From an optimization exercise on the open Yosys and OpenROAD flow, aimed at small area, a short achievable clock period and few clock cycles; shortcuts taken in it are not production practice.
Where RTL was checked, it was by simulation tests only, not by an equivalence proof against the original.
Not every run is shown, and edits may drop behaviour that the tests do not exercise.
The RTL of runs 2 to 7 and 10 was laid out without a check of its function.
Power and IR drop assume default switching activity.

**Run 1: cell placement**

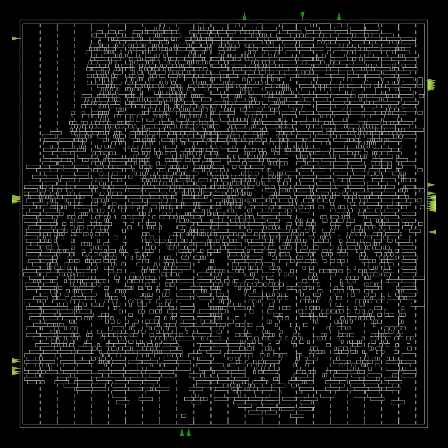
**Run 1: nets reached from selected ports**

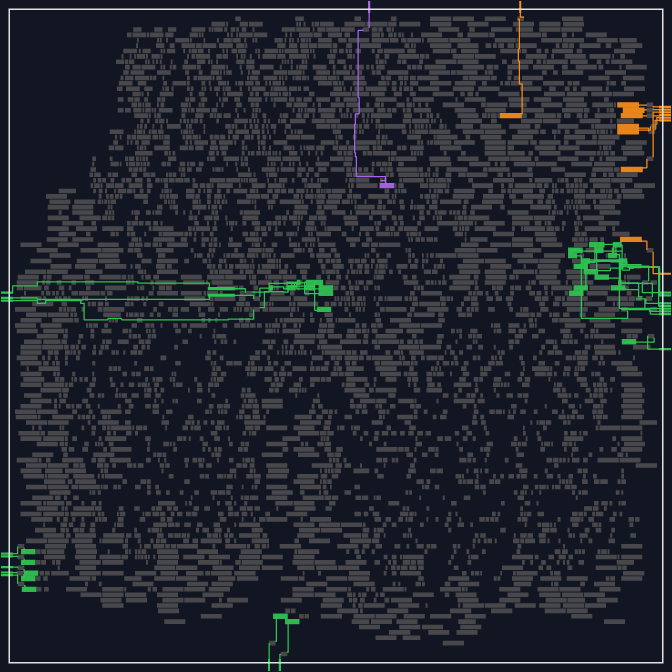
**Run 1: routed metal per tile**

Scale bar: 100 um. The die is cut into 33 by 33 equal tiles; dark blue is low, red is high, scaled to the fullest tile. Values are wire area over tile area, all layers added.
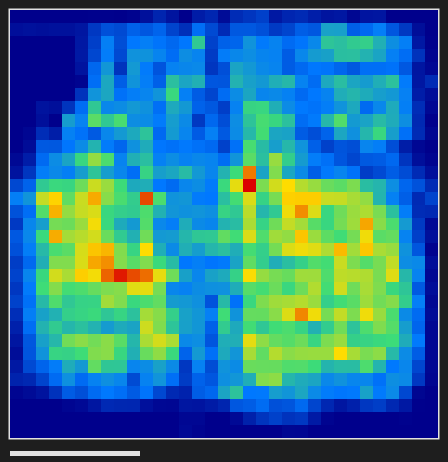
[design/flow/run.sh]
#!/bin/bash
# synth_recipe.tcl (not shown) runs the flow's synth.tcl, then flattens the netlist and writes it again
# the make line also repeats each setting of config.mk as NAME=value (left out here)
make -C /OpenROAD-flow-scripts/flow DESIGN_CONFIG=/design/flow/config.mk WORK_HOME=/design/flow/orfs CLKGATE_MAP_FILE= SYNTH_SCRIPT=/design/flow/synth_recipe.tcl finish
[design/flow/config.mk]
export PLATFORM = sky130hd
export DESIGN_NAME = coprocessador
export DESIGN_NICKNAME = coprocessador
export VERILOG_FILES = /design/flow/design.v
export SDC_FILE = /design/flow/constraint.sdc
export NUM_CORES = 8
export LEC_CHECK = 0
export CAP_MARGIN = 40
export CORE_MARGIN = 2
export CORE_UTILIZATION = 40
export SLEW_MARGIN = 40
[design/flow/constraint.sdc]
create_clock -name core_clock -period 20.0 [get_ports {clk}]
set_input_delay 4.0000 -clock core_clock [delete_from_list [all_inputs] [get_ports {clk}]]
set_output_delay 4.0000 -clock core_clock [all_outputs]
set_load 0.01 [all_outputs]
[design/flow/design.v]
module mul8bc2(a, b, p, ovf);
	input  [7:0] a, b;
	output [7:0] p;
	output ovf;
	assign p = a * b;
	function [3:0] hexp(input [7:0] x);
		reg [7:0] t; reg pw; reg [3:0] l;
		begin
			t = x ^ {8{x[7]}};
			l = t[6] ? 4'd6 : t[5] ? 4'd5 : t[4] ? 4'd4 : t[3] ? 4'd3 :
			    t[2] ? 4'd2 : t[1] ? 4'd1 : t[0] ? 4'd0 : 4'd15;
			pw = x[7] & ((t & (t + 8'd1)) == 8'd0);
			hexp = l + {3'b0, pw};
		end
	endfunction
	wire [3:0] ha = hexp(a);
	wire [3:0] hb = hexp(b);
	wire [3:0] hs = ha + hb;
	wire nz = (a != 8'd0) && (b != 8'd0);
	wire neg = a[7] ^ b[7];
	assign ovf = nz & ((hs >= 4'd8) | ((hs == 4'd7) & ~(neg & (p == 8'h80))) |
	                   ((hs == 4'd6) & (p[7] ^ neg)));
endmodule
module coprocessador(
	instruction,
	clk,
	rst,
	wr,
	dataOut,
	incorrect_addr_flag,
	overflow_flag,
	done_flag
);
	input [17:0] instruction;
	input clk, rst, wr;
	output reg [7:0] dataOut;
	output reg incorrect_addr_flag;
	output overflow_flag;
	output done_flag;
	localparam NOP = 3'b000, LOAD = 3'b001, STORE = 3'b010, ADD = 3'b011,
	           SUB = 3'b100, MULE = 3'b101, MULM = 3'b110, RST = 3'b111;
	wire [2:0] opcode = instruction[2:0];
	reg armed;         
	reg done;
	reg [17:0] ir;     
	reg ir_wr;
	reg st_pend;       
	reg clr_pend;      
	reg czero;         
	reg ovf;
	wire start = armed & (opcode != NOP) & ~rst;
	wire start_op = start & (opcode == ADD || opcode == SUB || opcode == MULE || opcode == MULM);
	assign done_flag = done;
	assign overflow_flag = ovf;
	wire [2:0] op = ir[2:0];
	wire is_mulm = (op == MULM);
	wire is_mule = (op == MULE);
	wire is_add = (op == ADD);
	wire is_sub = (op == SUB);
	wire [7:0] scal = ir[10:3];
	reg act1;
	reg [2:0] j1, k1;
	reg act2, first2, last2;
	reg [2:0] j2;
	reg [7:0] p2 [0:4];
	reg pov2;
	wire last1 = is_mulm ? (j1 == 3'd4 && k1 == 3'd4) : (j1 == 3'd4);
	always @(posedge clk) begin
		ir <= instruction;
		ir_wr <= wr;
		if (rst) begin
			armed <= 1'b1;
			done <= 1'b0;
			st_pend <= 1'b0;
			clr_pend <= 1'b0;
			act1 <= 1'b0;
			act2 <= 1'b0;
		end else begin
			armed <= (opcode == NOP);
			st_pend <= start & (opcode == STORE);
			clr_pend <= start & (opcode == RST);
			if (start) begin
				done <= ~start_op;
			end else if (act2 & last2) begin
				done <= 1'b1;
			end
			if (start_op) begin
				act1 <= 1'b1;
				j1 <= 3'd0;
				k1 <= 3'd0;
			end else if (act1) begin
				if (last1) act1 <= 1'b0;
				if (is_mulm && k1 != 3'd4) begin
					k1 <= k1 + 3'd1;
				end else begin
					k1 <= 3'd0;
					j1 <= j1 + 3'd1;
				end
			end
			act2 <= act1;
		end
		first2 <= ~is_mulm | (k1 == 3'd0);
		last2 <= last1;
		j2 <= j1;
	end
	always @(posedge clk) begin
		if (rst) begin
			incorrect_addr_flag <= 1'b0;
		end else if (start & (opcode == LOAD)) begin
			incorrect_addr_flag <= (instruction[5:3] > 3'd4) | (instruction[8:6] > 3'd4);
		end else if (start & (opcode == STORE)) begin
			incorrect_addr_flag <= (instruction[6:4] > 3'd4) | (instruction[9:7] > 3'd4);
		end
	end
	reg [7:0] A [0:4][0:4];
	reg [7:0] B [0:4][0:4];
	wire clear = rst | clr_pend;
	wire [7:0] wdata = ir[17:10] & {8{~clear}};
	wire st_ok = st_pend & ir_wr & (ir[9:7] <= 3'd4) & (ir[6:4] <= 3'd4);
	genvar r, c;
	generate
		for (r = 0; r < 5; r = r + 1) begin : gr
			for (c = 0; c < 5; c = c + 1) begin : gc
				wire hit = st_ok & (ir[9:7] == r) & (ir[6:4] == c);
				always @(posedge clk) begin
					if (clear | (hit & ~ir[3])) A[r][c] <= wdata;
					if (clear | (hit & ir[3])) B[r][c] <= wdata;
				end
			end
		end
	endgenerate
	reg [7:0] C [0:4][0:4];
	always @(posedge clk) begin
		if (rst | (start & (opcode == RST))) czero <= 1'b1;
		else if (act2) czero <= 1'b0;
	end
	always @(posedge clk) begin
		if (start & (opcode == LOAD)) begin
			if (czero || instruction[8:6] > 3'd4 || instruction[5:3] > 3'd4)
				dataOut <= 8'd0;
			else
				dataOut <= C[instruction[8:6]][instruction[5:3]];
		end
	end
	wire [2:0] selA = is_mulm ? k1 : j1;       
	wire [2:0] selB = is_mulm ? j1 : j2;       
	reg [7:0] bcol [0:4];
	reg [7:0] acol [0:4];
	integer i;
	always @(*) begin
		for (i = 0; i < 5; i = i + 1) begin
			acol[i] = A[i][selA];
			bcol[i] = B[i][selB];
		end
	end
	wire [7:0] y = is_mulm ? bcol[k1] : is_mule ? scal : 8'd1;
	wire [4:0] mov;
	wire [7:0] prod [0:4];
	wire [4:0] aov;
	wire [4:0] b80;
	generate
		for (r = 0; r < 5; r = r + 1) begin : lane
			mul8bc2 m(acol[r], y, prod[r], mov[r]);
			always @(posedge clk) p2[r] <= prod[r];
			wire [7:0] left = is_mulm ? (first2 ? 8'd0 : C[r][4]) :
			                  is_add ? bcol[r] : is_sub ? ~bcol[r] : 8'd0;
			wire [7:0] sum = left + p2[r] + {7'd0, is_sub};
			assign aov[r] = (left[7] == p2[r][7]) & (sum[7] != left[7]);
			assign b80[r] = is_sub & (bcol[r] == 8'h80);
			always @(posedge clk) begin
				if (act2) begin
					if (first2) begin
						C[r][0] <= C[r][1];
						C[r][1] <= C[r][2];
						C[r][2] <= C[r][3];
						C[r][3] <= C[r][4];
					end
					C[r][4] <= sum;
				end
			end
		end
	endgenerate
	always @(posedge clk) begin
		pov2 <= |mov;
		if (start_op) ovf <= 1'b0;
		else if (act2) ovf <= ovf | pov2 | (|aov) | (|b80);
	end
endmodule
==> out/qor.csv, run 1 <==
metric,value,unit
multi_input_area,20900,um^2
grt_max_degree,82,
finalHoldViolCount,0,
busiest_layer,met2,
cp-start-kind,flop,
crit_fanout,37,
cts.clk_slew.worst_paths,70,ps
power.internal,3.11,mW
relSlewSlack,36.6,%
clk_latency,690,ps
total_power,4.96,mW
post_dp_cell_area,44800,um^2
ant_nets,0,
start_util,40.3,%
fin_crit_sh,54.0,%
critPathRequiredTime,20560,ps
drt-met1-wl,74500,um
first_global_vias,35000,
setup_ws,9200,ps
finalSetupViolations,0,
muxShareOfSynthArea,3.84,%
critPathKind,flop to flop,
grt_use_met2,53.3,%
holdBufCountCts,0,
drv_slew,0,
p_comb,1.64,mW
yosys_warnings,14,
ys_ff_latch,688,
p_per_area,105,nW/um^2
crit_start,ir[1]$_DFF_P_,
met3_usage,7.85,%
maxCapViolations,0,
status,no timing/DRC/antenna violations,
power_leader,registers,
area_delta_synth_final,11.8,%
rsz0062_at_grt,no,
antenna_found_initial,6,
avgSynthCellArea,10.7,um^2
top_layer_used,met5,
async_flop_share,0,%
clock_power_share,29.2,%
hold_ws,440,ps
pre_cts_ws,9600,ps
synth_area,42400,um^2
detailedRoute.firstIterationViolations,5727,
dp_cells,5287,
ys_seq_area_share,47.0,%
cts_buffers,77,
route.met2.wl,84000,um
r2r_end,pov2$_DFF_P_,
layout_commonest_cell,edfxtp_1,
synthSimpleGateAreaFrac,13.8,%
stdcell_area,47400,um^2
cts_resized,0,
synthCells,3964,
synthXorXnorAreaFrac,2.99,%
ys.flop_type,edfxtp_1,
vias,37000,
seq-power,1.87,mW
gp_congestion,1.08,
Testbench counts for the RTL of run 1, summed over its fixed seeds: cycles 27,240.
Notes on 'cell placement' above:
Well Taps: 1391
seq_cells: 688
core region area: 105000 um^2
fraction of area in registers: 42.1%

Notes on 'nets reached from selected ports' above:
orange -> dataOut  # bits 8, direction output, end cells 8, buffers 8, wire 162 um
purple -> overflow_flag  # bits 1, direction output, end cells 1, buffers 1, wire 114 um
green -> instruction  # bits 18, direction input, end cells 36, buffers 18, wire 1240 um
I/O Buffers: 31
IO Count: 32

Notes on 'routed metal per tile' above:
tiles over half the peak = 23%
densest ninth of the die = west
mean over tiles = 0.31

## run 1: cells in the mapped netlist (27+ instances only)
library cell,number,area [um^2]
o21ai_0,162,811
a22o_1,52,455
nand2_1,234,878
a31oi_1,27,169
inv_1,202,758
mux2i_1,81,811
fa_1,81,1620
edfxtp_1,614,18400
a22oi_1,196,1470
a32oi_1,31,272
a222oi_1,52,521
and3_1,49,307
nor2_1,334,1250
ha_1,158,1980
nand2b_1,37,231
xnor2_1,98,858
and2_1,37,231
or2_2,29,181
clkbuf_1,147,552
mux2_2,55,619
a211oi_1,31,233
dfxtp_1,74,1480
nand4_1,60,375
a21o_1,34,255
nor2b_1,35,219
o22ai_1,49,307
a221oi_1,54,473
nand3_1,177,886
a21oi_1,172,861
nor3_1,75,375
buf_2,62,310
## run 1: layout make-up
cell class | count | area share [%]
multi-input cells | 2824 | 44.2
inverters | 210 | 1.66
flip-flops and latches | 688 | 42.1
well taps | 1391 | 3.67
repair buffers | 174 | 2.99
clock inverters | 45 | 1.06
diodes | 2 | 0.0106
clock buffers | 97 | 4.34
## run 1: sequential cells by signal (all words and copies together), names as in the netlist, 3 cells and up
signal   cells
j2           3
j1           3
p2          40
B          200
dataOut      8
ir          18
k1           3
A          200
C          200
## Run 2: files that changed since run 1, shown whole
==> design/flow/design.v <==
module mul8bc2(a, b, p, ovf);
	input  [7:0] a, b;
	output [7:0] p;
	output ovf;
	assign p = a * b;
	function [3:0] hexp(input [7:0] x);
		reg [7:0] t; reg pw; reg [3:0] l;
		begin
			t = x ^ {8{x[7]}};
			l = t[6] ? 4'd6 : t[5] ? 4'd5 : t[4] ? 4'd4 : t[3] ? 4'd3 :
			    t[2] ? 4'd2 : t[1] ? 4'd1 : t[0] ? 4'd0 : 4'd15;
			pw = x[7] & ((t & (t + 8'd1)) == 8'd0);
			hexp = l + {3'b0, pw};
		end
	endfunction
	wire [3:0] ha = hexp(a);
	wire [3:0] hb = hexp(b);
	wire [3:0] hs = ha + hb;
	wire nz = (a != 8'd0) && (b != 8'd0);
	wire neg = a[7] ^ b[7];
	assign ovf = nz & ((hs >= 4'd8) | ((hs == 4'd7) & ~(neg & (p == 8'h80))) |
	                   ((hs == 4'd6) & (p[7] ^ neg)));
endmodule
module coprocessador(
	instruction,
	clk,
	rst,
	wr,
	dataOut,
	incorrect_addr_flag,
	overflow_flag,
	done_flag
);
	input [17:0] instruction;
	input clk, rst, wr;
	output reg [7:0] dataOut;
	output reg incorrect_addr_flag;
	output overflow_flag;
	output done_flag;
	localparam NOP = 3'b000, LOAD = 3'b001, STORE = 3'b010, ADD = 3'b011,
	           SUB = 3'b100, MULE = 3'b101, MULM = 3'b110, RST = 3'b111;
	wire [2:0] opcode = instruction[2:0];
	reg armed;         
	reg done;
	reg [17:0] ir;     
	reg ir_wr;
	reg st_pend;       
	reg clr_pend;      
	reg czero;         
	reg ovf;
	wire start = armed & (opcode != NOP) & ~rst;
	wire op_in = (opcode == ADD) | (opcode == SUB) | (opcode == MULE) | (opcode == MULM);
	wire start_op = start & op_in;
	assign done_flag = done;
	assign overflow_flag = ovf;
	reg is_mulm, is_mule, is_add, is_sub;
	wire [7:0] scal = ir[10:3];    
	reg act1;                  
	reg first1, last1;
	reg [4:0] sa;              
	reg [4:0] jn, kn;          
	reg act2, first2, last2;
	reg [4:0] b2;              
	reg [7:0] yq;
	reg [7:0] p2 [0:4];
	reg pov2;
	wire nlast = is_mulm ? (jn[4] & kn[4]) : jn[4];
	wire [4:0] jrot = {jn[3:0], jn[4]};
	wire [4:0] krot = {kn[3:0], kn[4]};
	always @(posedge clk) begin
		ir <= instruction;
		ir_wr <= wr;
		if (rst) begin
			armed <= 1'b1;
			done <= 1'b0;
			st_pend <= 1'b0;
			clr_pend <= 1'b0;
			act1 <= 1'b0;
			act2 <= 1'b0;
		end else begin
			armed <= (opcode == NOP);
			st_pend <= start & (opcode == STORE);
			clr_pend <= start & (opcode == RST);
			if (start) begin
				done <= ~op_in;
			end else if (act2 & last2) begin
				done <= 1'b1;
			end
			if (start_op) begin
				act1 <= 1'b1;
			end else if (act1 & last1) begin
				act1 <= 1'b0;
			end
			act2 <= act1;
		end
		if (start_op) begin
			is_mulm <= (opcode == MULM);
			is_mule <= (opcode == MULE);
			is_add <= (opcode == ADD);
			is_sub <= (opcode == SUB);
			sa <= 5'b00001;
			first1 <= 1'b1;
			last1 <= 1'b0;
			if (opcode == MULM) begin
				jn <= 5'b00001;
				kn <= 5'b00010;
			end else begin
				jn <= 5'b00010;
				kn <= 5'b00001;
			end
		end else begin
			sa <= is_mulm ? kn : jn;
			first1 <= ~is_mulm | kn[0];
			last1 <= nlast;
			if (is_mulm) begin
				kn <= krot;
				if (kn[4]) jn <= jrot;
			end else begin
				jn <= jrot;
			end
		end
		first2 <= first1;
		last2 <= last1;
		b2 <= sa;
	end
	always @(posedge clk) begin
		if (start & (opcode == LOAD)) begin
			incorrect_addr_flag <= (instruction[5:3] > 3'd4) | (instruction[8:6] > 3'd4);
		end else if (start & (opcode == STORE)) begin
			incorrect_addr_flag <= (instruction[6:4] > 3'd4) | (instruction[9:7] > 3'd4);
		end
	end
	reg [7:0] A [0:4][0:4];
	reg [7:0] B [0:4][0:4];
	wire clear = rst | clr_pend;
	wire [7:0] wdata = ir[17:10] & {8{~clear}};
	wire st_ok = st_pend & ir_wr;
	genvar r, c;
	generate
		for (r = 0; r < 5; r = r + 1) begin : gr
			for (c = 0; c < 5; c = c + 1) begin : gc
				wire hit = st_ok & (ir[9:7] == r) & (ir[6:4] == c);
				always @(posedge clk) begin
					if (clear | (hit & ~ir[3])) A[r][c] <= wdata;
					if (clear | (hit & ir[3])) B[r][c] <= wdata;
				end
			end
		end
	endgenerate
	reg [7:0] C [0:4][0:4];
	always @(posedge clk) begin
		if (rst | (start & (opcode == RST))) czero <= 1'b1;
		else if (act2) czero <= 1'b0;
	end
	wire [4:0] lrow, lcol;
	generate
		for (c = 0; c < 5; c = c + 1) begin : ld
			assign lrow[c] = (instruction[8:6] == c);
			assign lcol[c] = (instruction[5:3] == c);
		end
	endgenerate
	reg [7:0] lrowv [0:4];
	reg [7:0] lval;
	integer i, k;
	always @(*) begin
		lval = 8'd0;
		for (i = 0; i < 5; i = i + 1) begin
			lrowv[i] = 8'd0;
			for (k = 0; k < 5; k = k + 1)
				lrowv[i] = lrowv[i] | (C[i][k] & {8{lcol[k]}});
			lval = lval | (lrowv[i] & {8{lrow[i]}});
		end
	end
	always @(posedge clk) begin
		if (start & (opcode == LOAD)) dataOut <= lval & {8{~czero}};
	end
	wire [4:0] sb = is_mulm ? jn : b2;     
	reg [7:0] acol [0:4];
	reg [7:0] bcol [0:4];
	reg [7:0] bnext;
	always @(*) begin
		bnext = 8'd0;
		for (i = 0; i < 5; i = i + 1) begin
			acol[i] = 8'd0;
			bcol[i] = 8'd0;
			for (k = 0; k < 5; k = k + 1) begin
				acol[i] = acol[i] | (A[i][k] & {8{sa[k]}});
				bcol[i] = bcol[i] | (B[i][k] & {8{sb[k]}});
			end
			bnext = bnext | (bcol[i] & {8{kn[i]}});
		end
	end
	always @(posedge clk) begin
		if (start_op)
			yq <= (opcode == MULM) ? B[0][0] : (opcode == MULE) ? instruction[10:3] : 8'd1;
		else
			yq <= is_mulm ? bnext : is_mule ? scal : 8'd1;
	end
	wire [4:0] mov;
	wire [7:0] prod [0:4];
	wire [4:0] aov;
	wire [4:0] b80;
	generate
		for (r = 0; r < 5; r = r + 1) begin : lane
			mul8bc2 m(acol[r], yq, prod[r], mov[r]);
			always @(posedge clk) p2[r] <= prod[r];
			wire [7:0] left = is_mulm ? (first2 ? 8'd0 : C[r][4]) :
			                  is_add ? bcol[r] : is_sub ? ~bcol[r] : 8'd0;
			wire [7:0] sum = left + p2[r] + {7'd0, is_sub};
			assign aov[r] = (left[7] == p2[r][7]) & (sum[7] != left[7]);
			assign b80[r] = is_sub & (bcol[r] == 8'h80);
			always @(posedge clk) begin
				if (act2) begin
					if (first2) begin
						C[r][0] <= C[r][1];
						C[r][1] <= C[r][2];
						C[r][2] <= C[r][3];
						C[r][3] <= C[r][4];
					end
					C[r][4] <= sum;
				end
			end
		end
	endgenerate
	always @(posedge clk) begin
		pov2 <= |mov;
		if (start_op) ovf <= 1'b0;
		else if (act2) ovf <= ovf | pov2 | (|aov) | (|b80);
	end
endmodule
==> out/qor.csv, run 2 <==
metric,value,unit,change
ys_ff_latch,710,,+3.2%
pre_cts_ws,13230,ps,+3630 ps
route.met2.wl,43600,um,-48%
io-pin-count,32,,unchanged
synth.most_common_cell,edfxtp_1,,
reg2reg_depth,22,,
slowest_stage,inv_1,,
r2r_end,pov2$_DFF_P_,,
critPathKind,input port to flop,,
io_buffers,31,,unchanged
synthCells,2565,,-35%
rsz0062_at_grt,no,,
drv_slew,0,,unchanged
drt-met1-wl,38000,um,-49%
grt_use_met2,34.3,%,-19 points
critPathRequiredTime,20380,ps,-180 ps
start_util,40.3,%,about the same
top_layer_used,met4,,
clock_sinks,710,,
crit_family,buffers and inverters,,
multi_input_area,12600,um^2,-40%
relSlewSlack,44.8,%,+8.2 points
detailedRoute.firstIterationViolations,2599,,-55%
yosysTopAreaCell,edfxtp_1,,
layout_commonest_cell,edfxtp_1,,
synthTopCellsByArea,"edfxtp_1 (55%), dfxtp_1 (5.1%), fa_1 (4.7%)",,
first_pass_iters,9,,
grt_pass1_wl,138000,um,
finalHoldViolCount,0,,unchanged
synth_area,34200,um^2,-19%
power.internal,3.20,mW,+3.0%
worstHoldPathCells,0,,
p_per_area,122,nW/um^2,+16%
yosys_warnings,16,,+2
cts.clk_slew.worst_paths,60,ps,about the same
avgSynthCellArea,13.3,um^2,+25%
hpwl,62800,um,
yosys.area.top_type_share,54.7,%,+11 points
area_delta_synth_final,12.8,%,
muxShareOfSynthArea,4.15,%,+0.31 points
met3_usage,3.19,%,-4.7 points
clk_latency,630,ps,-60 ps
synth-compound-area-share,12.3,%,
holdBufCountCts,0,,unchanged
first_global_vias,22000,,-37%
p_comb,1.34,mW,-18%
max_stage_delay,720,ps,
rows,107,,
crit_arrival,6540,ps,
cpMostUsedCell,nand2_1,,
setup-tns-final,0,ps,
top_regs,"A: 200 flops, B: 200 flops, C: 200 flops",,
cp-start-kind,input port,,
clock-root-buffer,clkbuf_16,,
cts_buffers,74,,-3.9%
cts_resized,0,,unchanged
gp_congestion,0.865,,-20%
grt_max_degree,69,,-16%
synth_commonest_cells,"edfxtp_1 (623), nand2_1 (257), inv_1 (169), a21oi_1 (148), ha_1 (128)",,
crit_start,instruction[2],,
ys_seq_area_share,59.8,%,+13 points
post_cts_buffers,0,,
clock_power_share,32.0,%,+2.8 points
vias,22000,,-40%
design.core.area,84900,um^2,-19%
ant_nets,0,,unchanged
nets,2830,,
fin_crit_sh,30.8,%,-23 points
antenna_found_initial,1,,-5
crit_fanout,25,,-32%
async_flop_share,0,%,unchanged
setup_ws,13840,ps,+4640 ps
busiest_layer,met2,,
synthSimpleGateAreaFrac,6.94,%,-6.8 points
ys.flop_type,edfxtp_1,,
synthXorXnorAreaFrac,3.85,%,+0.85 points
grtUsageMet1,28.3,%,
status,no timing/DRC/antenna violations,,
min_period,6160,ps,
power_leader,registers,,
maxCapViolations,0,,unchanged
die_area,87800,um^2,
route.met3.wl,6740,um,
finalSetupViolations,0,,unchanged
## run 2: changes by cell type after synthesis, sizes merged, moves of 44 or more
cell / change
nor3: -53
o21ai: -56
nand4: -44
a22o: -52
and3: -44
clkbuf: -63
buf: -46
mux2: -51
nor2: -243
nand3: -159
a22oi: -80
## run 2: kinds of logic after synthesis
| group | after synthesis |
|---|---|
| AOI/OAI and AO/OA | 606 |
| buffers and inverters | 308 |
| and+or+nand+nor | 513 |
| xor gates and xnor gates | 128 |
| DFF | 710 |
| adders and majority gates | 208 |
| muxes | 92 |
## run 2: layout make-up
class	instances	area share, %
sequential	710	53.0
multi-input combinational	1547	32.6
clock buffer	90	5.25
tap	1144	3.71
timing repair buffer	93	1.91
clock inverter	48	1.78
inverter	175	1.70
antenna	1	0.00649
## run 2: metrics by stage
step / cells / total power [mW] / hold WS (ps) / cell area, um^2
floorplan: 2565 / 2.80 / 310 / 34200
global placement: 3652 / 3.17 / 319 / 35700
detailed placement: 3667 / 3.21 / 314 / 35800
CTS: 3805 / 4.71 / 329 / 38500
global route: 3807 / 4.93 / 331 / 38600
finish: 3808 / 4.70 / 329 / 38600
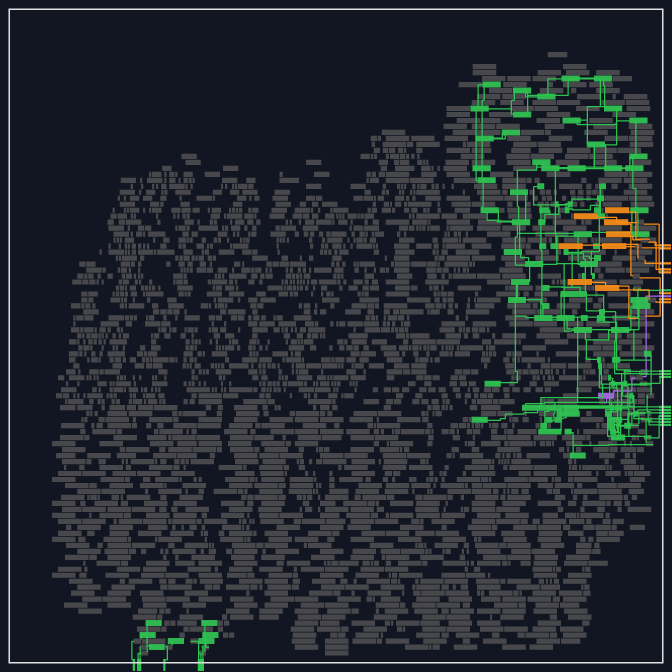
**Above:** run 2 (nets reached from selected ports).
purple -> overflow_flag  # bits 1, direction output, end cells 1, buffers 1, wire 68.7 um
green -> instruction  # bits 18, direction input, end cells 109, buffers 20, wire 2600 um
orange -> dataOut  # bits 8, direction output, end cells 8, buffers 8, wire 271 um

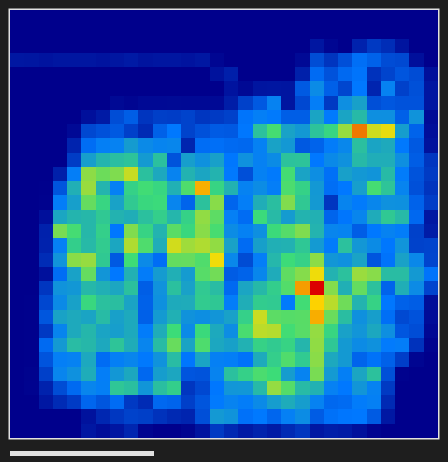
**Above:** run 2 (routed metal per tile).
Scale bar: 100 um. The die is cut into 30 by 30 equal tiles; dark blue is low, red is high, scaled to the fullest tile. Values are wire area over tile area, all layers added.
nearly empty tiles = 26%
tiles over half the peak = 9.0%
fullest tile = 0.75
emptiest ninth of the die = north-west
mean over tiles = 0.17
Tot GR Track Use: 21.1%
final wirelength: 92100 um
WL/cell: 24.2 um

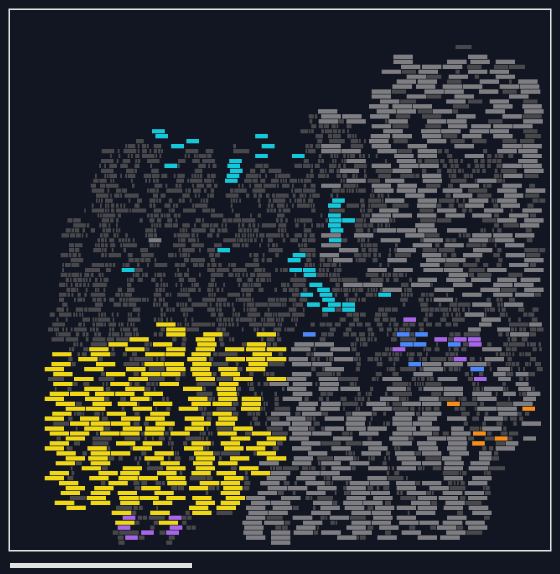
**Above:** run 2 (register map, names as in the netlist).
Scale bar: 100 um. Other sequential cells in the stronger gray, the rest of the logic in the fainter gray.
yellow -> A  # flops 200
purple -> ir  # flops 15
blue -> yq  # flops 8
cyan -> p2  # flops 40
orange -> sa  # flops 5, where south-east
Final Util: 45.5%
Seq. pwr: 1.85 mW
register area: 20500 um^2

==> run 2 -> run 3 <==
--- a/design/flow/config.mk
+++ b/design/flow/config.mk
@@ -5,6 +5,7 @@
 export SDC_FILE = /design/flow/constraint.sdc
 export NUM_CORES = 8
 export LEC_CHECK = 0
+export ABC_CLOCK_PERIOD_IN_PS = 4000
 export CAP_MARGIN = 40
 export CORE_MARGIN = 2
 export CORE_UTILIZATION = 40
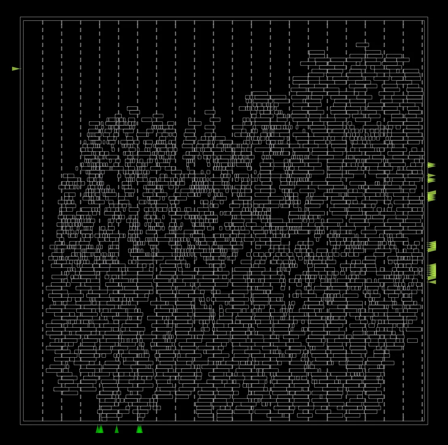
**Above:** run 3 (cell placement).
fillers: 7543
Post-Layout Cell Count: 3808
seq_cells: 710
Well Taps: 1144
core region area: 84900 um^2

==> out/qor.csv, run 3 <==
metric,value,unit,change
maxCapViolations,0,,unchanged
cts_resized,0,,unchanged
vias,22000,,unchanged
synthSimpleGateAreaFrac,6.94,%,unchanged
rows,107,,unchanged
cts.clk_slew.worst_paths,60,ps,about the same
p_per_area,122,nW/um^2,unchanged
grtUsageMet1,28.3,%,unchanged
synth_edf_count,623,,
muxShareOfSynthArea,4.15,%,unchanged
synthTopCellsByArea,"edfxtp_1 (55%), dfxtp_1 (5.1%), fa_1 (4.7%)",,
p_comb,1.34,mW,about the same
max_stage_delay,720,ps,about the same
multi_input_cells,1547,,unchanged
seq_area_share,53.0,%,unchanged
power.internal,3.20,mW,unchanged
non_clock_buffer_area_share,1.91,%,unchanged
synth_cell_types,76,,
synth_top_family_by_area,compound AO/OA/AOI/OAI gates,,
power_frac_comb,28.6,%,
avgSynthCellArea,13.3,um^2,unchanged
via_per_inst,5.79,,
hold_ws,329,ps,unchanged
gp_congestion,0.865,,unchanged
cts_buffers,74,,unchanged
syn-num-nets,2794,,
cpMostUsedCell,nand2_1,,
ctsHtreeMaxLevel,3,,
largestClassByArea,sequential cells,,
power.switching,1.50,mW,
grt_use_met2,34.3,%,unchanged
min_period,6160,ps,unchanged
seq-power,1.85,mW,about the same
io_buffers,31,,unchanged
multi_input_area_share,32.6,%,unchanged
die_h,296,um,
cp-start-kind,input port,,
r2r_end,pov2$_DFF_P_,,
rr_startpoint,sa[0]$_SDFF_PP1_,,
ys_seq_area_share,59.8,%,unchanged
antenna_found_initial,1,,unchanged
grt_usage,21.1,%,unchanged
yosys_warnings,16,,unchanged
synthCells,2565,,unchanged
powerClk,1.50,mW,
setup-tns-final,0,ps,unchanged
inverters,175,,unchanged
synthXorXnorAreaFrac,3.85,%,unchanged
multi_input_area,12600,um^2,unchanged
final.setup_skew,35.0,ps,
die-width,296,um,
grt_pass1_wl,138000,um,unchanged
route.met2.wl,43600,um,unchanged
grt_max_degree,69,,unchanged
met3_usage,3.19,%,unchanged
layout_common_cells,"edfxtp_1 (623), nand2_1 (257), inv_1 (169)",,
die_area,87800,um^2,unchanged
critPathKind,input port to flop,,
clock-root-buffer,clkbuf_16,,
holdBufCountCts,0,,unchanged
worstHoldStart,first1$_SDFF_PP1_,,
fmax,162,MHz,
grt_overflow,0,,
io-pin-count,32,,unchanged
drt-total-wl,92100,um,unchanged
clockBufferDepth,3,,
top_layer_used,met4,,
reg2reg_depth,22,,unchanged
slowest_stage,inv_1,,
ys_ff_latch,710,,unchanged
yosysTopAreaCell,edfxtp_1,,
fin_crit_sh,30.8,%,unchanged
post_cts_buffers,0,,unchanged
drv_slew,0,,unchanged
drc,0,,
cts_tree,done,,
first_global_vias,22000,,unchanged
synth.most_common_cell,edfxtp_1,,
clock_sinks,710,,unchanged
top_regs,"A: 200 flops, B: 200 flops, C: 200 flops",,
ff2ff_setup_slack,13850,ps,
ant_nets,0,,unchanged
worstHoldPathType,flop to flop,,
clock_power_share,32.0,%,about the same
ir_worst_vdd,0.0715,mV,
detailedRoute.firstIterationViolations,2599,,unchanged
min_to,first2$_DFF_P_,,
drive_above_1_share,10.4,%,
nets,2830,,unchanged
relSlewSlack,44.8,%,unchanged
layout_commonest_cell,edfxtp_1,,
crit_arrival,6540,ps,about the same
pwr-share-seq,39.4,%,
rsz0062_at_grt,no,,
final-clk-cell-share,7.03,%,unchanged
leakage,14.5,nW,
synth_area,34200,um^2,unchanged
synth_fa_ha_area_share,9.37,%,
async_flop_share,0,%,unchanged
finalHoldViolCount,0,,unchanged
power_leader,registers,,
hpwl,62800,um,unchanged
clk_latency,630,ps,about the same
antenna_cells,1,,unchanged
yosys.area.top_type_share,54.7,%,unchanged
busiest_layer,met2,,
swShare,31.9,%,
tightest_slew,822,ps,
critPathRequiredTime,20380,ps,about the same
synth-compound-area-share,12.3,%,unchanged
ys.flop_type,edfxtp_1,,
crit_fanout,25,,unchanged
finalSetupViolations,0,,unchanged
synth_commonest_cells,"edfxtp_1 (623), nand2_1 (257), inv_1 (169), a21oi_1 (148), ha_1 (128)",,
wl_per_cell,24.2,um,unchanged
worstHoldPathCells,0,,unchanged
route.met3.wl,6740,um,unchanged
drt-met1-wl,38000,um,unchanged
start_util,40.3,%,unchanged
path_cells,clkdlybuf4s50_1 > nor3_1 > nor2_1 > and2_1 > nand2_1 > inv_1 > nand2_1 > o21a_1,,
seq_area,20500,um^2,unchanged
n_clock_buffer,90,,unchanged
first_pass_iters,9,,unchanged
worst_setup_path_end_kind,flop,,
status,no timing/DRC/antenna violations,,
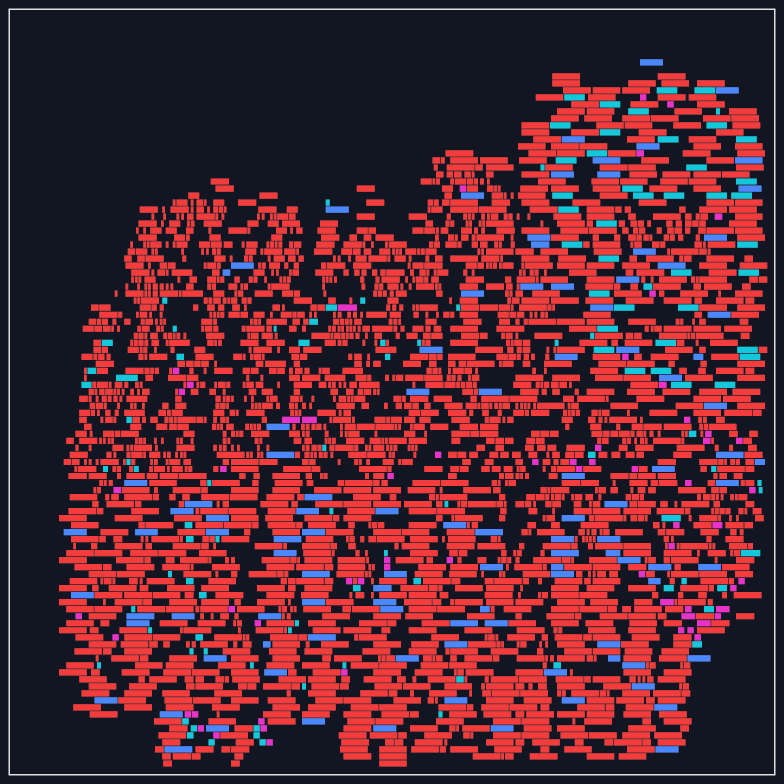
**Above:** run 3 (sizing map).
red -> x1 and smaller  # cells 2386, most used edfxtp_1
cyan -> x2  # cells 111, most used mux4_2
blue -> x6 and larger  # cells 104, most used clkbuf_16
magenta -> x3 and x4  # cells 62, most used buf_4
Worst Slack Setup Final: 13840 ps
design area: 38600 um^2
Synth-to-Final Area Change: 12.8%
bufs w/o clock: 93

run 3: cell counts after synthesis:
Identical to the previous run, type by type.
run 3: worst max path at each step:
stage	depth (start not counted)	start	to
after detailed placement	8	instruction[2]	kn[0]$_DFFE_PP_
after CTS	22	sa[0]$_SDFF_PP1_	pov2$_DFF_P_
after global placement	8	instruction[2]	kn[0]$_DFFE_PP_
after floorplan	8	instruction[3]	dataOut[0]$_DFFE_PP_
after global routing	19	sa[0]$_SDFF_PP1_	pov2$_DFF_P_
final	8	instruction[2]	kn[0]$_DFFE_PP_
run 3: stage by stage:
| step | std cells | power [mW] | util [%] | area, um^2 | setup slack, ps |
|---|---|---|---|---|---|
| after detailed placement | 3667 | 3.21 | 42.2 | 35800 | 13230 |
| after CTS | 3805 | 4.71 | 45.4 | 38500 | 13840 |
| after global routing | 3807 | 4.93 | 45.4 | 38600 | 13570 |
| after floorplan | 2565 | 2.80 | - | 34200 | 13570 |
| after global placement | 3652 | 3.17 | 42.1 | 35700 | 13300 |
| final | 3808 | 4.70 | 45.5 | 38600 | 13840 |
run 3: worst max-delay path: cells and delay by family:
kind | cells | cell delay, ps
buf+inv | 2 | 1370
simple gates | 5 | 990
compound gates | 1 | 170
==> run 3 -> run 4 <==
==> design/flow/flow/run.sh (new file) <==
#!/bin/bash
# Standard layout (standard synthesis, standard steps), with timing repair
# aimed at a setup slack of SETUP_SLACK_MARGIN ns at the design's clock
# period, and plain buffers (instead of delay cells) on the ports.
set -euo pipefail
bash standard.sh SETUP_SLACK_MARGIN=14.5 'BUFFER_PORTS_ARGS=-buffer_cell sky130_fd_sc_hd__buf_4' finish > flow_make.log 2>&1
==> design/flow/standard.sh (new file) <==
#!/bin/bash
# synth_recipe.tcl (not shown) runs the flow's synth.tcl, then flattens the netlist and writes it again
# the make line also repeats each setting of config.mk as NAME=value (left out here)
make -C /OpenROAD-flow-scripts/flow DESIGN_CONFIG=/design/flow/config.mk WORK_HOME=/design/flow/orfs CLKGATE_MAP_FILE= SYNTH_SCRIPT=/design/flow/synth_recipe.tcl "${@:-finish}"
--- a/design/flow/config.mk
+++ b/design/flow/config.mk
@@ -5,7 +5,6 @@
 export SDC_FILE = /design/flow/constraint.sdc
 export NUM_CORES = 8
 export LEC_CHECK = 0
-export ABC_CLOCK_PERIOD_IN_PS = 4000
 export CAP_MARGIN = 40
 export CORE_MARGIN = 2
 export CORE_UTILIZATION = 40
removed: design/flow/run.sh
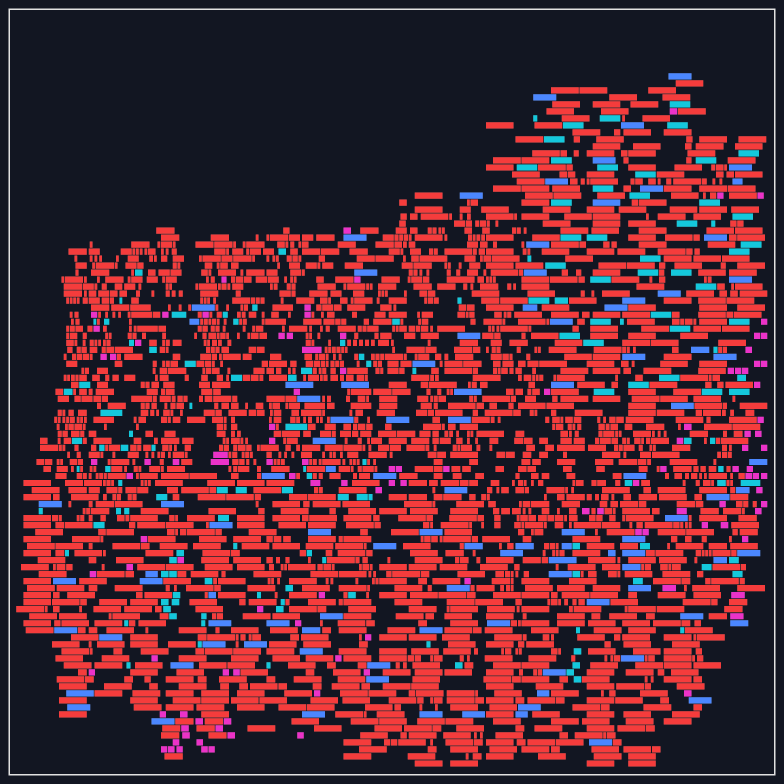
**Above:** run 4 (sizing map).
Worst Slack Setup Final: 14500 ps
design area: 38600 um^2
bufs w/o clock: 104

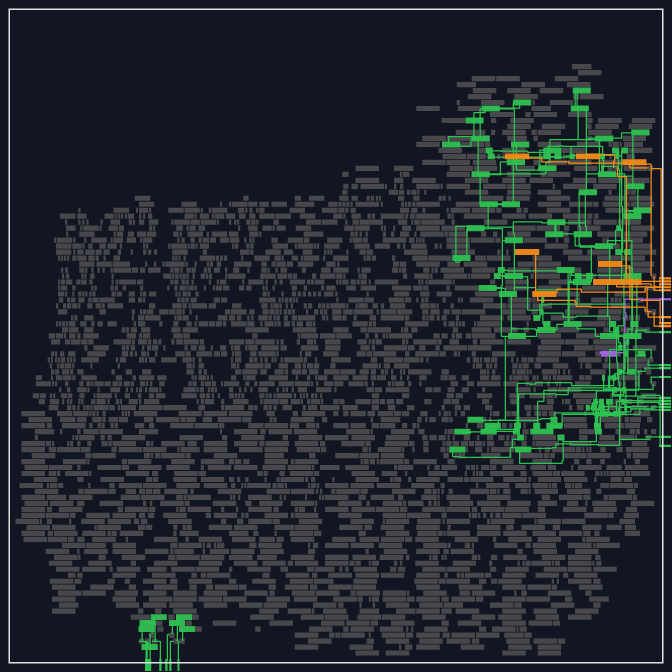
**Above:** run 4 (nets reached from selected ports).
green -> instruction  # bits 18, direction input, end cells 109, buffers 18, wire 3060 um
orange -> dataOut  # bits 8, direction output, end cells 8, buffers 8, wire 489 um
purple -> overflow_flag  # bits 1, direction output, end cells 1, buffers 1, wire 55.3 um

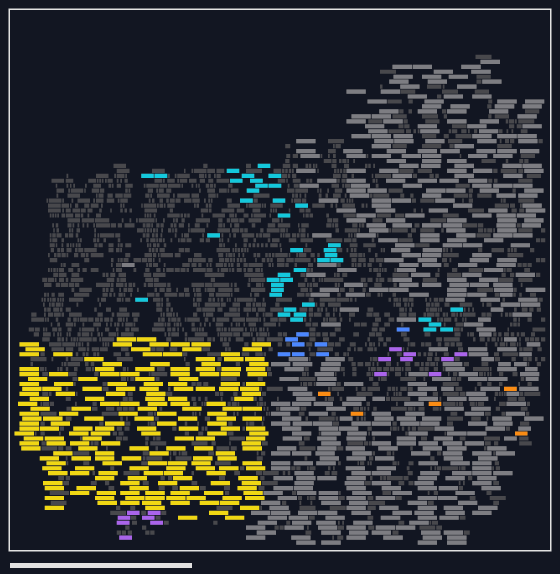
**Above:** run 4 (register map, names as in the netlist).
Scale bar: 100 um. Other sequential cells in the stronger gray, the rest of the logic in the fainter gray.
purple -> ir  # flops 15
blue -> yq  # flops 8
orange -> sa  # flops 5, where south-east
cyan -> p2  # flops 40, where center
yellow -> A  # flops 200
not colored = 442

==> out/qor.csv, run 4 <==
metric,value,unit,change
clock-root-buffer,clkbuf_16,,
worstHoldStart,first1$_SDFF_PP1_,,
tightest_slew,896,ps,+73.1 ps
p_per_area,120,nW/um^2,-1.9%
synth_area,34200,um^2,unchanged
grt_overflow,0,,unchanged
crit_fanout,41,,+64%
setup-tns-final,0,ps,unchanged
max_stage_delay,530,ps,-190 ps
grt_pass1_wl,138000,um,-0.46%
cts_resized,33,,+33
worst_setup_path_end_kind,flop,,
total_power,4.62,mW,-1.7%
cts.clk_slew.worst_paths,60,ps,about the same
nets,2845,,+0.53%
clockBufferDepth,3,,unchanged
maxCapViolations,0,,unchanged
fin_crit_sh,27.5,%,-3.3 points
clk_latency,630,ps,about the same
io-pin-count,32,,unchanged
design.core.area,84900,um^2,unchanged
finalSetupViolations,0,,unchanged
post_dp_cell_area,35700,um^2,-0.30%
grt_usage,20.9,%,-0.12 points
p_comb,1.38,mW,+3%
r2r_end,pov2$_DFF_P_,,
start_util,40.3,%,unchanged
swShare,32.9,%,+0.98 points
first_global_vias,22000,,-0.20%
vias,22000,,-0.068%
powerClk,1.39,mW,-7%
rsz0062_at_grt,yes,,
rr_startpoint,sa[1]$_SDFF_PP0_,,
io_buffers,31,,unchanged
hold_ws,334,ps,+4.73 ps
gp_congestion,0.926,,+7.0%
yosysTopAreaCell,edfxtp_1,,
synth_cell_types,76,,unchanged
cp-endpoint,pov2$_DFF_P_,,
die-width,296,um,unchanged
cp.depth,20,,+12
yosys_warnings,16,,unchanged
fmax,182,MHz,+12%
hpwl,61900,um,-1.5%
multi_input_area,12700,um^2,+1.3%
final.setup_skew,31.6,ps,-3.47 ps
top_regs,"A: 200 flops, B: 200 flops, C: 200 flops",,
synthTopCellsByArea,"edfxtp_1 (55%), dfxtp_1 (5.1%), fa_1 (4.7%)",,
rows,107,,unchanged
die_h,296,um,unchanged
crit_arrival,5980,ps,-560 ps
status,no timing/DRC/antenna violations,,
synth.most_common_cell,edfxtp_1,,
ys_seq_area_share,59.8,%,unchanged
leakage,14.5,nW,+0.11%
detailedRoute.firstIterationViolations,2403,,-7.5%
grt_max_degree,81,,+17%
min_period,5500,ps,-663 ps
pwr-share-seq,40.0,%,+0.6 points
cts_buffers,77,,+4.1%
stdcell_count,3826,,+0.47%
critPathBufInv,2,,unchanged
ctsHtreeMaxLevel,3,,unchanged
reg2reg_depth,20,,-9.1%
power.internal,3.10,mW,-3.2%
antenna_found_initial,5,,+4
drive_above_1_share,13.3,%,+2.9 points
area_delta_synth_final,13.0,%,
drv_slew,0,,unchanged
worstHoldPathType,flop to flop,,
dp_cells,3655,,-0.33%
ys.flop_type,edfxtp_1,,
fillers,7565,,+0.29%
ff2ff_setup_slack,14500,ps,+650 ps
synth_commonest_cells,"edfxtp_1 (623), nand2_1 (257), inv_1 (169), a21oi_1 (148), ha_1 (128)",,
min_to,first2$_DFF_P_,,
crit_start,sa[1]$_SDFF_PP0_,,
synthCells,2565,,unchanged
layout_common_cells,"edfxtp_1 (623), nand2_1 (247), inv_1 (162)",,
ant_nets,0,,unchanged
syn-num-nets,2794,,unchanged
ys_ff_latch,710,,unchanged
async_flop_share,0,%,unchanged
cts_tree,done,,
avgSynthCellArea,13.3,um^2,unchanged
worstHoldPathCells,0,,unchanged
path_cells,buf_12 > a222oi_1 > nand2_2 > inv_2 > nor2_1 > fa_1 > fa_1 > ha_1 > fa_1 > ha_1 > a21o_1 > a21oi_1 > xnor2_1 > xnor3_1 > xnor3_2 > nand4b_1 > nand4_1 > o32ai_1 > nor4_2 > a41oi_1,,
clock_power_share,30.0,%,-2.0 points
power_leader,registers,,
synth_edf_count,623,,unchanged
holdBufCountCts,0,,unchanged
wl_per_cell,24.1,um,-0.37%
seq-power,1.85,mW,about the same
drc,0,,unchanged
post_cts_buffers,11,,+11
power.switching,1.52,mW,+1.3%
first_pass_iters,7,,-2
via_per_inst,5.76,,-0.54%
cpMostUsedCell,fa_1,,
crit_family,adder cells,,
critPathKind,flop to flop,,
seq_area,20500,um^2,about the same
slowest_stage,a222oi_1,,
ir_worst_vdd,0.0757,mV,+5.9%
finalHoldViolCount,0,,unchanged
finalCoreUtilization,45.5,%,+0.062 points
yosys.area.top_type_share,54.7,%,unchanged
drt-total-wl,92200,um,about the same
clock_sinks,710,,unchanged
relSlewSlack,40.3,%,-4.5 points
die_area,87800,um^2,unchanged
power_frac_comb,29.9,%,+1.3 points
-- run 4: cell types whose count changed in the layout (fill, tap and decap cells not counted), moves of 8 or more --
cell,delta
buf_4,+39
nand2_1,-10
a22oi_2,+8
o21ai_2,+11
and2_4,+8
nand2_2,+9
clkdlybuf4s50_1,-29
a22oi_1,-8
clkinv_1,+8
bufinv_16,-9
o21ai_1,-11
-- run 4: kinds of logic after synthesis --
| kind of cell | share of synthesized area, % |
|---|---|
| AO/OA/AOI/OAI | 12.3 |
| adder cells (fa/ha/maj) | 9.37 |
| XOR/XNOR | 3.85 |
| buffers and inverters | 3.61 |
| AND/OR/NAND/NOR | 6.94 |
| flip-flops | 59.8 |
| multiplexers | 4.15 |
-- run 4: cell type report --
type                    instances  share of cell area [%]
diodes                          1                 0.00648
clock buffers                  96                    5.25
clock inverters                48                    1.14
inverters                     175                    1.74
multi-input cells            1547                    33.0
flip-flops and latches        710                    52.9
well taps                    1144                    3.71
repair buffers                104                    2.20
repair inverters                1                  0.0194
-- run 4: per-layer routing --
layer  track usage (%)  vias up  wire, um
met5                 0        -         0
met4              8.11        0      3300
met3              3.25      173      7560
met2              33.3      953     42700
met1              29.0    11100     38600
li1                  -     9825         -
==> run 4 -> run 5 <==
--- a/design/flow/design.v
+++ b/design/flow/design.v
@@ -56,17 +56,17 @@
 	reg is_mulm, is_mule, is_add, is_sub;
 	wire [7:0] scal = ir[10:3];    
 	reg act1;                  
-	reg first1, last1;
-	reg [4:0] sa;              
-	reg [4:0] jn, kn;          
+	reg [4:0] j1, k1;          
 	reg act2, first2, last2;
 	reg [4:0] b2;              
+	reg [7:0] xq [0:4];
 	reg [7:0] yq;
 	reg [7:0] p2 [0:4];
 	reg pov2;
-	wire nlast = is_mulm ? (jn[4] & kn[4]) : jn[4];
-	wire [4:0] jrot = {jn[3:0], jn[4]};
-	wire [4:0] krot = {kn[3:0], kn[4]};
+	wire busy = act1 | act2;
+	wire last1 = is_mulm ? (j1[4] & k1[4]) : j1[4];
+	wire [4:0] kn = is_mulm ? {k1[3:0], k1[4]} : 5'b00001;
+	wire [4:0] jn = (is_mulm & ~k1[4]) ? j1 : {j1[3:0], j1[4]};
 	always @(posedge clk) begin
 		ir <= instruction;
 		ir_wr <= wr;
@@ -88,40 +88,27 @@
 			end
 			if (start_op) begin
 				act1 <= 1'b1;
-			end else if (act1 & last1) begin
+			end else if (last1) begin
 				act1 <= 1'b0;
 			end
 			act2 <= act1;
 		end
-		if (start_op) begin
+		if (~busy) begin
 			is_mulm <= (opcode == MULM);
 			is_mule <= (opcode == MULE);
 			is_add <= (opcode == ADD);
 			is_sub <= (opcode == SUB);
-			sa <= 5'b00001;
-			first1 <= 1'b1;
-			last1 <= 1'b0;
-			if (opcode == MULM) begin
-				jn <= 5'b00001;
-				kn <= 5'b00010;
-			end else begin
-				jn <= 5'b00010;
-				kn <= 5'b00001;
-			end
+		end
+		if (act1) begin
+			j1 <= jn;
+			k1 <= kn;
 		end else begin
-			sa <= is_mulm ? kn : jn;
-			first1 <= ~is_mulm | kn[0];
-			last1 <= nlast;
-			if (is_mulm) begin
-				kn <= krot;
-				if (kn[4]) jn <= jrot;
-			end else begin
-				jn <= jrot;
-			end
-		end
-		first2 <= first1;
+			j1 <= 5'b00001;
+			k1 <= 5'b00001;
+		end
+		first2 <= ~is_mulm | k1[0];
 		last2 <= last1;
-		b2 <= sa;
+		b2 <= j1;
 	end
 	always @(posedge clk) begin
 		if (start & (opcode == LOAD)) begin
@@ -174,7 +161,8 @@
 	always @(posedge clk) begin
 		if (start & (opcode == LOAD)) dataOut <= lval & {8{~czero}};
 	end
-	wire [4:0] sb = is_mulm ? jn : b2;     
+	wire [4:0] sa = ~act1 ? 5'b00001 : is_mulm ? kn : jn;    
+	wire [4:0] sb = is_mulm ? jn : b2;                       
 	reg [7:0] acol [0:4];
 	reg [7:0] bcol [0:4];
 	reg [7:0] bnext;
@@ -191,7 +179,8 @@
 		end
 	end
 	always @(posedge clk) begin
-		if (start_op)
+		for (i = 0; i < 5; i = i + 1) xq[i] <= acol[i];
+		if (~act1)
 			yq <= (opcode == MULM) ? B[0][0] : (opcode == MULE) ? instruction[10:3] : 8'd1;
 		else
 			yq <= is_mulm ? bnext : is_mule ? scal : 8'd1;
@@ -202,7 +191,7 @@
 	wire [4:0] b80;
 	generate
 		for (r = 0; r < 5; r = r + 1) begin : lane
-			mul8bc2 m(acol[r], yq, prod[r], mov[r]);
+			mul8bc2 m(xq[r], yq, prod[r], mov[r]);
 			always @(posedge clk) p2[r] <= prod[r];
 			wire [7:0] left = is_mulm ? (first2 ? 8'd0 : C[r][4]) :
 			                  is_add ? bcol[r] : is_sub ? ~bcol[r] : 8'd0;
==> design/flow/run.sh (new file) <==
#!/bin/bash
# synth_recipe.tcl (not shown) runs the flow's synth.tcl, then flattens the netlist and writes it again
# the make line also repeats each setting of config.mk as NAME=value (left out here)
make -C /OpenROAD-flow-scripts/flow DESIGN_CONFIG=/design/flow/config.mk WORK_HOME=/design/flow/orfs CLKGATE_MAP_FILE= SYNTH_SCRIPT=/design/flow/synth_recipe.tcl finish
removed: design/flow/flow/run.sh
removed: design/flow/standard.sh
==> out/qor.csv, run 5 <==
metric,value,unit,change
detailedRoute.firstIterationViolations,2994,,+25%
async_flop_share,0,%,unchanged
clock-root-buffer,clkbuf_16,,
pwr-share-seq,45.7,%,+5.7 points
grt_pass1_wl,137000,um,-0.51%
synth_cell_types,69,,-9.2%
rows,108,,+0.93%
powerClk,1.48,mW,+6%
drive_above_1_share,8.93,%,-4.4 points
grt_usage,20.0,%,-0.90 points
cts.clk_slew.worst_paths,60,ps,about the same
pre_cts_ws,13160,ps,
ys_seq_area_share,59.9,%,about the same
seq-power,1.91,mW,+3%
finalHoldViolCount,0,,unchanged
leakage,14.8,nW,+1.9%
power.internal,2.99,mW,-3.5%
min_period,6280,ps,+779 ps
max_stage_delay,760,ps,+230 ps
drv_slew,0,,unchanged
tightest_slew,903,ps,+7.15 ps
io-pin-count,32,,unchanged
synth.most_common_cell,edfxtp_1,,
ctsHtreeMaxLevel,3,,unchanged
wl_per_cell,23.2,um,-3.7%
synthTopCellsByArea,"edfxtp_1 (52%), dfxtp_1 (7.4%), fa_1 (4.6%)",,
yosys.area.top_type_share,52.4,%,-2.3 points
slowest_stage,clkdlybuf4s50_1,,
path_cells,clkdlybuf4s50_1 > inv_1 > nor3_2 > buf_4 > a221oi_1 > o32ai_1 > a21oi_1 > nor2_1,,
first_global_vias,22000,,+0.19%
cts_buffers,77,,unchanged
holdBufCountCts,0,,unchanged
post_cts_buffers,0,,-11
dp_cells,3760,,+2.9%
top_regs,"A: 200 flops, B: 200 flops, C: 200 flops",,
first_pass_iters,9,,+2
clock_power_share,35.4,%,+5.4 points
hold_ws,411,ps,+76.8 ps
power_frac_comb,18.8,%,-11 points
ir_worst_vdd,0.0705,mV,-6.9%
start_util,40.4,%,+0.12 points
grt_overflow,0,,unchanged
status,no timing/DRC/antenna violations,,
clock_sinks,743,,+4.6%
synthCells,2695,,+5.1%
maxCapViolations,0,,unchanged
post_dp_cell_area,36600,um^2,+2.6%
stdcell_area,39300,um^2,+1.7%
synth_fa_ha_area_share,9.12,%,-0.24 points
cts_resized,0,,-100%
ant_nets,0,,unchanged
syn-num-nets,2924,,+4.7%
fmax,159,MHz,-12%
fin_crit_sh,31.4,%,+3.9 points
critPathRequiredTime,20480,ps,
antenna_found_initial,3,,-2
setup_ws,13720,ps,-779 ps
nets,2913,,+2.4%
layout_commonest_cell,edfxtp_1,,
hpwl,60600,um,-2.0%
via_per_inst,5.71,,-0.85%
swShare,28.3,%,-4.6 points
crit_fanout,31,,-24%
critPathKind,input port to flop,,
die_h,300,um,+1.3%
yosysTopAreaCell,edfxtp_1,,
power.switching,1.18,mW,-22%
io_buffers,31,,unchanged
worstHoldPathType,flop to flop,,
crit_arrival,6760,ps,+780 ps
synth_area,35100,um^2,+2.7%
clockBufferDepth,3,,unchanged
finalSetupViolations,0,,unchanged
die-width,300,um,+1.3%
synth_edf_count,613,,-1.6%
drc,0,,unchanged
ys.flop_type,edfxtp_1,,
worst_setup_path_end_kind,flop,,
cp-start-kind,input port,,
rsz0062_at_grt,no,,
synth_commonest_cells,"edfxtp_1 (613), nand2_1 (276), inv_1 (177), clkbuf_1 (140), a22oi_1 (138)",,
synthXorXnorAreaFrac,3.50,%,-0.34 points
power_leader,registers,,
avgSynthCellArea,13.0,um^2,-2.3%
gp_congestion,0.896,,-3.3%
design.core.area,86900,um^2,+2.4%
ys_ff_latch,743,,+4.6%
setup-tns-final,0,ps,unchanged
layout_common_cells,"edfxtp_1 (613), nand2_1 (276), inv_1 (177)",,
final.setup_skew,51.8,ps,+20.2 ps
synth-compound-area-share,10.5,%,-1.8 points
relSlewSlack,39.8,%,-0.48 points
yosys_warnings,18,,+2
synthSimpleGateAreaFrac,9.04,%,+2.1 points
cts_tree,done,,
grt_max_degree,85,,+4.9%
muxShareOfSynthArea,4.32,%,+0.17 points
synth_top_family_by_area,compound AO/OA/AOI/OAI gates,,
total_power,4.17,mW,-9.6%
die_area,90100,um^2,+2.6%
vias,22300,,+1.1%
clk_latency,640,ps,about the same
drt-total-wl,90600,um,-1.8%
p_per_area,106,nW/um^2,-11%
area_delta_synth_final,12.0,%,
p_comb,0.785,mW,-43%
## run 5: cell type report
type	count	area, um^2	area share, %
Antenna cell	1	2.50	0.00637
Clock buffer	93	2050	5.22
Clock inverter	47	604	1.54
Inverter	180	676	1.72
Multi-Input combinational cell	1611	12900	32.8
Sequential cell	743	21000	53.5
Tap cell	1155	1450	3.68
Timing Repair Buffer	71	621	1.58
## run 5: layer usage
| layer | routed length [um] | part of all wire (%) | global-route usage, % |
|---|---|---|---|
| met2 | 41500 | 46 | 31.1 |
| met5 | 0 | 0 | 0 |
| met4 | 3120 | 3.4 | 7.07 |
| met1 | 39500 | 44 | 28.6 |
| met3 | 6410 | 7.1 | 3.23 |
## run 5: worst paths after layout
kind / start / endpoint / slack, ps / depth (start not counted)
max: instruction[5] / dataOut[4]$_DFFE_PP_ / 13720 / 8
min: j1[2]$_SDFF_PN0_ / b2[2]$_DFF_P_ / 410 / 0
max reg2reg: is_mulm$_DFFE_PN_ / ovf$_SDFFE_PP0P_ / 14340 / 18
min reg2reg: j1[2]$_SDFF_PN0_ / b2[2]$_DFF_P_ / 410 / 0
## run 5: critical path, delay by kind of cell
family / cells / cell delay, ps
simple gates: 2 / 670
buf+inv: 3 / 1340
compound gates: 3 / 730
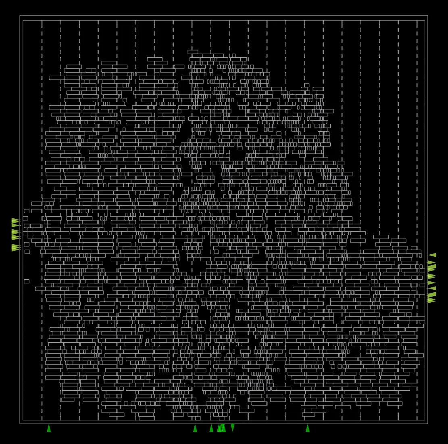
**Above:** run 5 (cell placement).
Post-Layout Cell Count: 3901
seq_cells: 743
Final Util: 45.2%
Well Taps: 1155
fillers: 7611

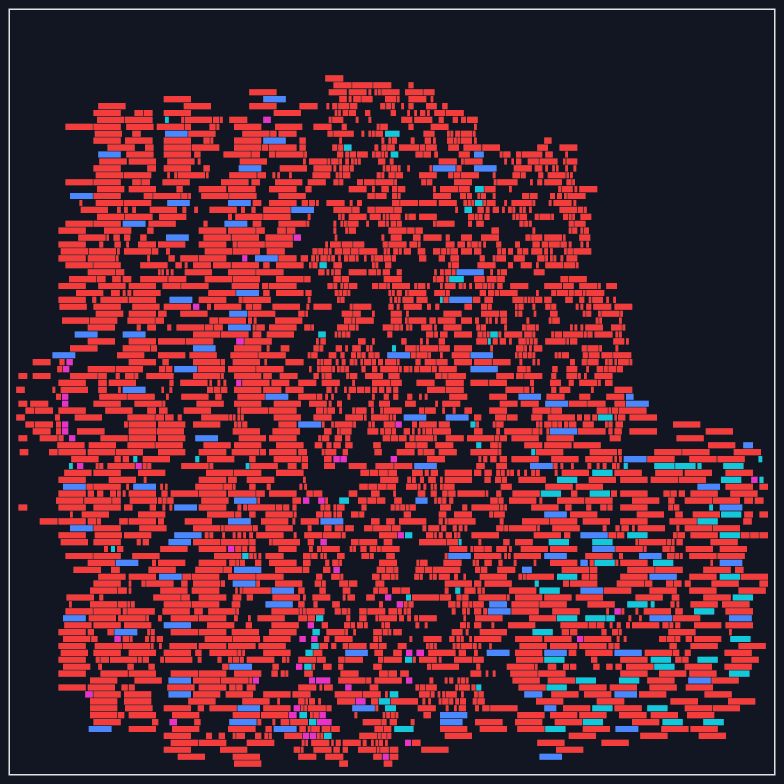
**Above:** run 5 (sizing map).
red -> x1 and smaller  # cells 2500, most used edfxtp_1
cyan -> x2  # cells 91, most used mux4_2
blue -> x6 and larger  # cells 101, most used clkbuf_16
magenta -> x3 and x4  # cells 53, most used buf_4

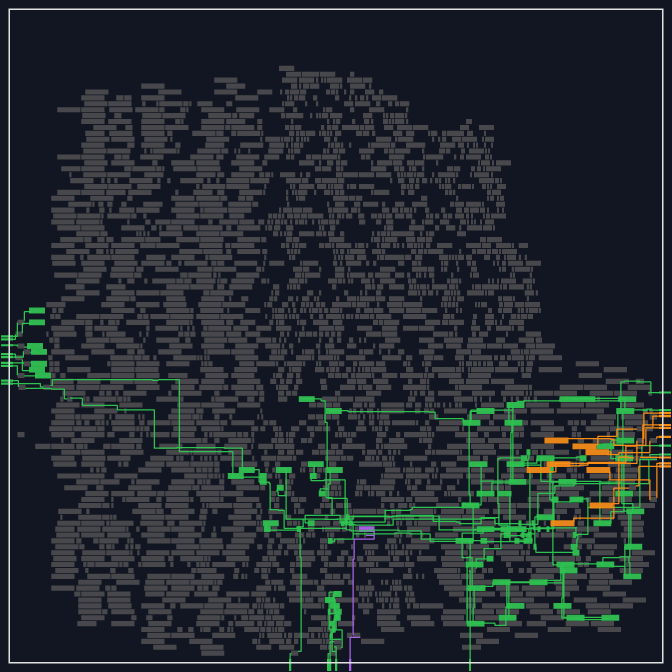
**Above:** run 5 (nets reached from selected ports).
purple -> overflow_flag  # bits 1, direction output, end cells 1, buffers 1, wire 76.9 um
orange -> dataOut  # bits 8, direction output, end cells 8, buffers 8, wire 402 um
green -> instruction  # bits 18, direction input, end cells 103, buffers 21, wire 3140 um

==> run 5 -> run 6 <==
==> design/flow/flow/run.sh (new file) <==
#!/bin/bash
# Standard layout (standard synthesis, standard steps), with timing repair
# aimed at a setup slack of SETUP_SLACK_MARGIN ns at the design's clock
# period, and plain buffers (instead of delay cells) on the ports.
set -euo pipefail
bash standard.sh SETUP_SLACK_MARGIN=15 'BUFFER_PORTS_ARGS=-buffer_cell sky130_fd_sc_hd__buf_4' finish > flow_make.log 2>&1
==> design/flow/standard.sh (new file) <==
#!/bin/bash
# synth_recipe.tcl (not shown) runs the flow's synth.tcl, then flattens the netlist and writes it again
# the make line also repeats each setting of config.mk as NAME=value (left out here)
make -C /OpenROAD-flow-scripts/flow DESIGN_CONFIG=/design/flow/config.mk WORK_HOME=/design/flow/orfs CLKGATE_MAP_FILE= SYNTH_SCRIPT=/design/flow/synth_recipe.tcl "${@:-finish}"
--- a/design/flow/config.mk
+++ b/design/flow/config.mk
@@ -7,5 +7,7 @@
 export LEC_CHECK = 0
 export CAP_MARGIN = 40
 export CORE_MARGIN = 2
-export CORE_UTILIZATION = 40
+export CORE_UTILIZATION = 65
+export CTS_BUF_LIST = sky130_fd_sc_hd__clkbuf_4 sky130_fd_sc_hd__clkbuf_8
+export PLACE_DENSITY = 0.75
 export SLEW_MARGIN = 40
removed: design/flow/run.sh
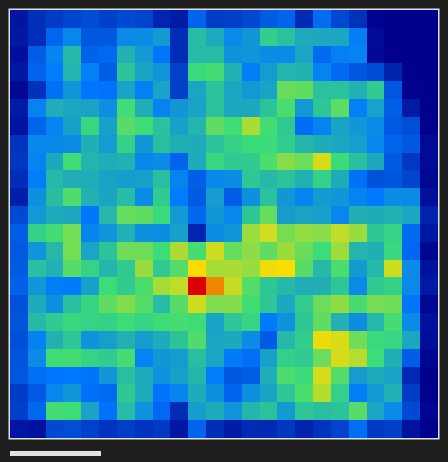
**Above:** run 6 (routed metal per tile).
Scale bar: 50 um. The die is cut into 24 by 24 equal tiles; dark blue is low, red is high, scaled to the fullest tile. Values are wire area over tile area, all layers added.
Vias: 23600
final wirelength: 94000 um
WL/cell: 26.6 um

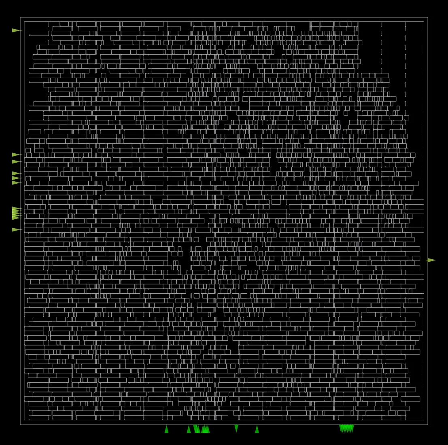
**Above:** run 6 (cell placement).
fillers: 3420
Final Util: 73.3%

==> out/qor.csv, run 6 <==
metric,value,unit,change
synth_fa_ha_area_share,9.12,%,unchanged
design.core.area,53600,um^2,-38%
seq_area,21000,um^2,+0.16%
finalHoldViolCount,0,,unchanged
yosys.area.top_type_share,52.4,%,unchanged
min_period,5370,ps,-906 ps
holdBufCountCts,0,,unchanged
synth_commonest_cells,"edfxtp_1 (613), nand2_1 (276), inv_1 (177), clkbuf_1 (140), a22oi_1 (138)",,
critPathKind,flop to output pin,,
synth.most_common_cell,edfxtp_1,,
critPathRequiredTime,16000,ps,-4480 ps
drc,0,,unchanged
worst_setup_path_end_kind,output pin,,
die-width,236,um,-21%
grt_pass1_wl,139000,um,+1.3%
die_h,236,um,-21%
io-pin-count,32,,unchanged
crit_family,flip-flops,,
async_flop_share,0,%,unchanged
clk_latency,750,ps,+110 ps
maxCapViolations,0,,unchanged
grt_overflow,0,,unchanged
power_frac_comb,20.4,%,+1.6 points
cp-endpoint,dataOut[7],,
fin_crit_sh,26.9,%,-4.5 points
drv_slew,0,,unchanged
multi_input_area,13200,um^2,+2.2%
antenna_found_initial,4,,+1
ys_seq_area_share,59.9,%,unchanged
ys_ff_latch,743,,unchanged
synthCells,2695,,unchanged
rr_startpoint,is_mulm$_DFFE_PN_,,
ctsHtreeMaxLevel,3,,unchanged
cts_buffers,112,,+45%
critPathBufInv,1,,-2
clock_power_share,32.3,%,-3.1 points
final.setup_skew,62.1,ps,+10.3 ps
setup-tns-final,0,ps,unchanged
ir_worst_vdd,0.0838,mV,+19%
min_to,C[12][5]$_DFFE_PP_,,
synthXorXnorAreaFrac,3.50,%,unchanged
pwr-share-seq,47.3,%,+1.6 points
rsz0062_at_grt,yes,,
first_pass_iters,9,,unchanged
synth-compound-area-share,10.5,%,unchanged
io_buffers,31,,unchanged
hpwl,58000,um,-4.3%
via_per_inst,6.67,,+17%
ff2ff_setup_slack,15140,ps,+800 ps
cts_resized,50,,+50
power.internal,2.85,mW,-4.9%
cp.depth,1,,-7
cts.clk_slew.worst_paths,70,ps,about the same
syn-num-nets,2924,,unchanged
p_per_area,103,nW/um^2,-3.4%
clock-root-buffer,clkbuf_8,,
relSlewSlack,46.2,%,+6.4 points
synth_edf_count,613,,unchanged
swShare,29.3,%,+1.0 points
yosysTopAreaCell,edfxtp_1,,
hold_ws,412,ps,+1.50 ps
synth_cell_types,69,,unchanged
worstHoldPathCells,0,,unchanged
top_regs,"A: 200 flops, B: 200 flops, C: 200 flops",,
total_power,4.03,mW,-3.5%
reg2reg_depth,18,,unchanged
status,no timing/DRC/antenna violations,,
cp-start-kind,flop,,
leakage,15.2,nW,+2.4%
first_global_vias,23100,,+5.0%
post_cts_buffers,5,,+5
yosys_warnings,18,,unchanged
nets,2973,,+2.1%
gp_congestion,0.934,,+4.2%
layout_commonest_cell,edfxtp_1,,
ant_nets,0,,unchanged
detailedRoute.firstIterationViolations,3066,,+2.4%
dp_cells,3290,,-13%
layout_common_cells,"edfxtp_1 (613), nand2_1 (276), inv_1 (174)",,
max_stage_delay,460,ps,-300 ps
post_dp_cell_area,36000,um^2,-1.6%
synthSimpleGateAreaFrac,9.04,%,unchanged
stdcell_count,3535,,-9.4%
drive_above_1_share,15.1,%,+6.2 points
synthTopCellsByArea,"edfxtp_1 (52%), dfxtp_1 (7.4%), fa_1 (4.6%)",,
finalSetupViolations,0,,unchanged
ys.flop_type,edfxtp_1,,
crit_fanout,1,,-97%
avgSynthCellArea,13.0,um^2,unchanged
pre_cts_ws,13430,ps,+274 ps
synth_area,35100,um^2,unchanged
die_area,55900,um^2,-38%
clockBufferDepth,3,,unchanged
r2r_end,ovf$_SDFFE_PP0P_,,
grt_max_degree,78,,-8.2%
path_cells,buf_6,,
slowest_stage,edfxtp_1,,
worstHoldPathType,flop to flop,,
cts_tree,done,,
tightest_slew,807,ps,-95.6 ps
rows,85,,-21%
crit_arrival,1370,ps,-5390 ps
power.switching,1.18,mW,+0.12%
worstHoldStart,C[13][5]$_DFFE_PP_,,
start_util,65.5,%,+25 points
synth_top_family_by_area,compound AO/OA/AOI/OAI gates,,
clock_sinks,743,,unchanged
fmax,186,MHz,+17%
muxShareOfSynthArea,4.32,%,unchanged
crit_start,dataOut[7]$_DFFE_PP_,,
grt_usage,33.1,%,+13 points
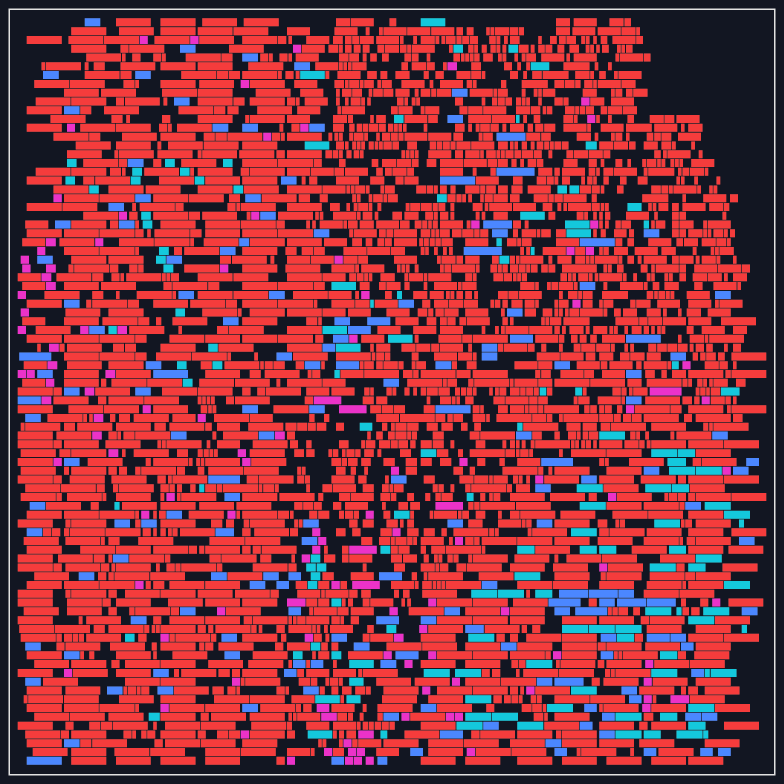
**Above:** run 6 (sizing map).
bufs w/o clock: 89
Worst Slack Setup Final: 14630 ps
Synth-to-Final Area Change: 11.9%
design area: 39300 um^2

run 6: cell counts after synthesis:
Identical to the previous run, type by type.
run 6: cells by family (layout without fill, tap and decap cells):
logic type / after synthesis / after routing
fa+ha+maj: 208 / 208
other cells: 0 / 1
mux: 101 / 101
xor+xnor: 127 / 127
buf+inv: 341 / 477
flops: 743 / 743
compound gates: 515 / 515
simple gates: 660 / 667
run 6: final cells by class:
class                           count  area share [%]
Antenna cell                        1         0.00637
Clock buffer                      162            4.96
Clock inverter                     46            1.04
Inverter                          180            1.75
Multi-Input combinational cell   1618            33.6
Sequential cell                   743            53.6
Tap cell                          696            2.22
Timing Repair Buffer               89            2.87
run 6: power by group through the flow:
stage | sequential [mW] | clock [mW] | combinational, mW
global route | 1.91 | 1.37 | 0.894
floorplan | 1.88 | 0 | 0.583
global placement | 1.93 | 0 | 0.738
finish | 1.91 | 1.30 | 0.821
detailed placement | 1.93 | 0 | 0.769
CTS | 1.90 | 1.31 | 0.792
run 6: per-layer routing:
metal	vias to the layer above	routed length [um]	global-route usage (%)	share of wire, %
met2	1592	44300	52.0	47
met3	255	10700	6.93	11
met1	11600	35300	45.7	37
li1	10200	-	-	-
met4	2	3790	13.3	4.0
met5	-	11	0	0.012
**Run 6: nets reached from selected ports**

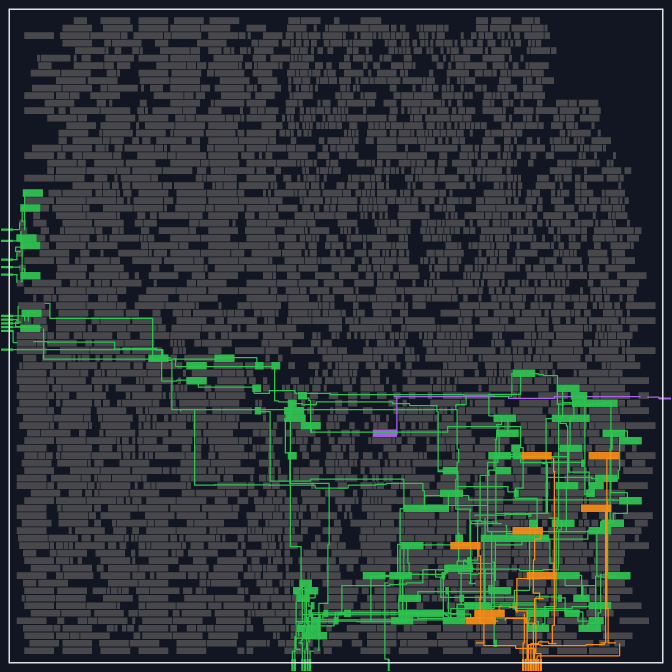

==> run 6 -> run 7 <==
--- a/design/flow/design.v
+++ b/design/flow/design.v
@@ -47,6 +47,8 @@
 	reg st_pend;       
 	reg clr_pend;      
 	reg czero;         
+	reg rst_q;         
+	reg go_pend;       
 	reg ovf;
 	wire start = armed & (opcode != NOP) & ~rst;
 	wire op_in = (opcode == ADD) | (opcode == SUB) | (opcode == MULE) | (opcode == MULM);
@@ -70,6 +72,7 @@
 	always @(posedge clk) begin
 		ir <= instruction;
 		ir_wr <= wr;
+		rst_q <= rst;
 		if (rst) begin
 			armed <= 1'b1;
 			done <= 1'b0;
@@ -77,6 +80,7 @@
 			clr_pend <= 1'b0;
 			act1 <= 1'b0;
 			act2 <= 1'b0;
+			go_pend <= 1'b0;
 		end else begin
 			armed <= (opcode == NOP);
 			st_pend <= start & (opcode == STORE);
@@ -86,14 +90,15 @@
 			end else if (act2 & last2) begin
 				done <= 1'b1;
 			end
-			if (start_op) begin
+			go_pend <= start_op & rst_q;
+			if ((start_op & ~rst_q) | go_pend) begin
 				act1 <= 1'b1;
 			end else if (last1) begin
 				act1 <= 1'b0;
 			end
 			act2 <= act1;
 		end
-		if (~busy) begin
+		if (~busy & ~go_pend) begin
 			is_mulm <= (opcode == MULM);
 			is_mule <= (opcode == MULE);
 			is_add <= (opcode == ADD);
@@ -119,7 +124,7 @@
 	end
 	reg [7:0] A [0:4][0:4];
 	reg [7:0] B [0:4][0:4];
-	wire clear = rst | clr_pend;
+	wire clear = rst_q | clr_pend;
 	wire [7:0] wdata = ir[17:10] & {8{~clear}};
 	wire st_ok = st_pend & ir_wr;
 	genvar r, c;
--- a/design/flow/config.mk
+++ b/design/flow/config.mk
@@ -8,6 +8,8 @@
 export CAP_MARGIN = 40
 export CORE_MARGIN = 2
 export CORE_UTILIZATION = 65
-export CTS_BUF_LIST = sky130_fd_sc_hd__clkbuf_4 sky130_fd_sc_hd__clkbuf_8
+export CTS_BUF_LIST = sky130_fd_sc_hd__clkbuf_8 sky130_fd_sc_hd__clkbuf_16
+export CTS_CLUSTER_DIAMETER = 60
+export CTS_CLUSTER_SIZE = 30
 export PLACE_DENSITY = 0.75
 export SLEW_MARGIN = 40
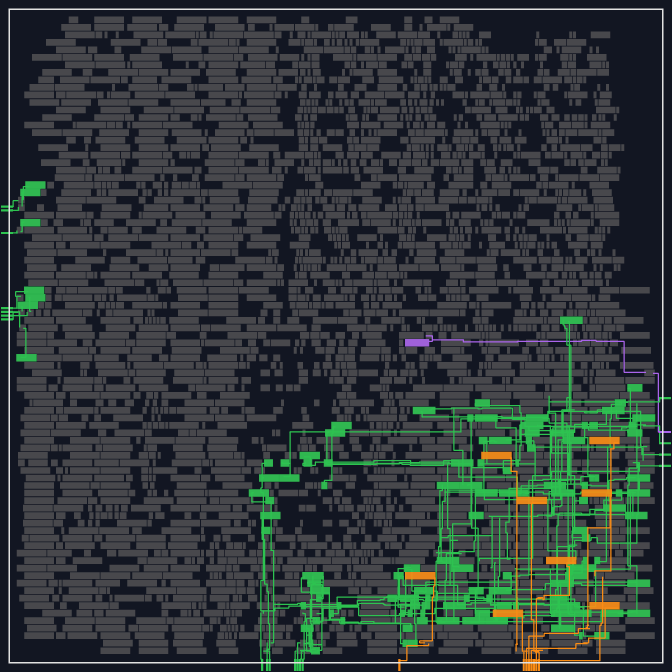
**Above:** run 7 (nets reached from selected ports).
green -> instruction  # bits 18, direction input, end cells 133, buffers 34, wire 4390 um
purple -> overflow_flag  # bits 1, direction output, end cells 1, buffers 1, wire 120 um
orange -> dataOut  # bits 8, direction output, end cells 8, buffers 8, wire 523 um

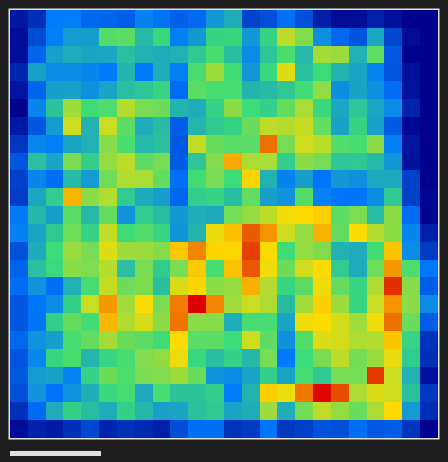
**Above:** run 7 (routed metal per tile).
Scale bar: 50 um. The die is cut into 24 by 24 equal tiles; dark blue is low, red is high, scaled to the fullest tile. Values are wire area over tile area, all layers added.
Vias: 22700
final wirelength: 89800 um
WL/cell: 26.1 um
Tot GR Track Use: 32.0%

==> out/qor.csv, run 7 <==
metric,value,unit,change
p_per_area,96.9,nW/um^2,-5.6%
synth_edf_count,613,,unchanged
io_buffers,31,,unchanged
stdcell_area,38500,um^2,-2.0%
die-width,236,um,-0.11%
power_leader,registers,,
min_to,b2[4]$_DFF_P_,,
worstHoldStart,j1[4]$_SDFF_PN0_,,
nets,2940,,-1.1%
seq-power,1.91,mW,about the same
nWellTaps,696,,unchanged
leakage,14.6,nW,-3.6%
io-pin-count,32,,unchanged
synth_cell_types,75,,+8.7%
synth_area,35000,um^2,-0.22%
ys_ff_latch,745,,+0.27%
critPathRequiredTime,16000,ps,about the same
cts.clk_slew.worst_paths,110,ps,+40 ps
critPathBufInv,1,,unchanged
crit_family,flip-flops,,
rsz0062_at_grt,yes,,
die_area,55800,um^2,-0.21%
power.switching,1.14,mW,-4.0%
max_stage_delay,470,ps,about the same
crit_start,dataOut[7]$_DFFE_PP_,,
grt_pass1_wl,134000,um,-3.3%
relSlewSlack,43.2,%,-3.0 points
rows,85,,unchanged
seq_area,21100,um^2,+0.12%
fillers,3485,,+1.9%
maxCapViolations,0,,unchanged
power.internal,2.59,mW,-8.9%
first_pass_iters,7,,-2
first_global_vias,22300,,-3.7%
min_period,5270,ps,-107 ps
finalHoldViolCount,0,,unchanged
grt_overflow,0,,unchanged
synth_top_family_by_area,compound AO/OA/AOI/OAI gates,,
synth.most_common_cell,edfxtp_1,,
synthTopCellsByArea,"edfxtp_1 (53%), dfxtp_1 (7.5%), fa_1 (4.6%)",,
largestClassByArea,sequential cells,,
area_delta_synth_final,9.88,%,
pwr-share-seq,51.1,%,+3.8 points
drv_slew,0,,unchanged
swShare,30.4,%,+1.1 points
rr_startpoint,k1[4]$_SDFF_PN0_,,
hpwl,57600,um,-0.70%
final.setup_skew,65.3,ps,+3.19 ps
finalCoreUtilization,71.9,%,-1.3 points
avgSynthCellArea,13.0,um^2,-0.25%
synth_fa_ha_area_share,9.14,%,+0.020 points
ys.flop_type,edfxtp_1,,
antenna_found_initial,2,,-2
ctsHtreeMaxLevel,2,,-1
setup_ws,14730,ps,+107 ps
slowest_stage,edfxtp_1,,
synth-compound-area-share,10.7,%,+0.25 points
hold_ws,433,ps,+20.6 ps
crit_arrival,1270,ps,-100 ps
syn-num-nets,2925,,+0.034%
async_flop_share,0,%,unchanged
synthXorXnorAreaFrac,3.42,%,-0.085 points
post_dp_cell_area,36100,um^2,+0.18%
p_comb,0.834,mW,+2%
worstHoldPathType,flop to flop,,
detailedRoute.firstIterationViolations,3064,,-0.065%
powerClk,0.988,mW,-24%
synthSimpleGateAreaFrac,8.97,%,-0.070 points
drive_above_1_share,11.8,%,-3.3 points
clock-root-buffer,clkbuf_16,,
worstHoldPathCells,0,,unchanged
multi_input_area,12900,um^2,-1.8%
clock_power_share,26.5,%,-5.8 points
clk_latency,640,ps,-110 ps
yosysTopAreaCell,edfxtp_1,,
ff2ff_setup_slack,14920,ps,-220 ps
path_cells,buf_6,,
power_frac_comb,22.4,%,+2.0 points
ant_nets,0,,unchanged
gp_congestion,0.957,,+2.5%
tightest_slew,846,ps,+39.4 ps
cts_tree,done,,
status,no timing/DRC/antenna violations,,
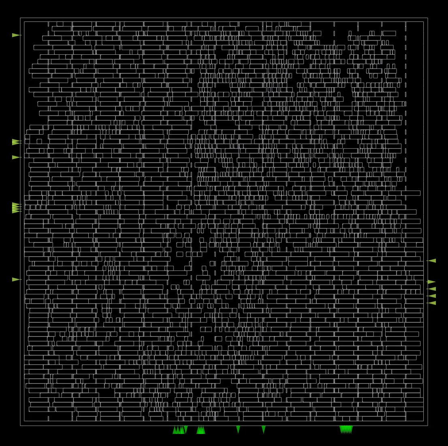
**Above:** run 7 (cell placement).
Post-Layout Cell Count: 3440
core region area: 53500 um^2
fraction of area in registers: 54.7%
seq_cells: 745

==> run 7: cell count changes in the layout (fill, tap and decap cells not counted), moves of 12 or more <==
cell	delta
xnor2_1	+15
clkbuf_8	-117
clkinv_1	-21
buf_4	+41
inv_1	+18
o21ai_1	-20
o21ai_0	+48
clkbuf_4	-45
clkbuf_16	+38
o21ai_2	-14
nand3_1	-16
and2_4	-15
a22oi_1	-41
a222oi_1	+12
==> run 7: layer usage <==
| metal | up-vias | part of all wire [%] | GRT usage (%) |
|---|---|---|---|
| li1 | 9996 | - | - |
| met1 | 11200 | 38 | 44.8 |
| met2 | 1301 | 47 | 51.0 |
| met3 | 190 | 11 | 5.35 |
| met4 | 0 | 4.1 | 12.4 |
| met5 | - | 0 | 0 |
==> run 7: logic make-up after synthesis <==
family | Yosys count
adder cells (fa/ha/maj) | 208
AND/OR/NAND/NOR | 653
AO/OA/AOI/OAI | 524
XOR/XNOR | 132
buffers and inverters | 346
flip-flops | 745
multiplexers | 88
==> run 7: timing repair <==
| item | in CTS | in global routing |
|---|---|---|
| cloned | 9 | 2 |
| setup endpoints to repair | 21 | 21 |
| pin swaps | 8 | 16 |
| gates resized for setup | 52 | 39 |
| setup buffers | 10 | 10 |
==> run 7 -> run 8 <==
--- a/design/flow/design.v
+++ b/design/flow/design.v
@@ -59,14 +59,11 @@
 	wire [7:0] scal = ir[10:3];    
 	reg act1;                  
 	reg [4:0] j1, k1;          
-	reg act2, first2, last2;
-	reg [4:0] b2;              
 	reg [7:0] xq [0:4];
 	reg [7:0] yq;
-	reg [7:0] p2 [0:4];
-	reg pov2;
-	wire busy = act1 | act2;
+	wire busy = act1;
 	wire last1 = is_mulm ? (j1[4] & k1[4]) : j1[4];
+	wire first1 = ~is_mulm | k1[0];
 	wire [4:0] kn = is_mulm ? {k1[3:0], k1[4]} : 5'b00001;
 	wire [4:0] jn = (is_mulm & ~k1[4]) ? j1 : {j1[3:0], j1[4]};
 	always @(posedge clk) begin
@@ -79,7 +76,6 @@
 			st_pend <= 1'b0;
 			clr_pend <= 1'b0;
 			act1 <= 1'b0;
-			act2 <= 1'b0;
 			go_pend <= 1'b0;
 		end else begin
 			armed <= (opcode == NOP);
@@ -87,7 +83,7 @@
 			clr_pend <= start & (opcode == RST);
 			if (start) begin
 				done <= ~op_in;
-			end else if (act2 & last2) begin
+			end else if (act1 & last1) begin
 				done <= 1'b1;
 			end
 			go_pend <= start_op & rst_q;
@@ -96,7 +92,6 @@
 			end else if (last1) begin
 				act1 <= 1'b0;
 			end
-			act2 <= act1;
 		end
 		if (~busy & ~go_pend) begin
 			is_mulm <= (opcode == MULM);
@@ -111,16 +106,13 @@
 			j1 <= 5'b00001;
 			k1 <= 5'b00001;
 		end
-		first2 <= ~is_mulm | k1[0];
-		last2 <= last1;
-		b2 <= j1;
-	end
-	always @(posedge clk) begin
-		if (start & (opcode == LOAD)) begin
-			incorrect_addr_flag <= (instruction[5:3] > 3'd4) | (instruction[8:6] > 3'd4);
-		end else if (start & (opcode == STORE)) begin
-			incorrect_addr_flag <= (instruction[6:4] > 3'd4) | (instruction[9:7] > 3'd4);
-		end
+	end
+	wire ld_go = start & (opcode == LOAD);
+	wire st_go = start & (opcode == STORE);
+	wire bad_in = ld_go ? ((instruction[5:3] > 3'd4) | (instruction[8:6] > 3'd4)) :
+	                      ((instruction[6:4] > 3'd4) | (instruction[9:7] > 3'd4));
+	always @(posedge clk) begin
+		incorrect_addr_flag <= ((ld_go | st_go) & bad_in) | (~(ld_go | st_go) & incorrect_addr_flag);
 	end
 	reg [7:0] A [0:4][0:4];
 	reg [7:0] B [0:4][0:4];
@@ -142,7 +134,7 @@
 	reg [7:0] C [0:4][0:4];
 	always @(posedge clk) begin
 		if (rst | (start & (opcode == RST))) czero <= 1'b1;
-		else if (act2) czero <= 1'b0;
+		else if (act1) czero <= 1'b0;
 	end
 	wire [4:0] lrow, lcol;
 	generate
@@ -164,10 +156,10 @@
 		end
 	end
 	always @(posedge clk) begin
-		if (start & (opcode == LOAD)) dataOut <= lval & {8{~czero}};
+		dataOut <= (lval & {8{ld_go & ~czero}}) | (dataOut & {8{~ld_go}});
 	end
 	wire [4:0] sa = ~act1 ? 5'b00001 : is_mulm ? kn : jn;    
-	wire [4:0] sb = is_mulm ? jn : b2;                       
+	wire [4:0] sb = is_mulm ? jn : j1;                       
 	reg [7:0] acol [0:4];
 	reg [7:0] bcol [0:4];
 	reg [7:0] bnext;
@@ -197,15 +189,14 @@
 	generate
 		for (r = 0; r < 5; r = r + 1) begin : lane
 			mul8bc2 m(xq[r], yq, prod[r], mov[r]);
-			always @(posedge clk) p2[r] <= prod[r];
-			wire [7:0] left = is_mulm ? (first2 ? 8'd0 : C[r][4]) :
+			wire [7:0] left = is_mulm ? (first1 ? 8'd0 : C[r][4]) :
 			                  is_add ? bcol[r] : is_sub ? ~bcol[r] : 8'd0;
-			wire [7:0] sum = left + p2[r] + {7'd0, is_sub};
-			assign aov[r] = (left[7] == p2[r][7]) & (sum[7] != left[7]);
+			wire [7:0] sum = left + prod[r] + {7'd0, is_sub};
+			assign aov[r] = (left[7] == prod[r][7]) & (sum[7] != left[7]);
 			assign b80[r] = is_sub & (bcol[r] == 8'h80);
 			always @(posedge clk) begin
-				if (act2) begin
-					if (first2) begin
+				if (act1) begin
+					if (first1) begin
 						C[r][0] <= C[r][1];
 						C[r][1] <= C[r][2];
 						C[r][2] <= C[r][3];
@@ -217,8 +208,7 @@
 		end
 	endgenerate
 	always @(posedge clk) begin
-		pov2 <= |mov;
 		if (start_op) ovf <= 1'b0;
-		else if (act2) ovf <= ovf | pov2 | (|aov) | (|b80);
+		else if (act1) ovf <= ovf | (|mov) | (|aov) | (|b80);
 	end
 endmodule
--- a/design/flow/config.mk
+++ b/design/flow/config.mk
@@ -9,7 +9,7 @@
 export CORE_MARGIN = 2
 export CORE_UTILIZATION = 65
 export CTS_BUF_LIST = sky130_fd_sc_hd__clkbuf_8 sky130_fd_sc_hd__clkbuf_16
-export CTS_CLUSTER_DIAMETER = 60
-export CTS_CLUSTER_SIZE = 30
+export CTS_CLUSTER_DIAMETER = 45
+export CTS_CLUSTER_SIZE = 24
 export PLACE_DENSITY = 0.75
 export SLEW_MARGIN = 40
==> out/qor.csv, run 8 <==
metric,value,unit,change
status,no timing/DRC/antenna violations,,
gp_congestion,0.966,,+1.0%
drt-total-wl,92100,um,+2.6%
synth.most_common_cell,edfxtp_1,,
first_global_vias,22500,,+0.82%
post_dp_cell_area,35400,um^2,-1.8%
worst_setup_path_end_kind,flop,,
total_power,4.32,mW,
critPathBufInv,5,,+4
power_frac_comb,23.7,%,+1.3 points
vias,23300,,+2.3%
synthTopCellsByArea,"edfxtp_1 (53%), dfxtp_1 (5.3%), fa_1 (4.7%)",,
dp_cells,3300,,
async_flop_share,0,%,unchanged
wl_per_cell,26.6,um,+1.9%
grt_use_met2,51.8,%,+0.89 points
die-width,234,um,-1.1%
clock_sinks,696,,
synthCells,2671,,
ant_nets,0,,unchanged
leakage,15.0,nW,+2.8%
cp-start-kind,input port,,
cts_resized,66,,+27%
synth_area,34300,um^2,-2.1%
synthSimpleGateAreaFrac,9.07,%,+0.094 points
power.internal,2.93,mW,+13%
rsz0062_at_grt,yes,,
min_period,5260,ps,-9.70 ps
hpwl,58000,um,+0.64%
clock_power_share,33.1,%,+6.6 points
holdBufCountCts,0,,
swShare,32.1,%,+1.7 points
fmax,190,MHz,
ys_seq_area_share,58.3,%,
finalHoldViolCount,0,,unchanged
io-pin-count,32,,unchanged
synth-compound-area-share,11.2,%,+0.51 points
powerClk,1.43,mW,+45%
layout_commonest_cell,edfxtp_1,,
stdcell_count,3464,,+0.70%
first_pass_iters,7,,unchanged
muxShareOfSynthArea,4.71,%,
pwr-share-seq,43.1,%,-8.0 points
nets,2944,,+0.14%
die_area,54600,um^2,-2.1%
grt_pass1_wl,135000,um,+0.93%
detailedRoute.firstIterationViolations,3205,,+4.6%
route.met3.wl,9560,um,+0.20%
grt_max_degree,161,,
p_per_area,111,nW/um^2,+15%
top_regs,"A: 200 flops, B: 200 flops, C: 200 flops",,
clock-root-buffer,clkbuf_16,,
finalSetupViolations,0,,
drt-met1-wl,35100,um,+1.9%
crit_arrival,5840,ps,+4570 ps
avgSynthCellArea,12.8,um^2,-1.2%
ys.flop_type,edfxtp_1,,
grt_overflow,0,,unchanged
slowest_stage,nor3_4,,
cts_tree,done,,
ctsHtreeMaxLevel,3,,+1
yosys_warnings,16,,
p_comb,1.03,mW,+24%
grt_usage,33.5,%,+1.4 points
cts_buffers,73,,
pre_cts_ws,13410,ps,
final.setup_skew,31.5,ps,-33.8 ps
synthXorXnorAreaFrac,3.32,%,-0.097 points
ir_worst_vdd,0.0952,mV,
route.met2.wl,43100,um,+2.2%
synth_top_family_by_area,compound AO/OA/AOI/OAI gates,,
fillers,3317,,-4.8%
synth_commonest_cells,"edfxtp_1 (605), nand2_1 (273), inv_1 (186), clkbuf_1 (133), ha_1 (128)",,
worstHoldPathType,flop to flop,,
design.core.area,52300,um^2,-2.2%
met3_usage,6.67,%,+1.3 points
rows,84,,-1.2%
yosysTopAreaCell,edfxtp_1,,
post_cts_buffers,2,,-8
grtUsageMet1,46.7,%,+1.9 points
syn-num-nets,2900,,-0.85%
drive_above_1_share,15.1,%,+3.4 points
setup-tns-final,0,ps,
finalCoreUtilization,74.3,%,+2.4 points
drc,0,,
critPathKind,input port to flop,,
clk_latency,640,ps,about the same
synth_edf_count,605,,-1.3%
max_stage_delay,290,ps,-180 ps
busiest_layer,met2,,
seq-power,1.86,mW,-3%
top_layer_used,met5,,
via_per_inst,6.71,,
layout_common_cells,"edfxtp_1 (605), nand2_1 (273), inv_1 (186)",,
crit_fanout,11,,
critPathRequiredTime,20580,ps,+4580 ps
maxCapViolations,0,,unchanged
path_cells,buf_12 > inv_6 > buf_12 > nor3_4 > buf_4 > clkbuf_16 > a221oi_2 > nor3_1 > nor2_1 > o22ai_1 > a22o_1,,
cpMostUsedCell,buf_12,,
antenna_found_initial,5,,+3
clockBufferDepth,3,,
relSlewSlack,41.7,%,-1.5 points
power_leader,registers,,
tightest_slew,874,ps,+27.8 ps
hold_ws,426,ps,-6.40 ps
power.switching,1.39,mW,+22%
synth_fa_ha_area_share,9.34,%,+0.20 points
fin_crit_sh,26.3,%,
ys_ff_latch,696,,-6.6%
start_util,65.5,%,
cts.clk_slew.worst_paths,80,ps,-30 ps
yosys.area.top_type_share,53.0,%,
io_buffers,31,,unchanged
synth_cell_types,77,,+2.7%
drv_slew,0,,unchanged
die_h,234,um,
crit_family,buffers and inverters,,
Testbench counts for the RTL of run 8, summed over its fixed seeds: cycles 27,000.
==> run 8: changes by cell type after synthesis, moves of 11 or more <==
cell | previous run | this run
and3_1 | 13 | 29
or3_1 | 19 | 6
nand2_1 | 284 | 273
a22oi_1 | 98 | 58
mux2_2 | 4 | 18
dfxtp_1 | 132 | 91
and2_1 | 102 | 115
nor3_1 | 25 | 39
o22ai_1 | 2 | 33
a21oi_1 | 77 | 64
==> run 8: final timing paths <==
check,startpoint,to,slack (ps),cells past startpoint
setup / recovery,instruction[5],dataOut[1]$_DFF_P_,14740,11
hold / removal,C[23][0]$_DFFE_PP_,C[22][0]$_DFFE_PP_,430,0
setup reg to reg,is_mulm$_DFFE_PP_,ovf$_SDFFE_PP0P_,14880,18
hold reg to reg,C[23][0]$_DFFE_PP_,C[22][0]$_DFFE_PP_,430,0
==> run 8: final cells by class <==
cell class              instances  area (um^2)  share of cell area, %
diodes                          1         2.50                0.00643
clock buffers                  73         1830                   4.70
clock inverters                62          767                   1.97
inverters                     192          733                   1.88
multi-input cells            1623        13400                   34.4
flip-flops and latches        696        20000                   51.5
well taps                     688          861                   2.21
repair buffers                129         1320                   3.38
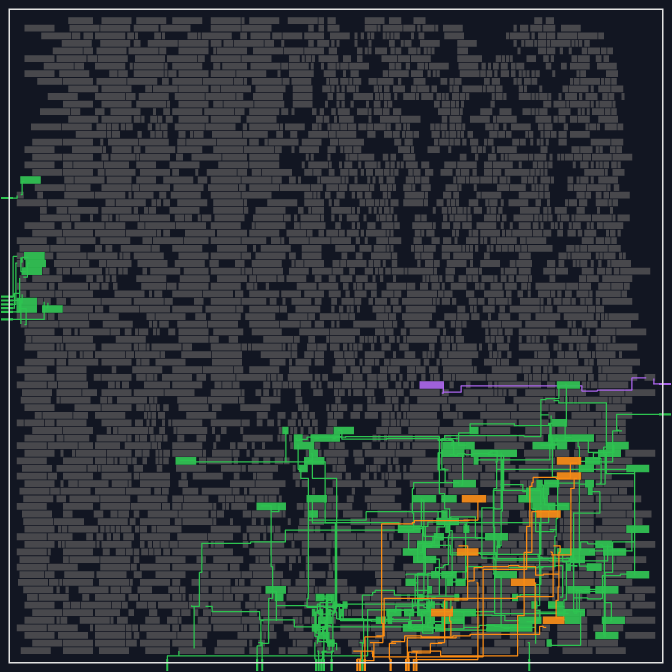
**Above:** run 8 (nets reached from selected ports).
purple -> overflow_flag  # bits 1, direction output, end cells 1, buffers 1, wire 90.1 um
green -> instruction  # bits 18, direction input, end cells 129, buffers 31, wire 3730 um
orange -> dataOut  # bits 8, direction output, end cells 8, buffers 8, wire 837 um

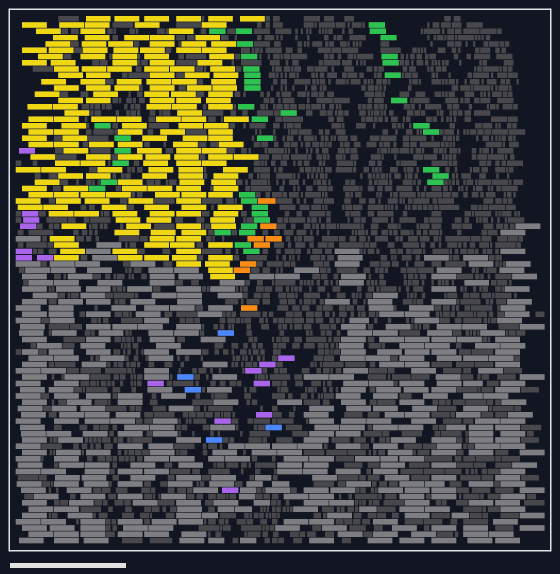
**Above:** run 8 (register map, names as in the netlist).
Scale bar: 50 um. Other sequential cells in the stronger gray, the rest of the logic in the fainter gray.
yellow -> A  # flops 200
blue -> k1  # flops 5
purple -> ir  # flops 15
orange -> yq  # flops 8, where center
green -> xq  # flops 40

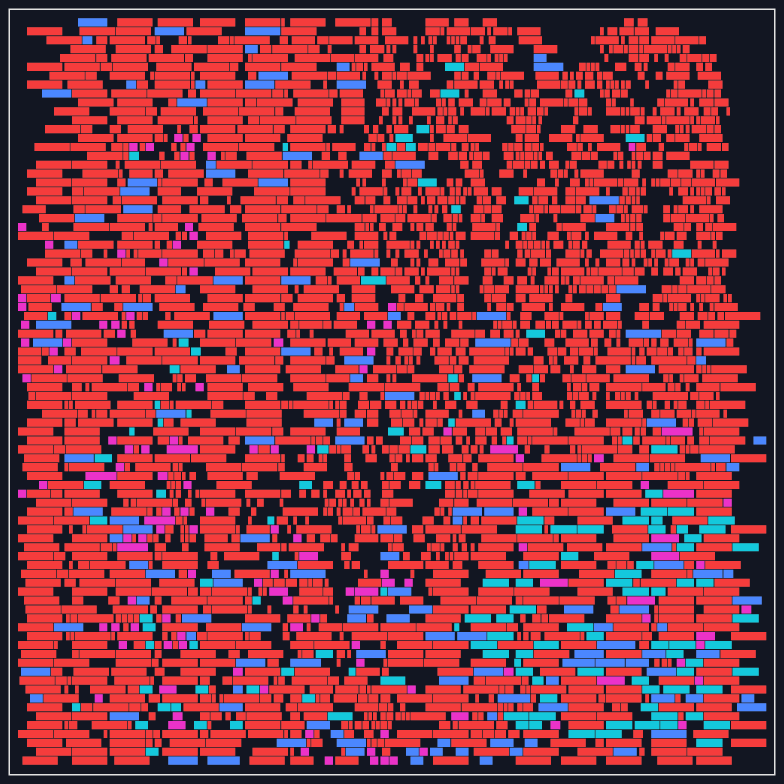
**Above:** run 8 (sizing map).
red -> x1 and smaller  # cells 2355, most used edfxtp_1
magenta -> x3 and x4  # cells 130, most used buf_4
cyan -> x2  # cells 138, most used mux4_2
blue -> x6 and larger  # cells 152, most used clkbuf_16
design area: 38900 um^2
Worst Slack Setup Final: 14740 ps
Synth-to-Final Area Change: 13.5%
bufs w/o clock: 129

==> run 8 -> run 9 <==
--- a/design/flow/config.mk
+++ b/design/flow/config.mk
@@ -9,7 +9,7 @@
 export CORE_MARGIN = 2
 export CORE_UTILIZATION = 65
 export CTS_BUF_LIST = sky130_fd_sc_hd__clkbuf_8 sky130_fd_sc_hd__clkbuf_16
-export CTS_CLUSTER_DIAMETER = 45
-export CTS_CLUSTER_SIZE = 24
+export CTS_CLUSTER_DIAMETER = 60
+export CTS_CLUSTER_SIZE = 30
 export PLACE_DENSITY = 0.75
 export SLEW_MARGIN = 40
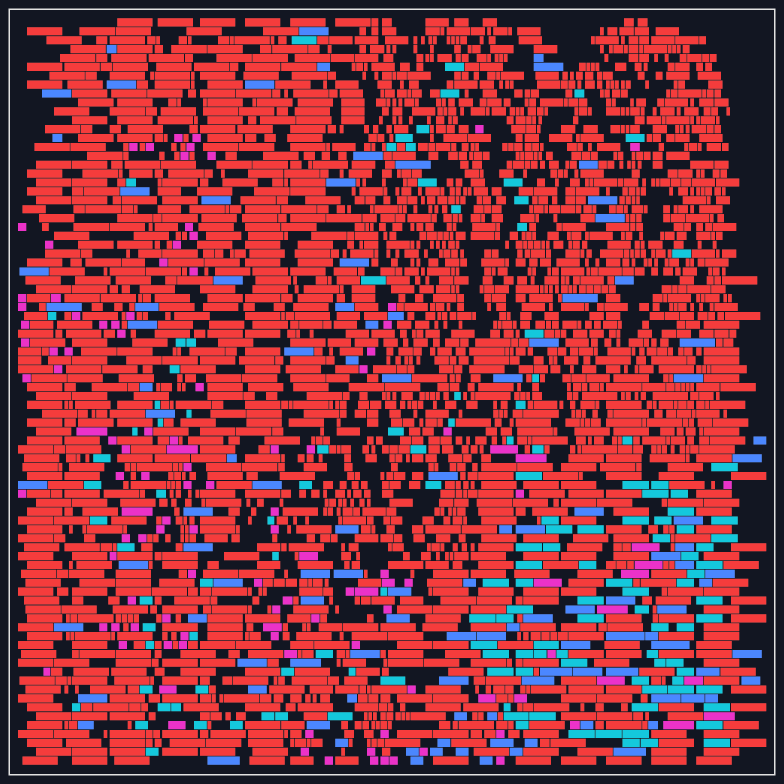
**Above:** run 9 (sizing map).
cyan -> x2  # cells 137, most used mux4_2
blue -> x6 and larger  # cells 111, most used clkbuf_16
red -> x1 and smaller  # cells 2354, most used edfxtp_1
magenta -> x3 and x4  # cells 116, most used buf_4
design area: 38000 um^2
bufs w/o clock: 128

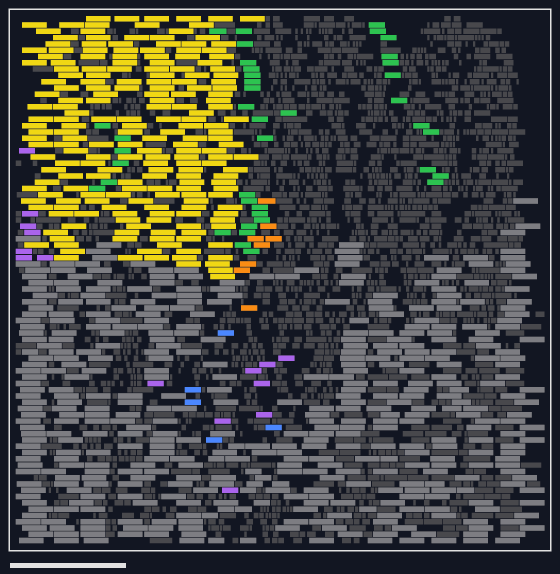
**Above:** run 9 (register map, names as in the netlist).
Scale bar: 50 um. Other sequential cells in the stronger gray, the rest of the logic in the fainter gray.
orange -> yq  # flops 8, where center
blue -> k1  # flops 5
purple -> ir  # flops 15
green -> xq  # flops 40
yellow -> A  # flops 200
not colored = 428
fraction of area in registers: 52.7%
Seq. pwr: 1.86 mW
Final Util: 72.6%

==> out/qor.csv, run 9 <==
metric,value,unit,change
yosys_warnings,16,,unchanged
r2r_end,ovf$_SDFFE_PP0P_,,
min_period,5150,ps,-106 ps
p_comb,1.03,mW,about the same
power_leader,registers,,
cpMostUsedCell,buf_12,,
antenna_found_initial,1,,-4
area_delta_synth_final,10.8,%,
hpwl,58000,um,unchanged
relSlewSlack,43.1,%,+1.4 points
rows,84,,unchanged
yosysTopAreaCell,edfxtp_1,,
tightest_slew,848,ps,-26.0 ps
ir_worst_vdd,0.119,mV,+25%
seq_area,20000,um^2,about the same
io-pin-count,32,,unchanged
start_util,65.5,%,unchanged
gp_congestion,0.966,,unchanged
drt-met1-wl,35200,um,+0.33%
critPathKind,input port to flop,,
synthCells,2671,,unchanged
critPathBufInv,5,,unchanged
drive_above_1_share,13.4,%,-1.7 points
fillers,3428,,+3.3%
drc,0,,unchanged
grtUsageMet1,47.4,%,+0.70 points
worst_setup_path_end_kind,flop,,
clockBufferDepth,3,,unchanged
synthTopCellsByArea,"edfxtp_1 (53%), dfxtp_1 (5.3%), fa_1 (4.7%)",,
die_h,234,um,unchanged
die-width,234,um,unchanged
worstHoldPathType,flop to flop,,
design.core.area,52300,um^2,unchanged
pwr-share-seq,47.6,%,+4.5 points
worstHoldStart,C[21][5]$_DFFE_PP_,,
multi_input_area,13400,um^2,+0.28%
cp.depth,11,,unchanged
detailedRoute.firstIterationViolations,3322,,+3.7%
status,no timing/DRC/antenna violations,,
layout_commonest_cell,edfxtp_1,,
first_global_vias,21800,,-2.8%
io_buffers,31,,unchanged
synth_area,34300,um^2,unchanged
crit_family,simple AND/OR/NAND/NOR gates,,
worstHoldPathCells,0,,unchanged
synth_edf_count,605,,unchanged
min_to,C[20][5]$_DFFE_PP_,,
die_area,54600,um^2,unchanged
critPathRequiredTime,20560,ps,-20 ps
synth_cell_types,77,,unchanged
fin_crit_sh,25.8,%,-0.53 points
grt_pass1_wl,133000,um,-1.8%
powerClk,1.02,mW,-29%
avgSynthCellArea,12.8,um^2,unchanged
async_flop_share,0,%,unchanged
ys_seq_area_share,58.3,%,unchanged
drt-total-wl,92200,um,about the same
power.internal,2.64,mW,-10%
rr_startpoint,is_mulm$_DFFE_PP_,,
clock_power_share,26.0,%,-7.1 points
max_stage_delay,300,ps,about the same
slowest_stage,nor3_4,,
drv_slew,0,,unchanged
grt_use_met2,51.0,%,-0.85 points
yosys.area.top_type_share,53.0,%,unchanged
met3_usage,4.32,%,-2.3 points
synth.most_common_cell,edfxtp_1,,
syn-num-nets,2900,,unchanged
fmax,194,MHz,+2.1%
path_cells,buf_12 > inv_6 > buf_12 > nor3_4 > buf_6 > clkbuf_16 > a221oi_2 > nor3_1 > nor2_1 > o22ai_1 > a22o_1,,
grt_usage,32.7,%,-0.73 points
nets,2913,,-1.1%
reg2reg_depth,21,,+3
grt_overflow,0,,unchanged
cts_buffers,43,,-41%
ctsHtreeMaxLevel,2,,-1
clk_latency,630,ps,about the same
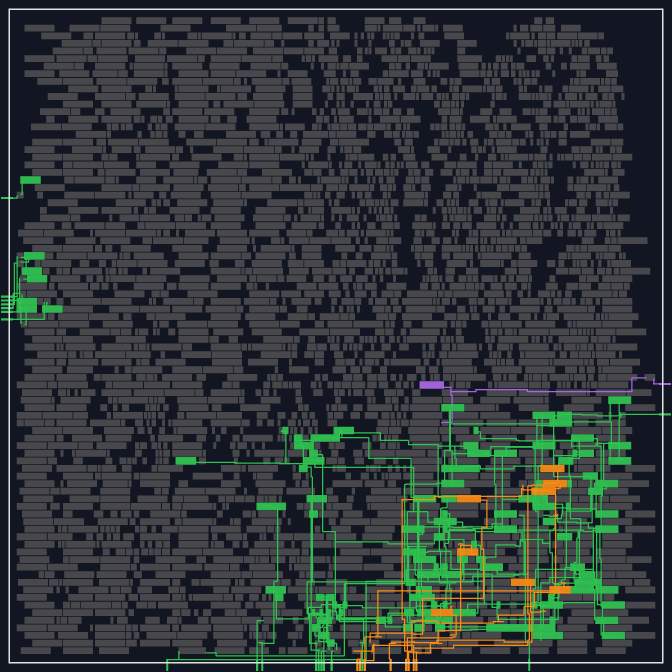
**Above:** run 9 (nets reached from selected ports).
purple -> overflow_flag  # bits 1, direction output, end cells 1, buffers 1, wire 101 um
green -> instruction  # bits 18, direction input, end cells 129, buffers 23, wire 3570 um
orange -> dataOut  # bits 8, direction output, end cells 8, buffers 8, wire 804 um

==> run 9: cell count changes in the layout (fill, tap and decap cells not counted), moves of 5 or more <==
cell	change
clkinv_4	-7
inv_6	-8
clkbuf_16	-27
inv_8	-5
clkinvlp_4	-6
==> run 9: through the flow <==
stage / setup WS, ps / instances
floorplan: 14510 / 2671
global placement: 13560 / 3297
detailed placement: 13410 / 3300
CTS: 14850 / 3387
global route: 14830 / 3406
finish: 14850 / 3409
==> run 9: repair_timing <==
action / in CTS / in global routing
buffers inserted: 3 / 9
cloned: 5 / 8
resized for setup: 73 / 40
setup endpoints to repair: 30 / 23
pin swaps: 5 / 22
==> run 9: logic make-up after synthesis <==
group	share of synthesized area, %
DFF	58.3
and+or+nand+nor	9.07
AOI/OAI and AO/OA	11.2
buffers and inverters	4.00
adders and majority gates	9.34
xor gates and xnor gates	3.32
muxes	4.71
==> run 9: final cells by class <==
cell class / count / area share (%)
multi-input combinational: 1623 / 35.3
tap: 688 / 2.27
inverter: 192 / 1.94
antenna: 3 / 0.0198
timing repair buffer: 128 / 3.59
clock buffer: 45 / 2.93
clock inverter: 34 / 1.21
sequential: 696 / 52.7
**Run 9: cell placement**

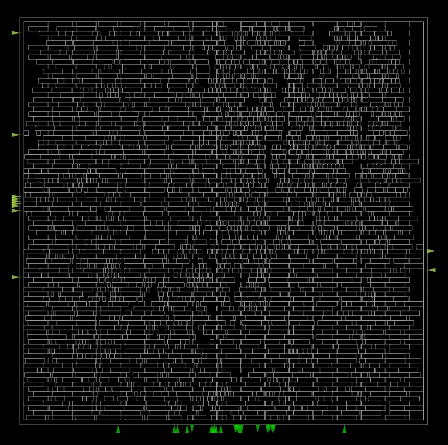

==> run 9 -> run 10 <==
--- a/design/flow/design.v
+++ b/design/flow/design.v
@@ -109,10 +109,10 @@
 	end
 	wire ld_go = start & (opcode == LOAD);
 	wire st_go = start & (opcode == STORE);
-	wire bad_in = ld_go ? ((instruction[5:3] > 3'd4) | (instruction[8:6] > 3'd4)) :
-	                      ((instruction[6:4] > 3'd4) | (instruction[9:7] > 3'd4));
-	always @(posedge clk) begin
-		incorrect_addr_flag <= ((ld_go | st_go) & bad_in) | (~(ld_go | st_go) & incorrect_addr_flag);
+	wire bad_in = (opcode == LOAD) ? ((instruction[5:3] > 3'd4) | (instruction[8:6] > 3'd4)) :
+	                                 ((instruction[6:4] > 3'd4) | (instruction[9:7] > 3'd4));
+	always @(posedge clk) begin
+		incorrect_addr_flag <= ((ld_go | st_go) & bad_in) | (~start & incorrect_addr_flag);
 	end
 	reg [7:0] A [0:4][0:4];
 	reg [7:0] B [0:4][0:4];
@@ -143,20 +143,21 @@
 			assign lcol[c] = (instruction[5:3] == c);
 		end
 	endgenerate
+	wire [4:0] lrowg = lrow & {5{ld_go & ~czero}};
 	reg [7:0] lrowv [0:4];
 	reg [7:0] lval;
 	integer i, k;
 	always @(*) begin
-		lval = 8'd0;
+		lval = dataOut & {8{~start}};
 		for (i = 0; i < 5; i = i + 1) begin
 			lrowv[i] = 8'd0;
 			for (k = 0; k < 5; k = k + 1)
 				lrowv[i] = lrowv[i] | (C[i][k] & {8{lcol[k]}});
-			lval = lval | (lrowv[i] & {8{lrow[i]}});
-		end
-	end
-	always @(posedge clk) begin
-		dataOut <= (lval & {8{ld_go & ~czero}}) | (dataOut & {8{~ld_go}});
+			lval = lval | (lrowv[i] & {8{lrowg[i]}});
+		end
+	end
+	always @(posedge clk) begin
+		dataOut <= lval;
 	end
 	wire [4:0] sa = ~act1 ? 5'b00001 : is_mulm ? kn : jn;    
 	wire [4:0] sb = is_mulm ? jn : j1;                       
==> design/flow/flow/run.sh (replaced) <==
#!/bin/bash
# Standard layout (standard synthesis, standard steps), with timing repair
# aimed at a setup slack of SETUP_SLACK_MARGIN ns at the design's clock
# period, plain buffers (instead of delay cells) on the ports, and a clock
# tree without dummy loads.
set -euo pipefail
CTS='-sink_clustering_enable -repair_clock_nets -sink_clustering_size 30 -sink_clustering_max_diameter 60 -buf_list {sky130_fd_sc_hd__clkbuf_8 sky130_fd_sc_hd__clkbuf_16} -dont_use_dummy_load'
bash standard.sh SETUP_SLACK_MARGIN=15 'BUFFER_PORTS_ARGS=-buffer_cell sky130_fd_sc_hd__buf_4' "CTS_ARGS=$CTS" finish > flow_make.log 2>&1
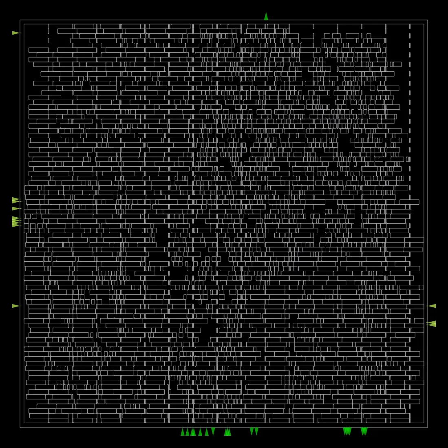
**Above:** run 10 (cell placement).
fraction of area in registers: 54.2%
row count: 84
Post-Layout Cell Count: 3412
Well Taps: 688

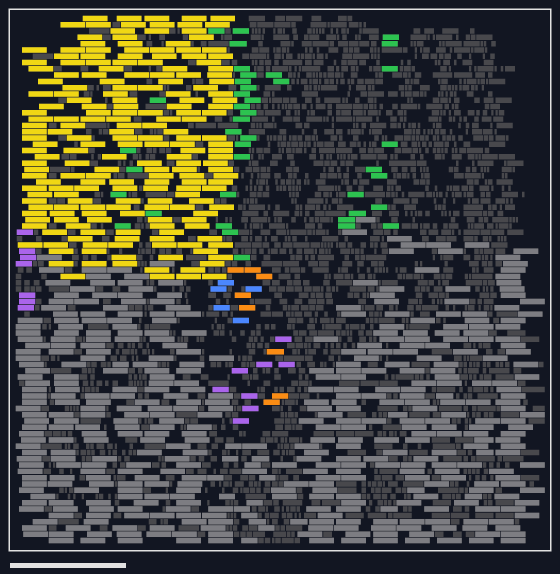
**Above:** run 10 (register map, names as in the netlist).
Scale bar: 50 um. Other sequential cells in the stronger gray, the rest of the logic in the fainter gray.
green -> xq  # flops 40
orange -> yq  # flops 8, where center
blue -> k1  # flops 5, where center
yellow -> A  # flops 200
purple -> ir  # flops 15
not colored = 428

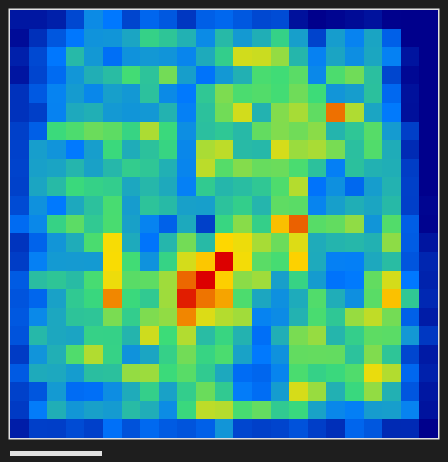
**Above:** run 10 (routed metal per tile).
Scale bar: 50 um. The die is cut into 23 by 23 equal tiles; dark blue is low, red is high, scaled to the fullest tile. Values are wire area over tile area, all layers added.
mean over tiles = 0.27
densest ninth of the die = center
tiles over half the peak = 26%
fullest tile = 0.70

==> out/qor.csv, run 10 <==
metric,value,unit,change
r2r_end,ovf$_SDFFE_PP0P_,,
ir_worst_vdd,0.0777,mV,-35%
synth.most_common_cell,edfxtp_1,,
yosys.area.top_type_share,53.0,%,about the same
cp.depth,1,,-10
critPathRequiredTime,16000,ps,-4560 ps
multi_input_cells,1702,,+4.9%
hpwl,57200,um,-1.4%
setup_ws,14900,ps,+55.0 ps
first_global_vias,21800,,-0.35%
drt-met1-wl,34100,um,-3.2%
grt_overflow,0,,unchanged
seq-power,1.83,mW,about the same
synthCells,2725,,+2.0%
power_leader,registers,,
fin_crit_sh,25.5,%,-0.27 points
multi_input_area_share,35.8,%,+0.48 points
die-width,234,um,about the same
detailedRoute.firstIterationViolations,3068,,-7.6%
ys_seq_area_share,58.4,%,about the same
p_comb,0.999,mW,about the same
grt_pass1_wl,131000,um,-1.6%
worstHoldPathCells,0,,unchanged
layout_commonest_cell,edfxtp_1,,
critPathKind,flop to output pin,,
tightest_slew,850,ps,+1.21 ps
clockBufferDepth,3,,unchanged
async_flop_share,0,%,unchanged
io_buffers,31,,unchanged
drv_slew,0,,unchanged
clk_latency,610,ps,-20 ps
crit_family,flip-flops,,
max_stage_delay,390,ps,+90 ps
die_area,54500,um^2,-0.11%
powerClk,0.793,mW,-22%
cts_resized,65,,-11%
inverters,173,,-9.9%
rr_startpoint,yq[3]$_DFF_P_,,
fmax,196,MHz,+1.1%
clock_power_share,21.9,%,-4.1 points
drive_above_1_share,9.80,%,-3.6 points
die_h,234,um,about the same
avgSynthCellArea,12.6,um^2,-2.1%
start_util,65.4,%,-0.072 points
area_delta_synth_final,7.75,%,
min_period,5100,ps,-55.0 ps
multi_input_area,13200,um^2,-1.6%
pwr-share-seq,50.6,%,+3.0 points
synth_cell_types,69,,-10%
seq_area,20000,um^2,about the same
gp_congestion,0.948,,-1.9%
fillers,3510,,+2.4%
yosys_warnings,16,,unchanged
met3_usage,4.49,%,+0.17 points
largestClassByArea,sequential cells,,
nNonClkBuffers,112,,-13%
path_cells,buf_6,,
reg2reg_depth,19,,-9.5%
worst_setup_path_end_kind,output pin,,
pre_cts_ws,13600,ps,+190 ps
grtUsageMet1,46.3,%,-1.1 points
synthTopCellsByArea,"edfxtp_1 (53%), dfxtp_1 (5.4%), fa_1 (4.7%)",,
synth_area,34200,um^2,-0.11%
slowest_stage,dfxtp_4,,
power.internal,2.51,mW,-4.8%
io-pin-count,32,,unchanged
syn-num-nets,2954,,+1.9%
final-clk-cell-share,2.78,%,-1.4 points
status,no timing/DRC/antenna violations,,
synth_edf_count,604,,-0.17%
seq_cell_count,696,,unchanged
drt-total-wl,85900,um,-6.8%
yosysTopAreaCell,edfxtp_1,,
post_cts_buffers,11,,+8
## run 10: cell count changes in the layout (fill, tap and decap cells not counted), sizes merged, moves of 16 or more
cell and change:
o21ai +17, nor2b +39, a221oi -46, nor2 +18, and3 +16, a21oi +21
nand2 +50, inv -41
## run 10: worst min path at each step
stage	startpoint	endpoint	slack [ps]
finish	C[1][6]$_DFFE_PP_	C[0][6]$_DFFE_PP_	430
CTS	C[11][0]$_DFFE_PP_	C[10][0]$_DFFE_PP_	430
floorplan	C[12][0]$_DFFE_PP_	C[11][0]$_DFFE_PP_	420
detailed placement	C[12][1]$_DFFE_PP_	C[11][1]$_DFFE_PP_	430
global placement	C[12][0]$_DFFE_PP_	C[11][0]$_DFFE_PP_	420
global route	C[11][0]$_DFFE_PP_	C[10][0]$_DFFE_PP_	450
## run 10: cells by family (layout without fill, tap and decap cells)
logic type / after synthesis / after routing / share of synthesized area [%]
simple gates: 766 / 766 / 10.8
buf+inv: 327 / 326 / 3.66
fa+ha+maj: 208 / 208 / 9.36
xor+xnor: 124 / 124 / 3.41
flops: 696 / 696 / 58.4
mux: 106 / 106 / 4.42
compound gates: 498 / 498 / 9.95

==> gallery <==
Register map, names as in the netlist.
shot_01.png
Scale bar: 50 um. Other sequential cells in the stronger gray, the rest of the logic in the fainter gray.
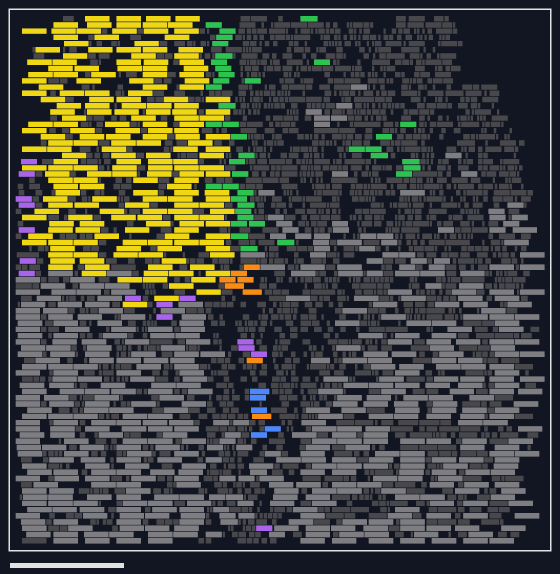
shot_02.png
Scale bar: 100 um. Other sequential cells in the stronger gray, the rest of the logic in the fainter gray.
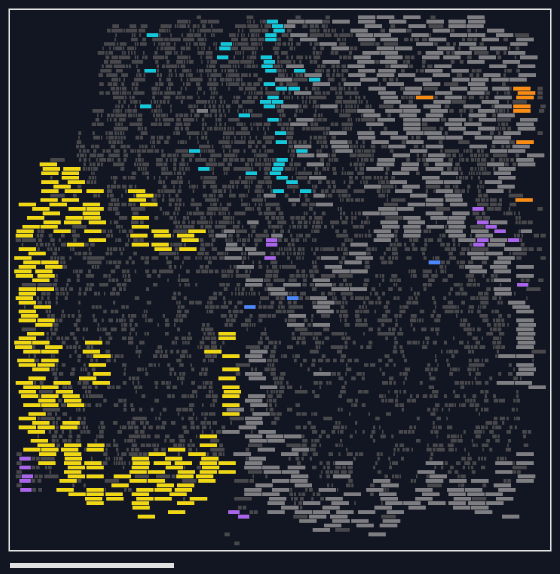
- shot_02.png = run 1
- shot_01.png = run 6
- most cells: shot_02.png


==> screenshots <==
Sizing map.
image #1
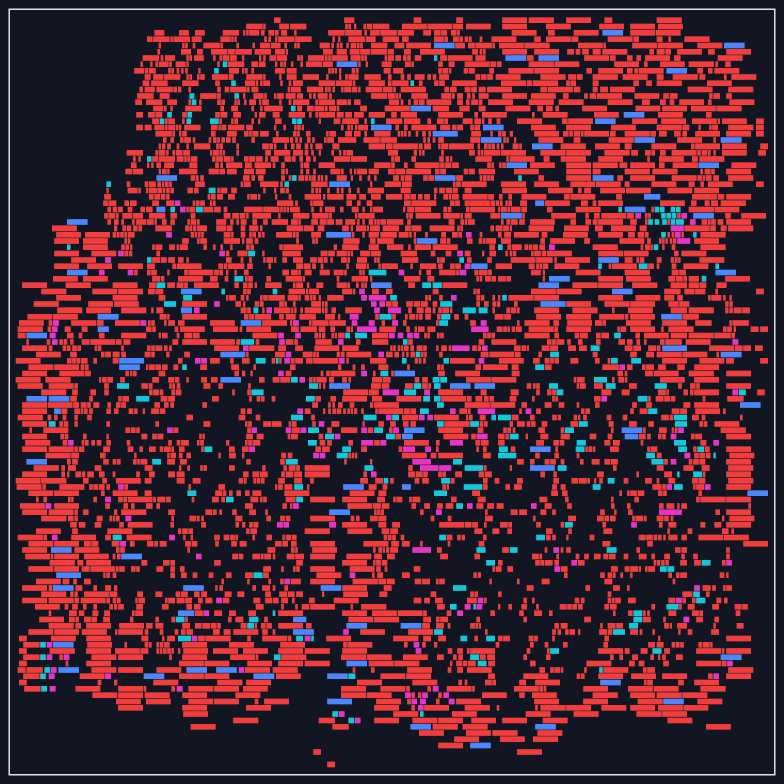
image #2
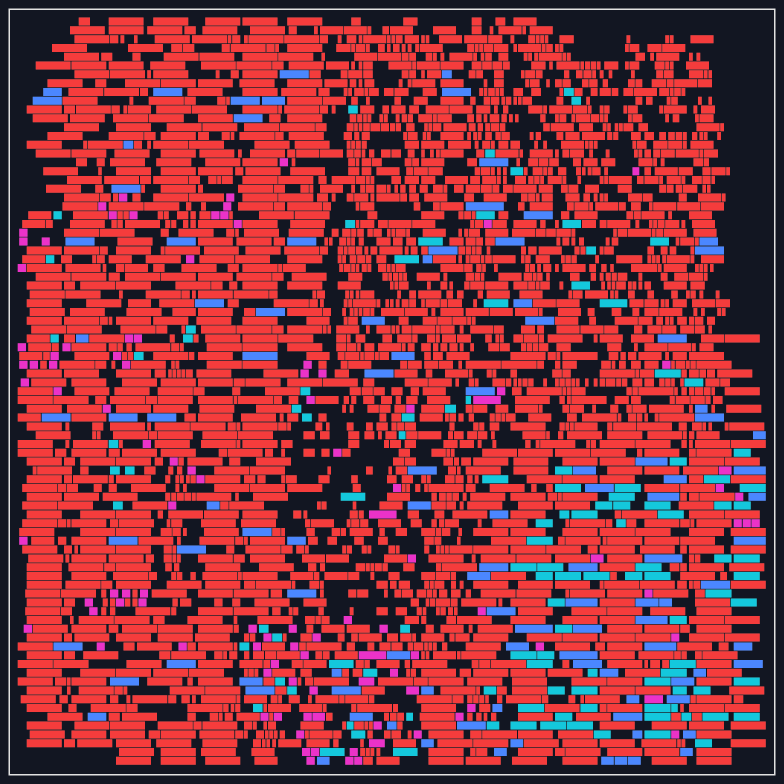
| from | picture |
|---|---|
| run 1 | image #1 |
| run 7 | image #2 |

[port drivers added, routing unchanged]
The flow's constraints put no driver on any port. The routed layouts listed below were extracted and timed again, unchanged, in two steps. Step 1 assumes that a clkbuf_16 drives the clock port and a buf_2 every other input. Step 2, shift: input delay + t, output delay - t, t = (earliest + latest rising clock arrival at the registers) / 2. This alone moves slack from input paths to output paths. Slacks: ideal ports / drivers / drivers and shift; pairs: ideal ports / drivers.
run	shift t [ns]	setup slack, ns	worst setup path at the end	worst register clock-pin slew, ns
run 1	0.739	9.198 / 9.198 / 9.198	register to register	0.07 / 0.07
run 2	0.678	13.837 / 13.851 / 13.184	input to register	0.07 / 0.07
run 3	0.678	13.837 / 13.851 / 13.184	input to register	0.07 / 0.07
run 4	0.687	14.500 / 14.500 / 13.991	input to register	0.06 / 0.06
run 5	0.679	13.721 / 13.753 / 13.074	input to register	0.07 / 0.07
run 6	0.784	14.627 / 14.568 / 14.045	input to register	0.07 / 0.07
run 7	0.662	14.734 / 14.522 / 13.860	input to register	0.12 / 0.12
run 8	0.693	14.744 / 14.525 / 13.833	input to register	0.08 / 0.08
run 9	0.653	14.850 / 14.614 / 13.961	input to register	0.12 / 0.12
run 10	0.623	14.905 / 14.733 / 14.111	input to register	0.11 / 0.11
After both steps setup and hold are still met in every run listed. For run 8, which loses most, drivers alone change the setup slack by -0.219 ns; drivers and shift together by -0.911 ns.
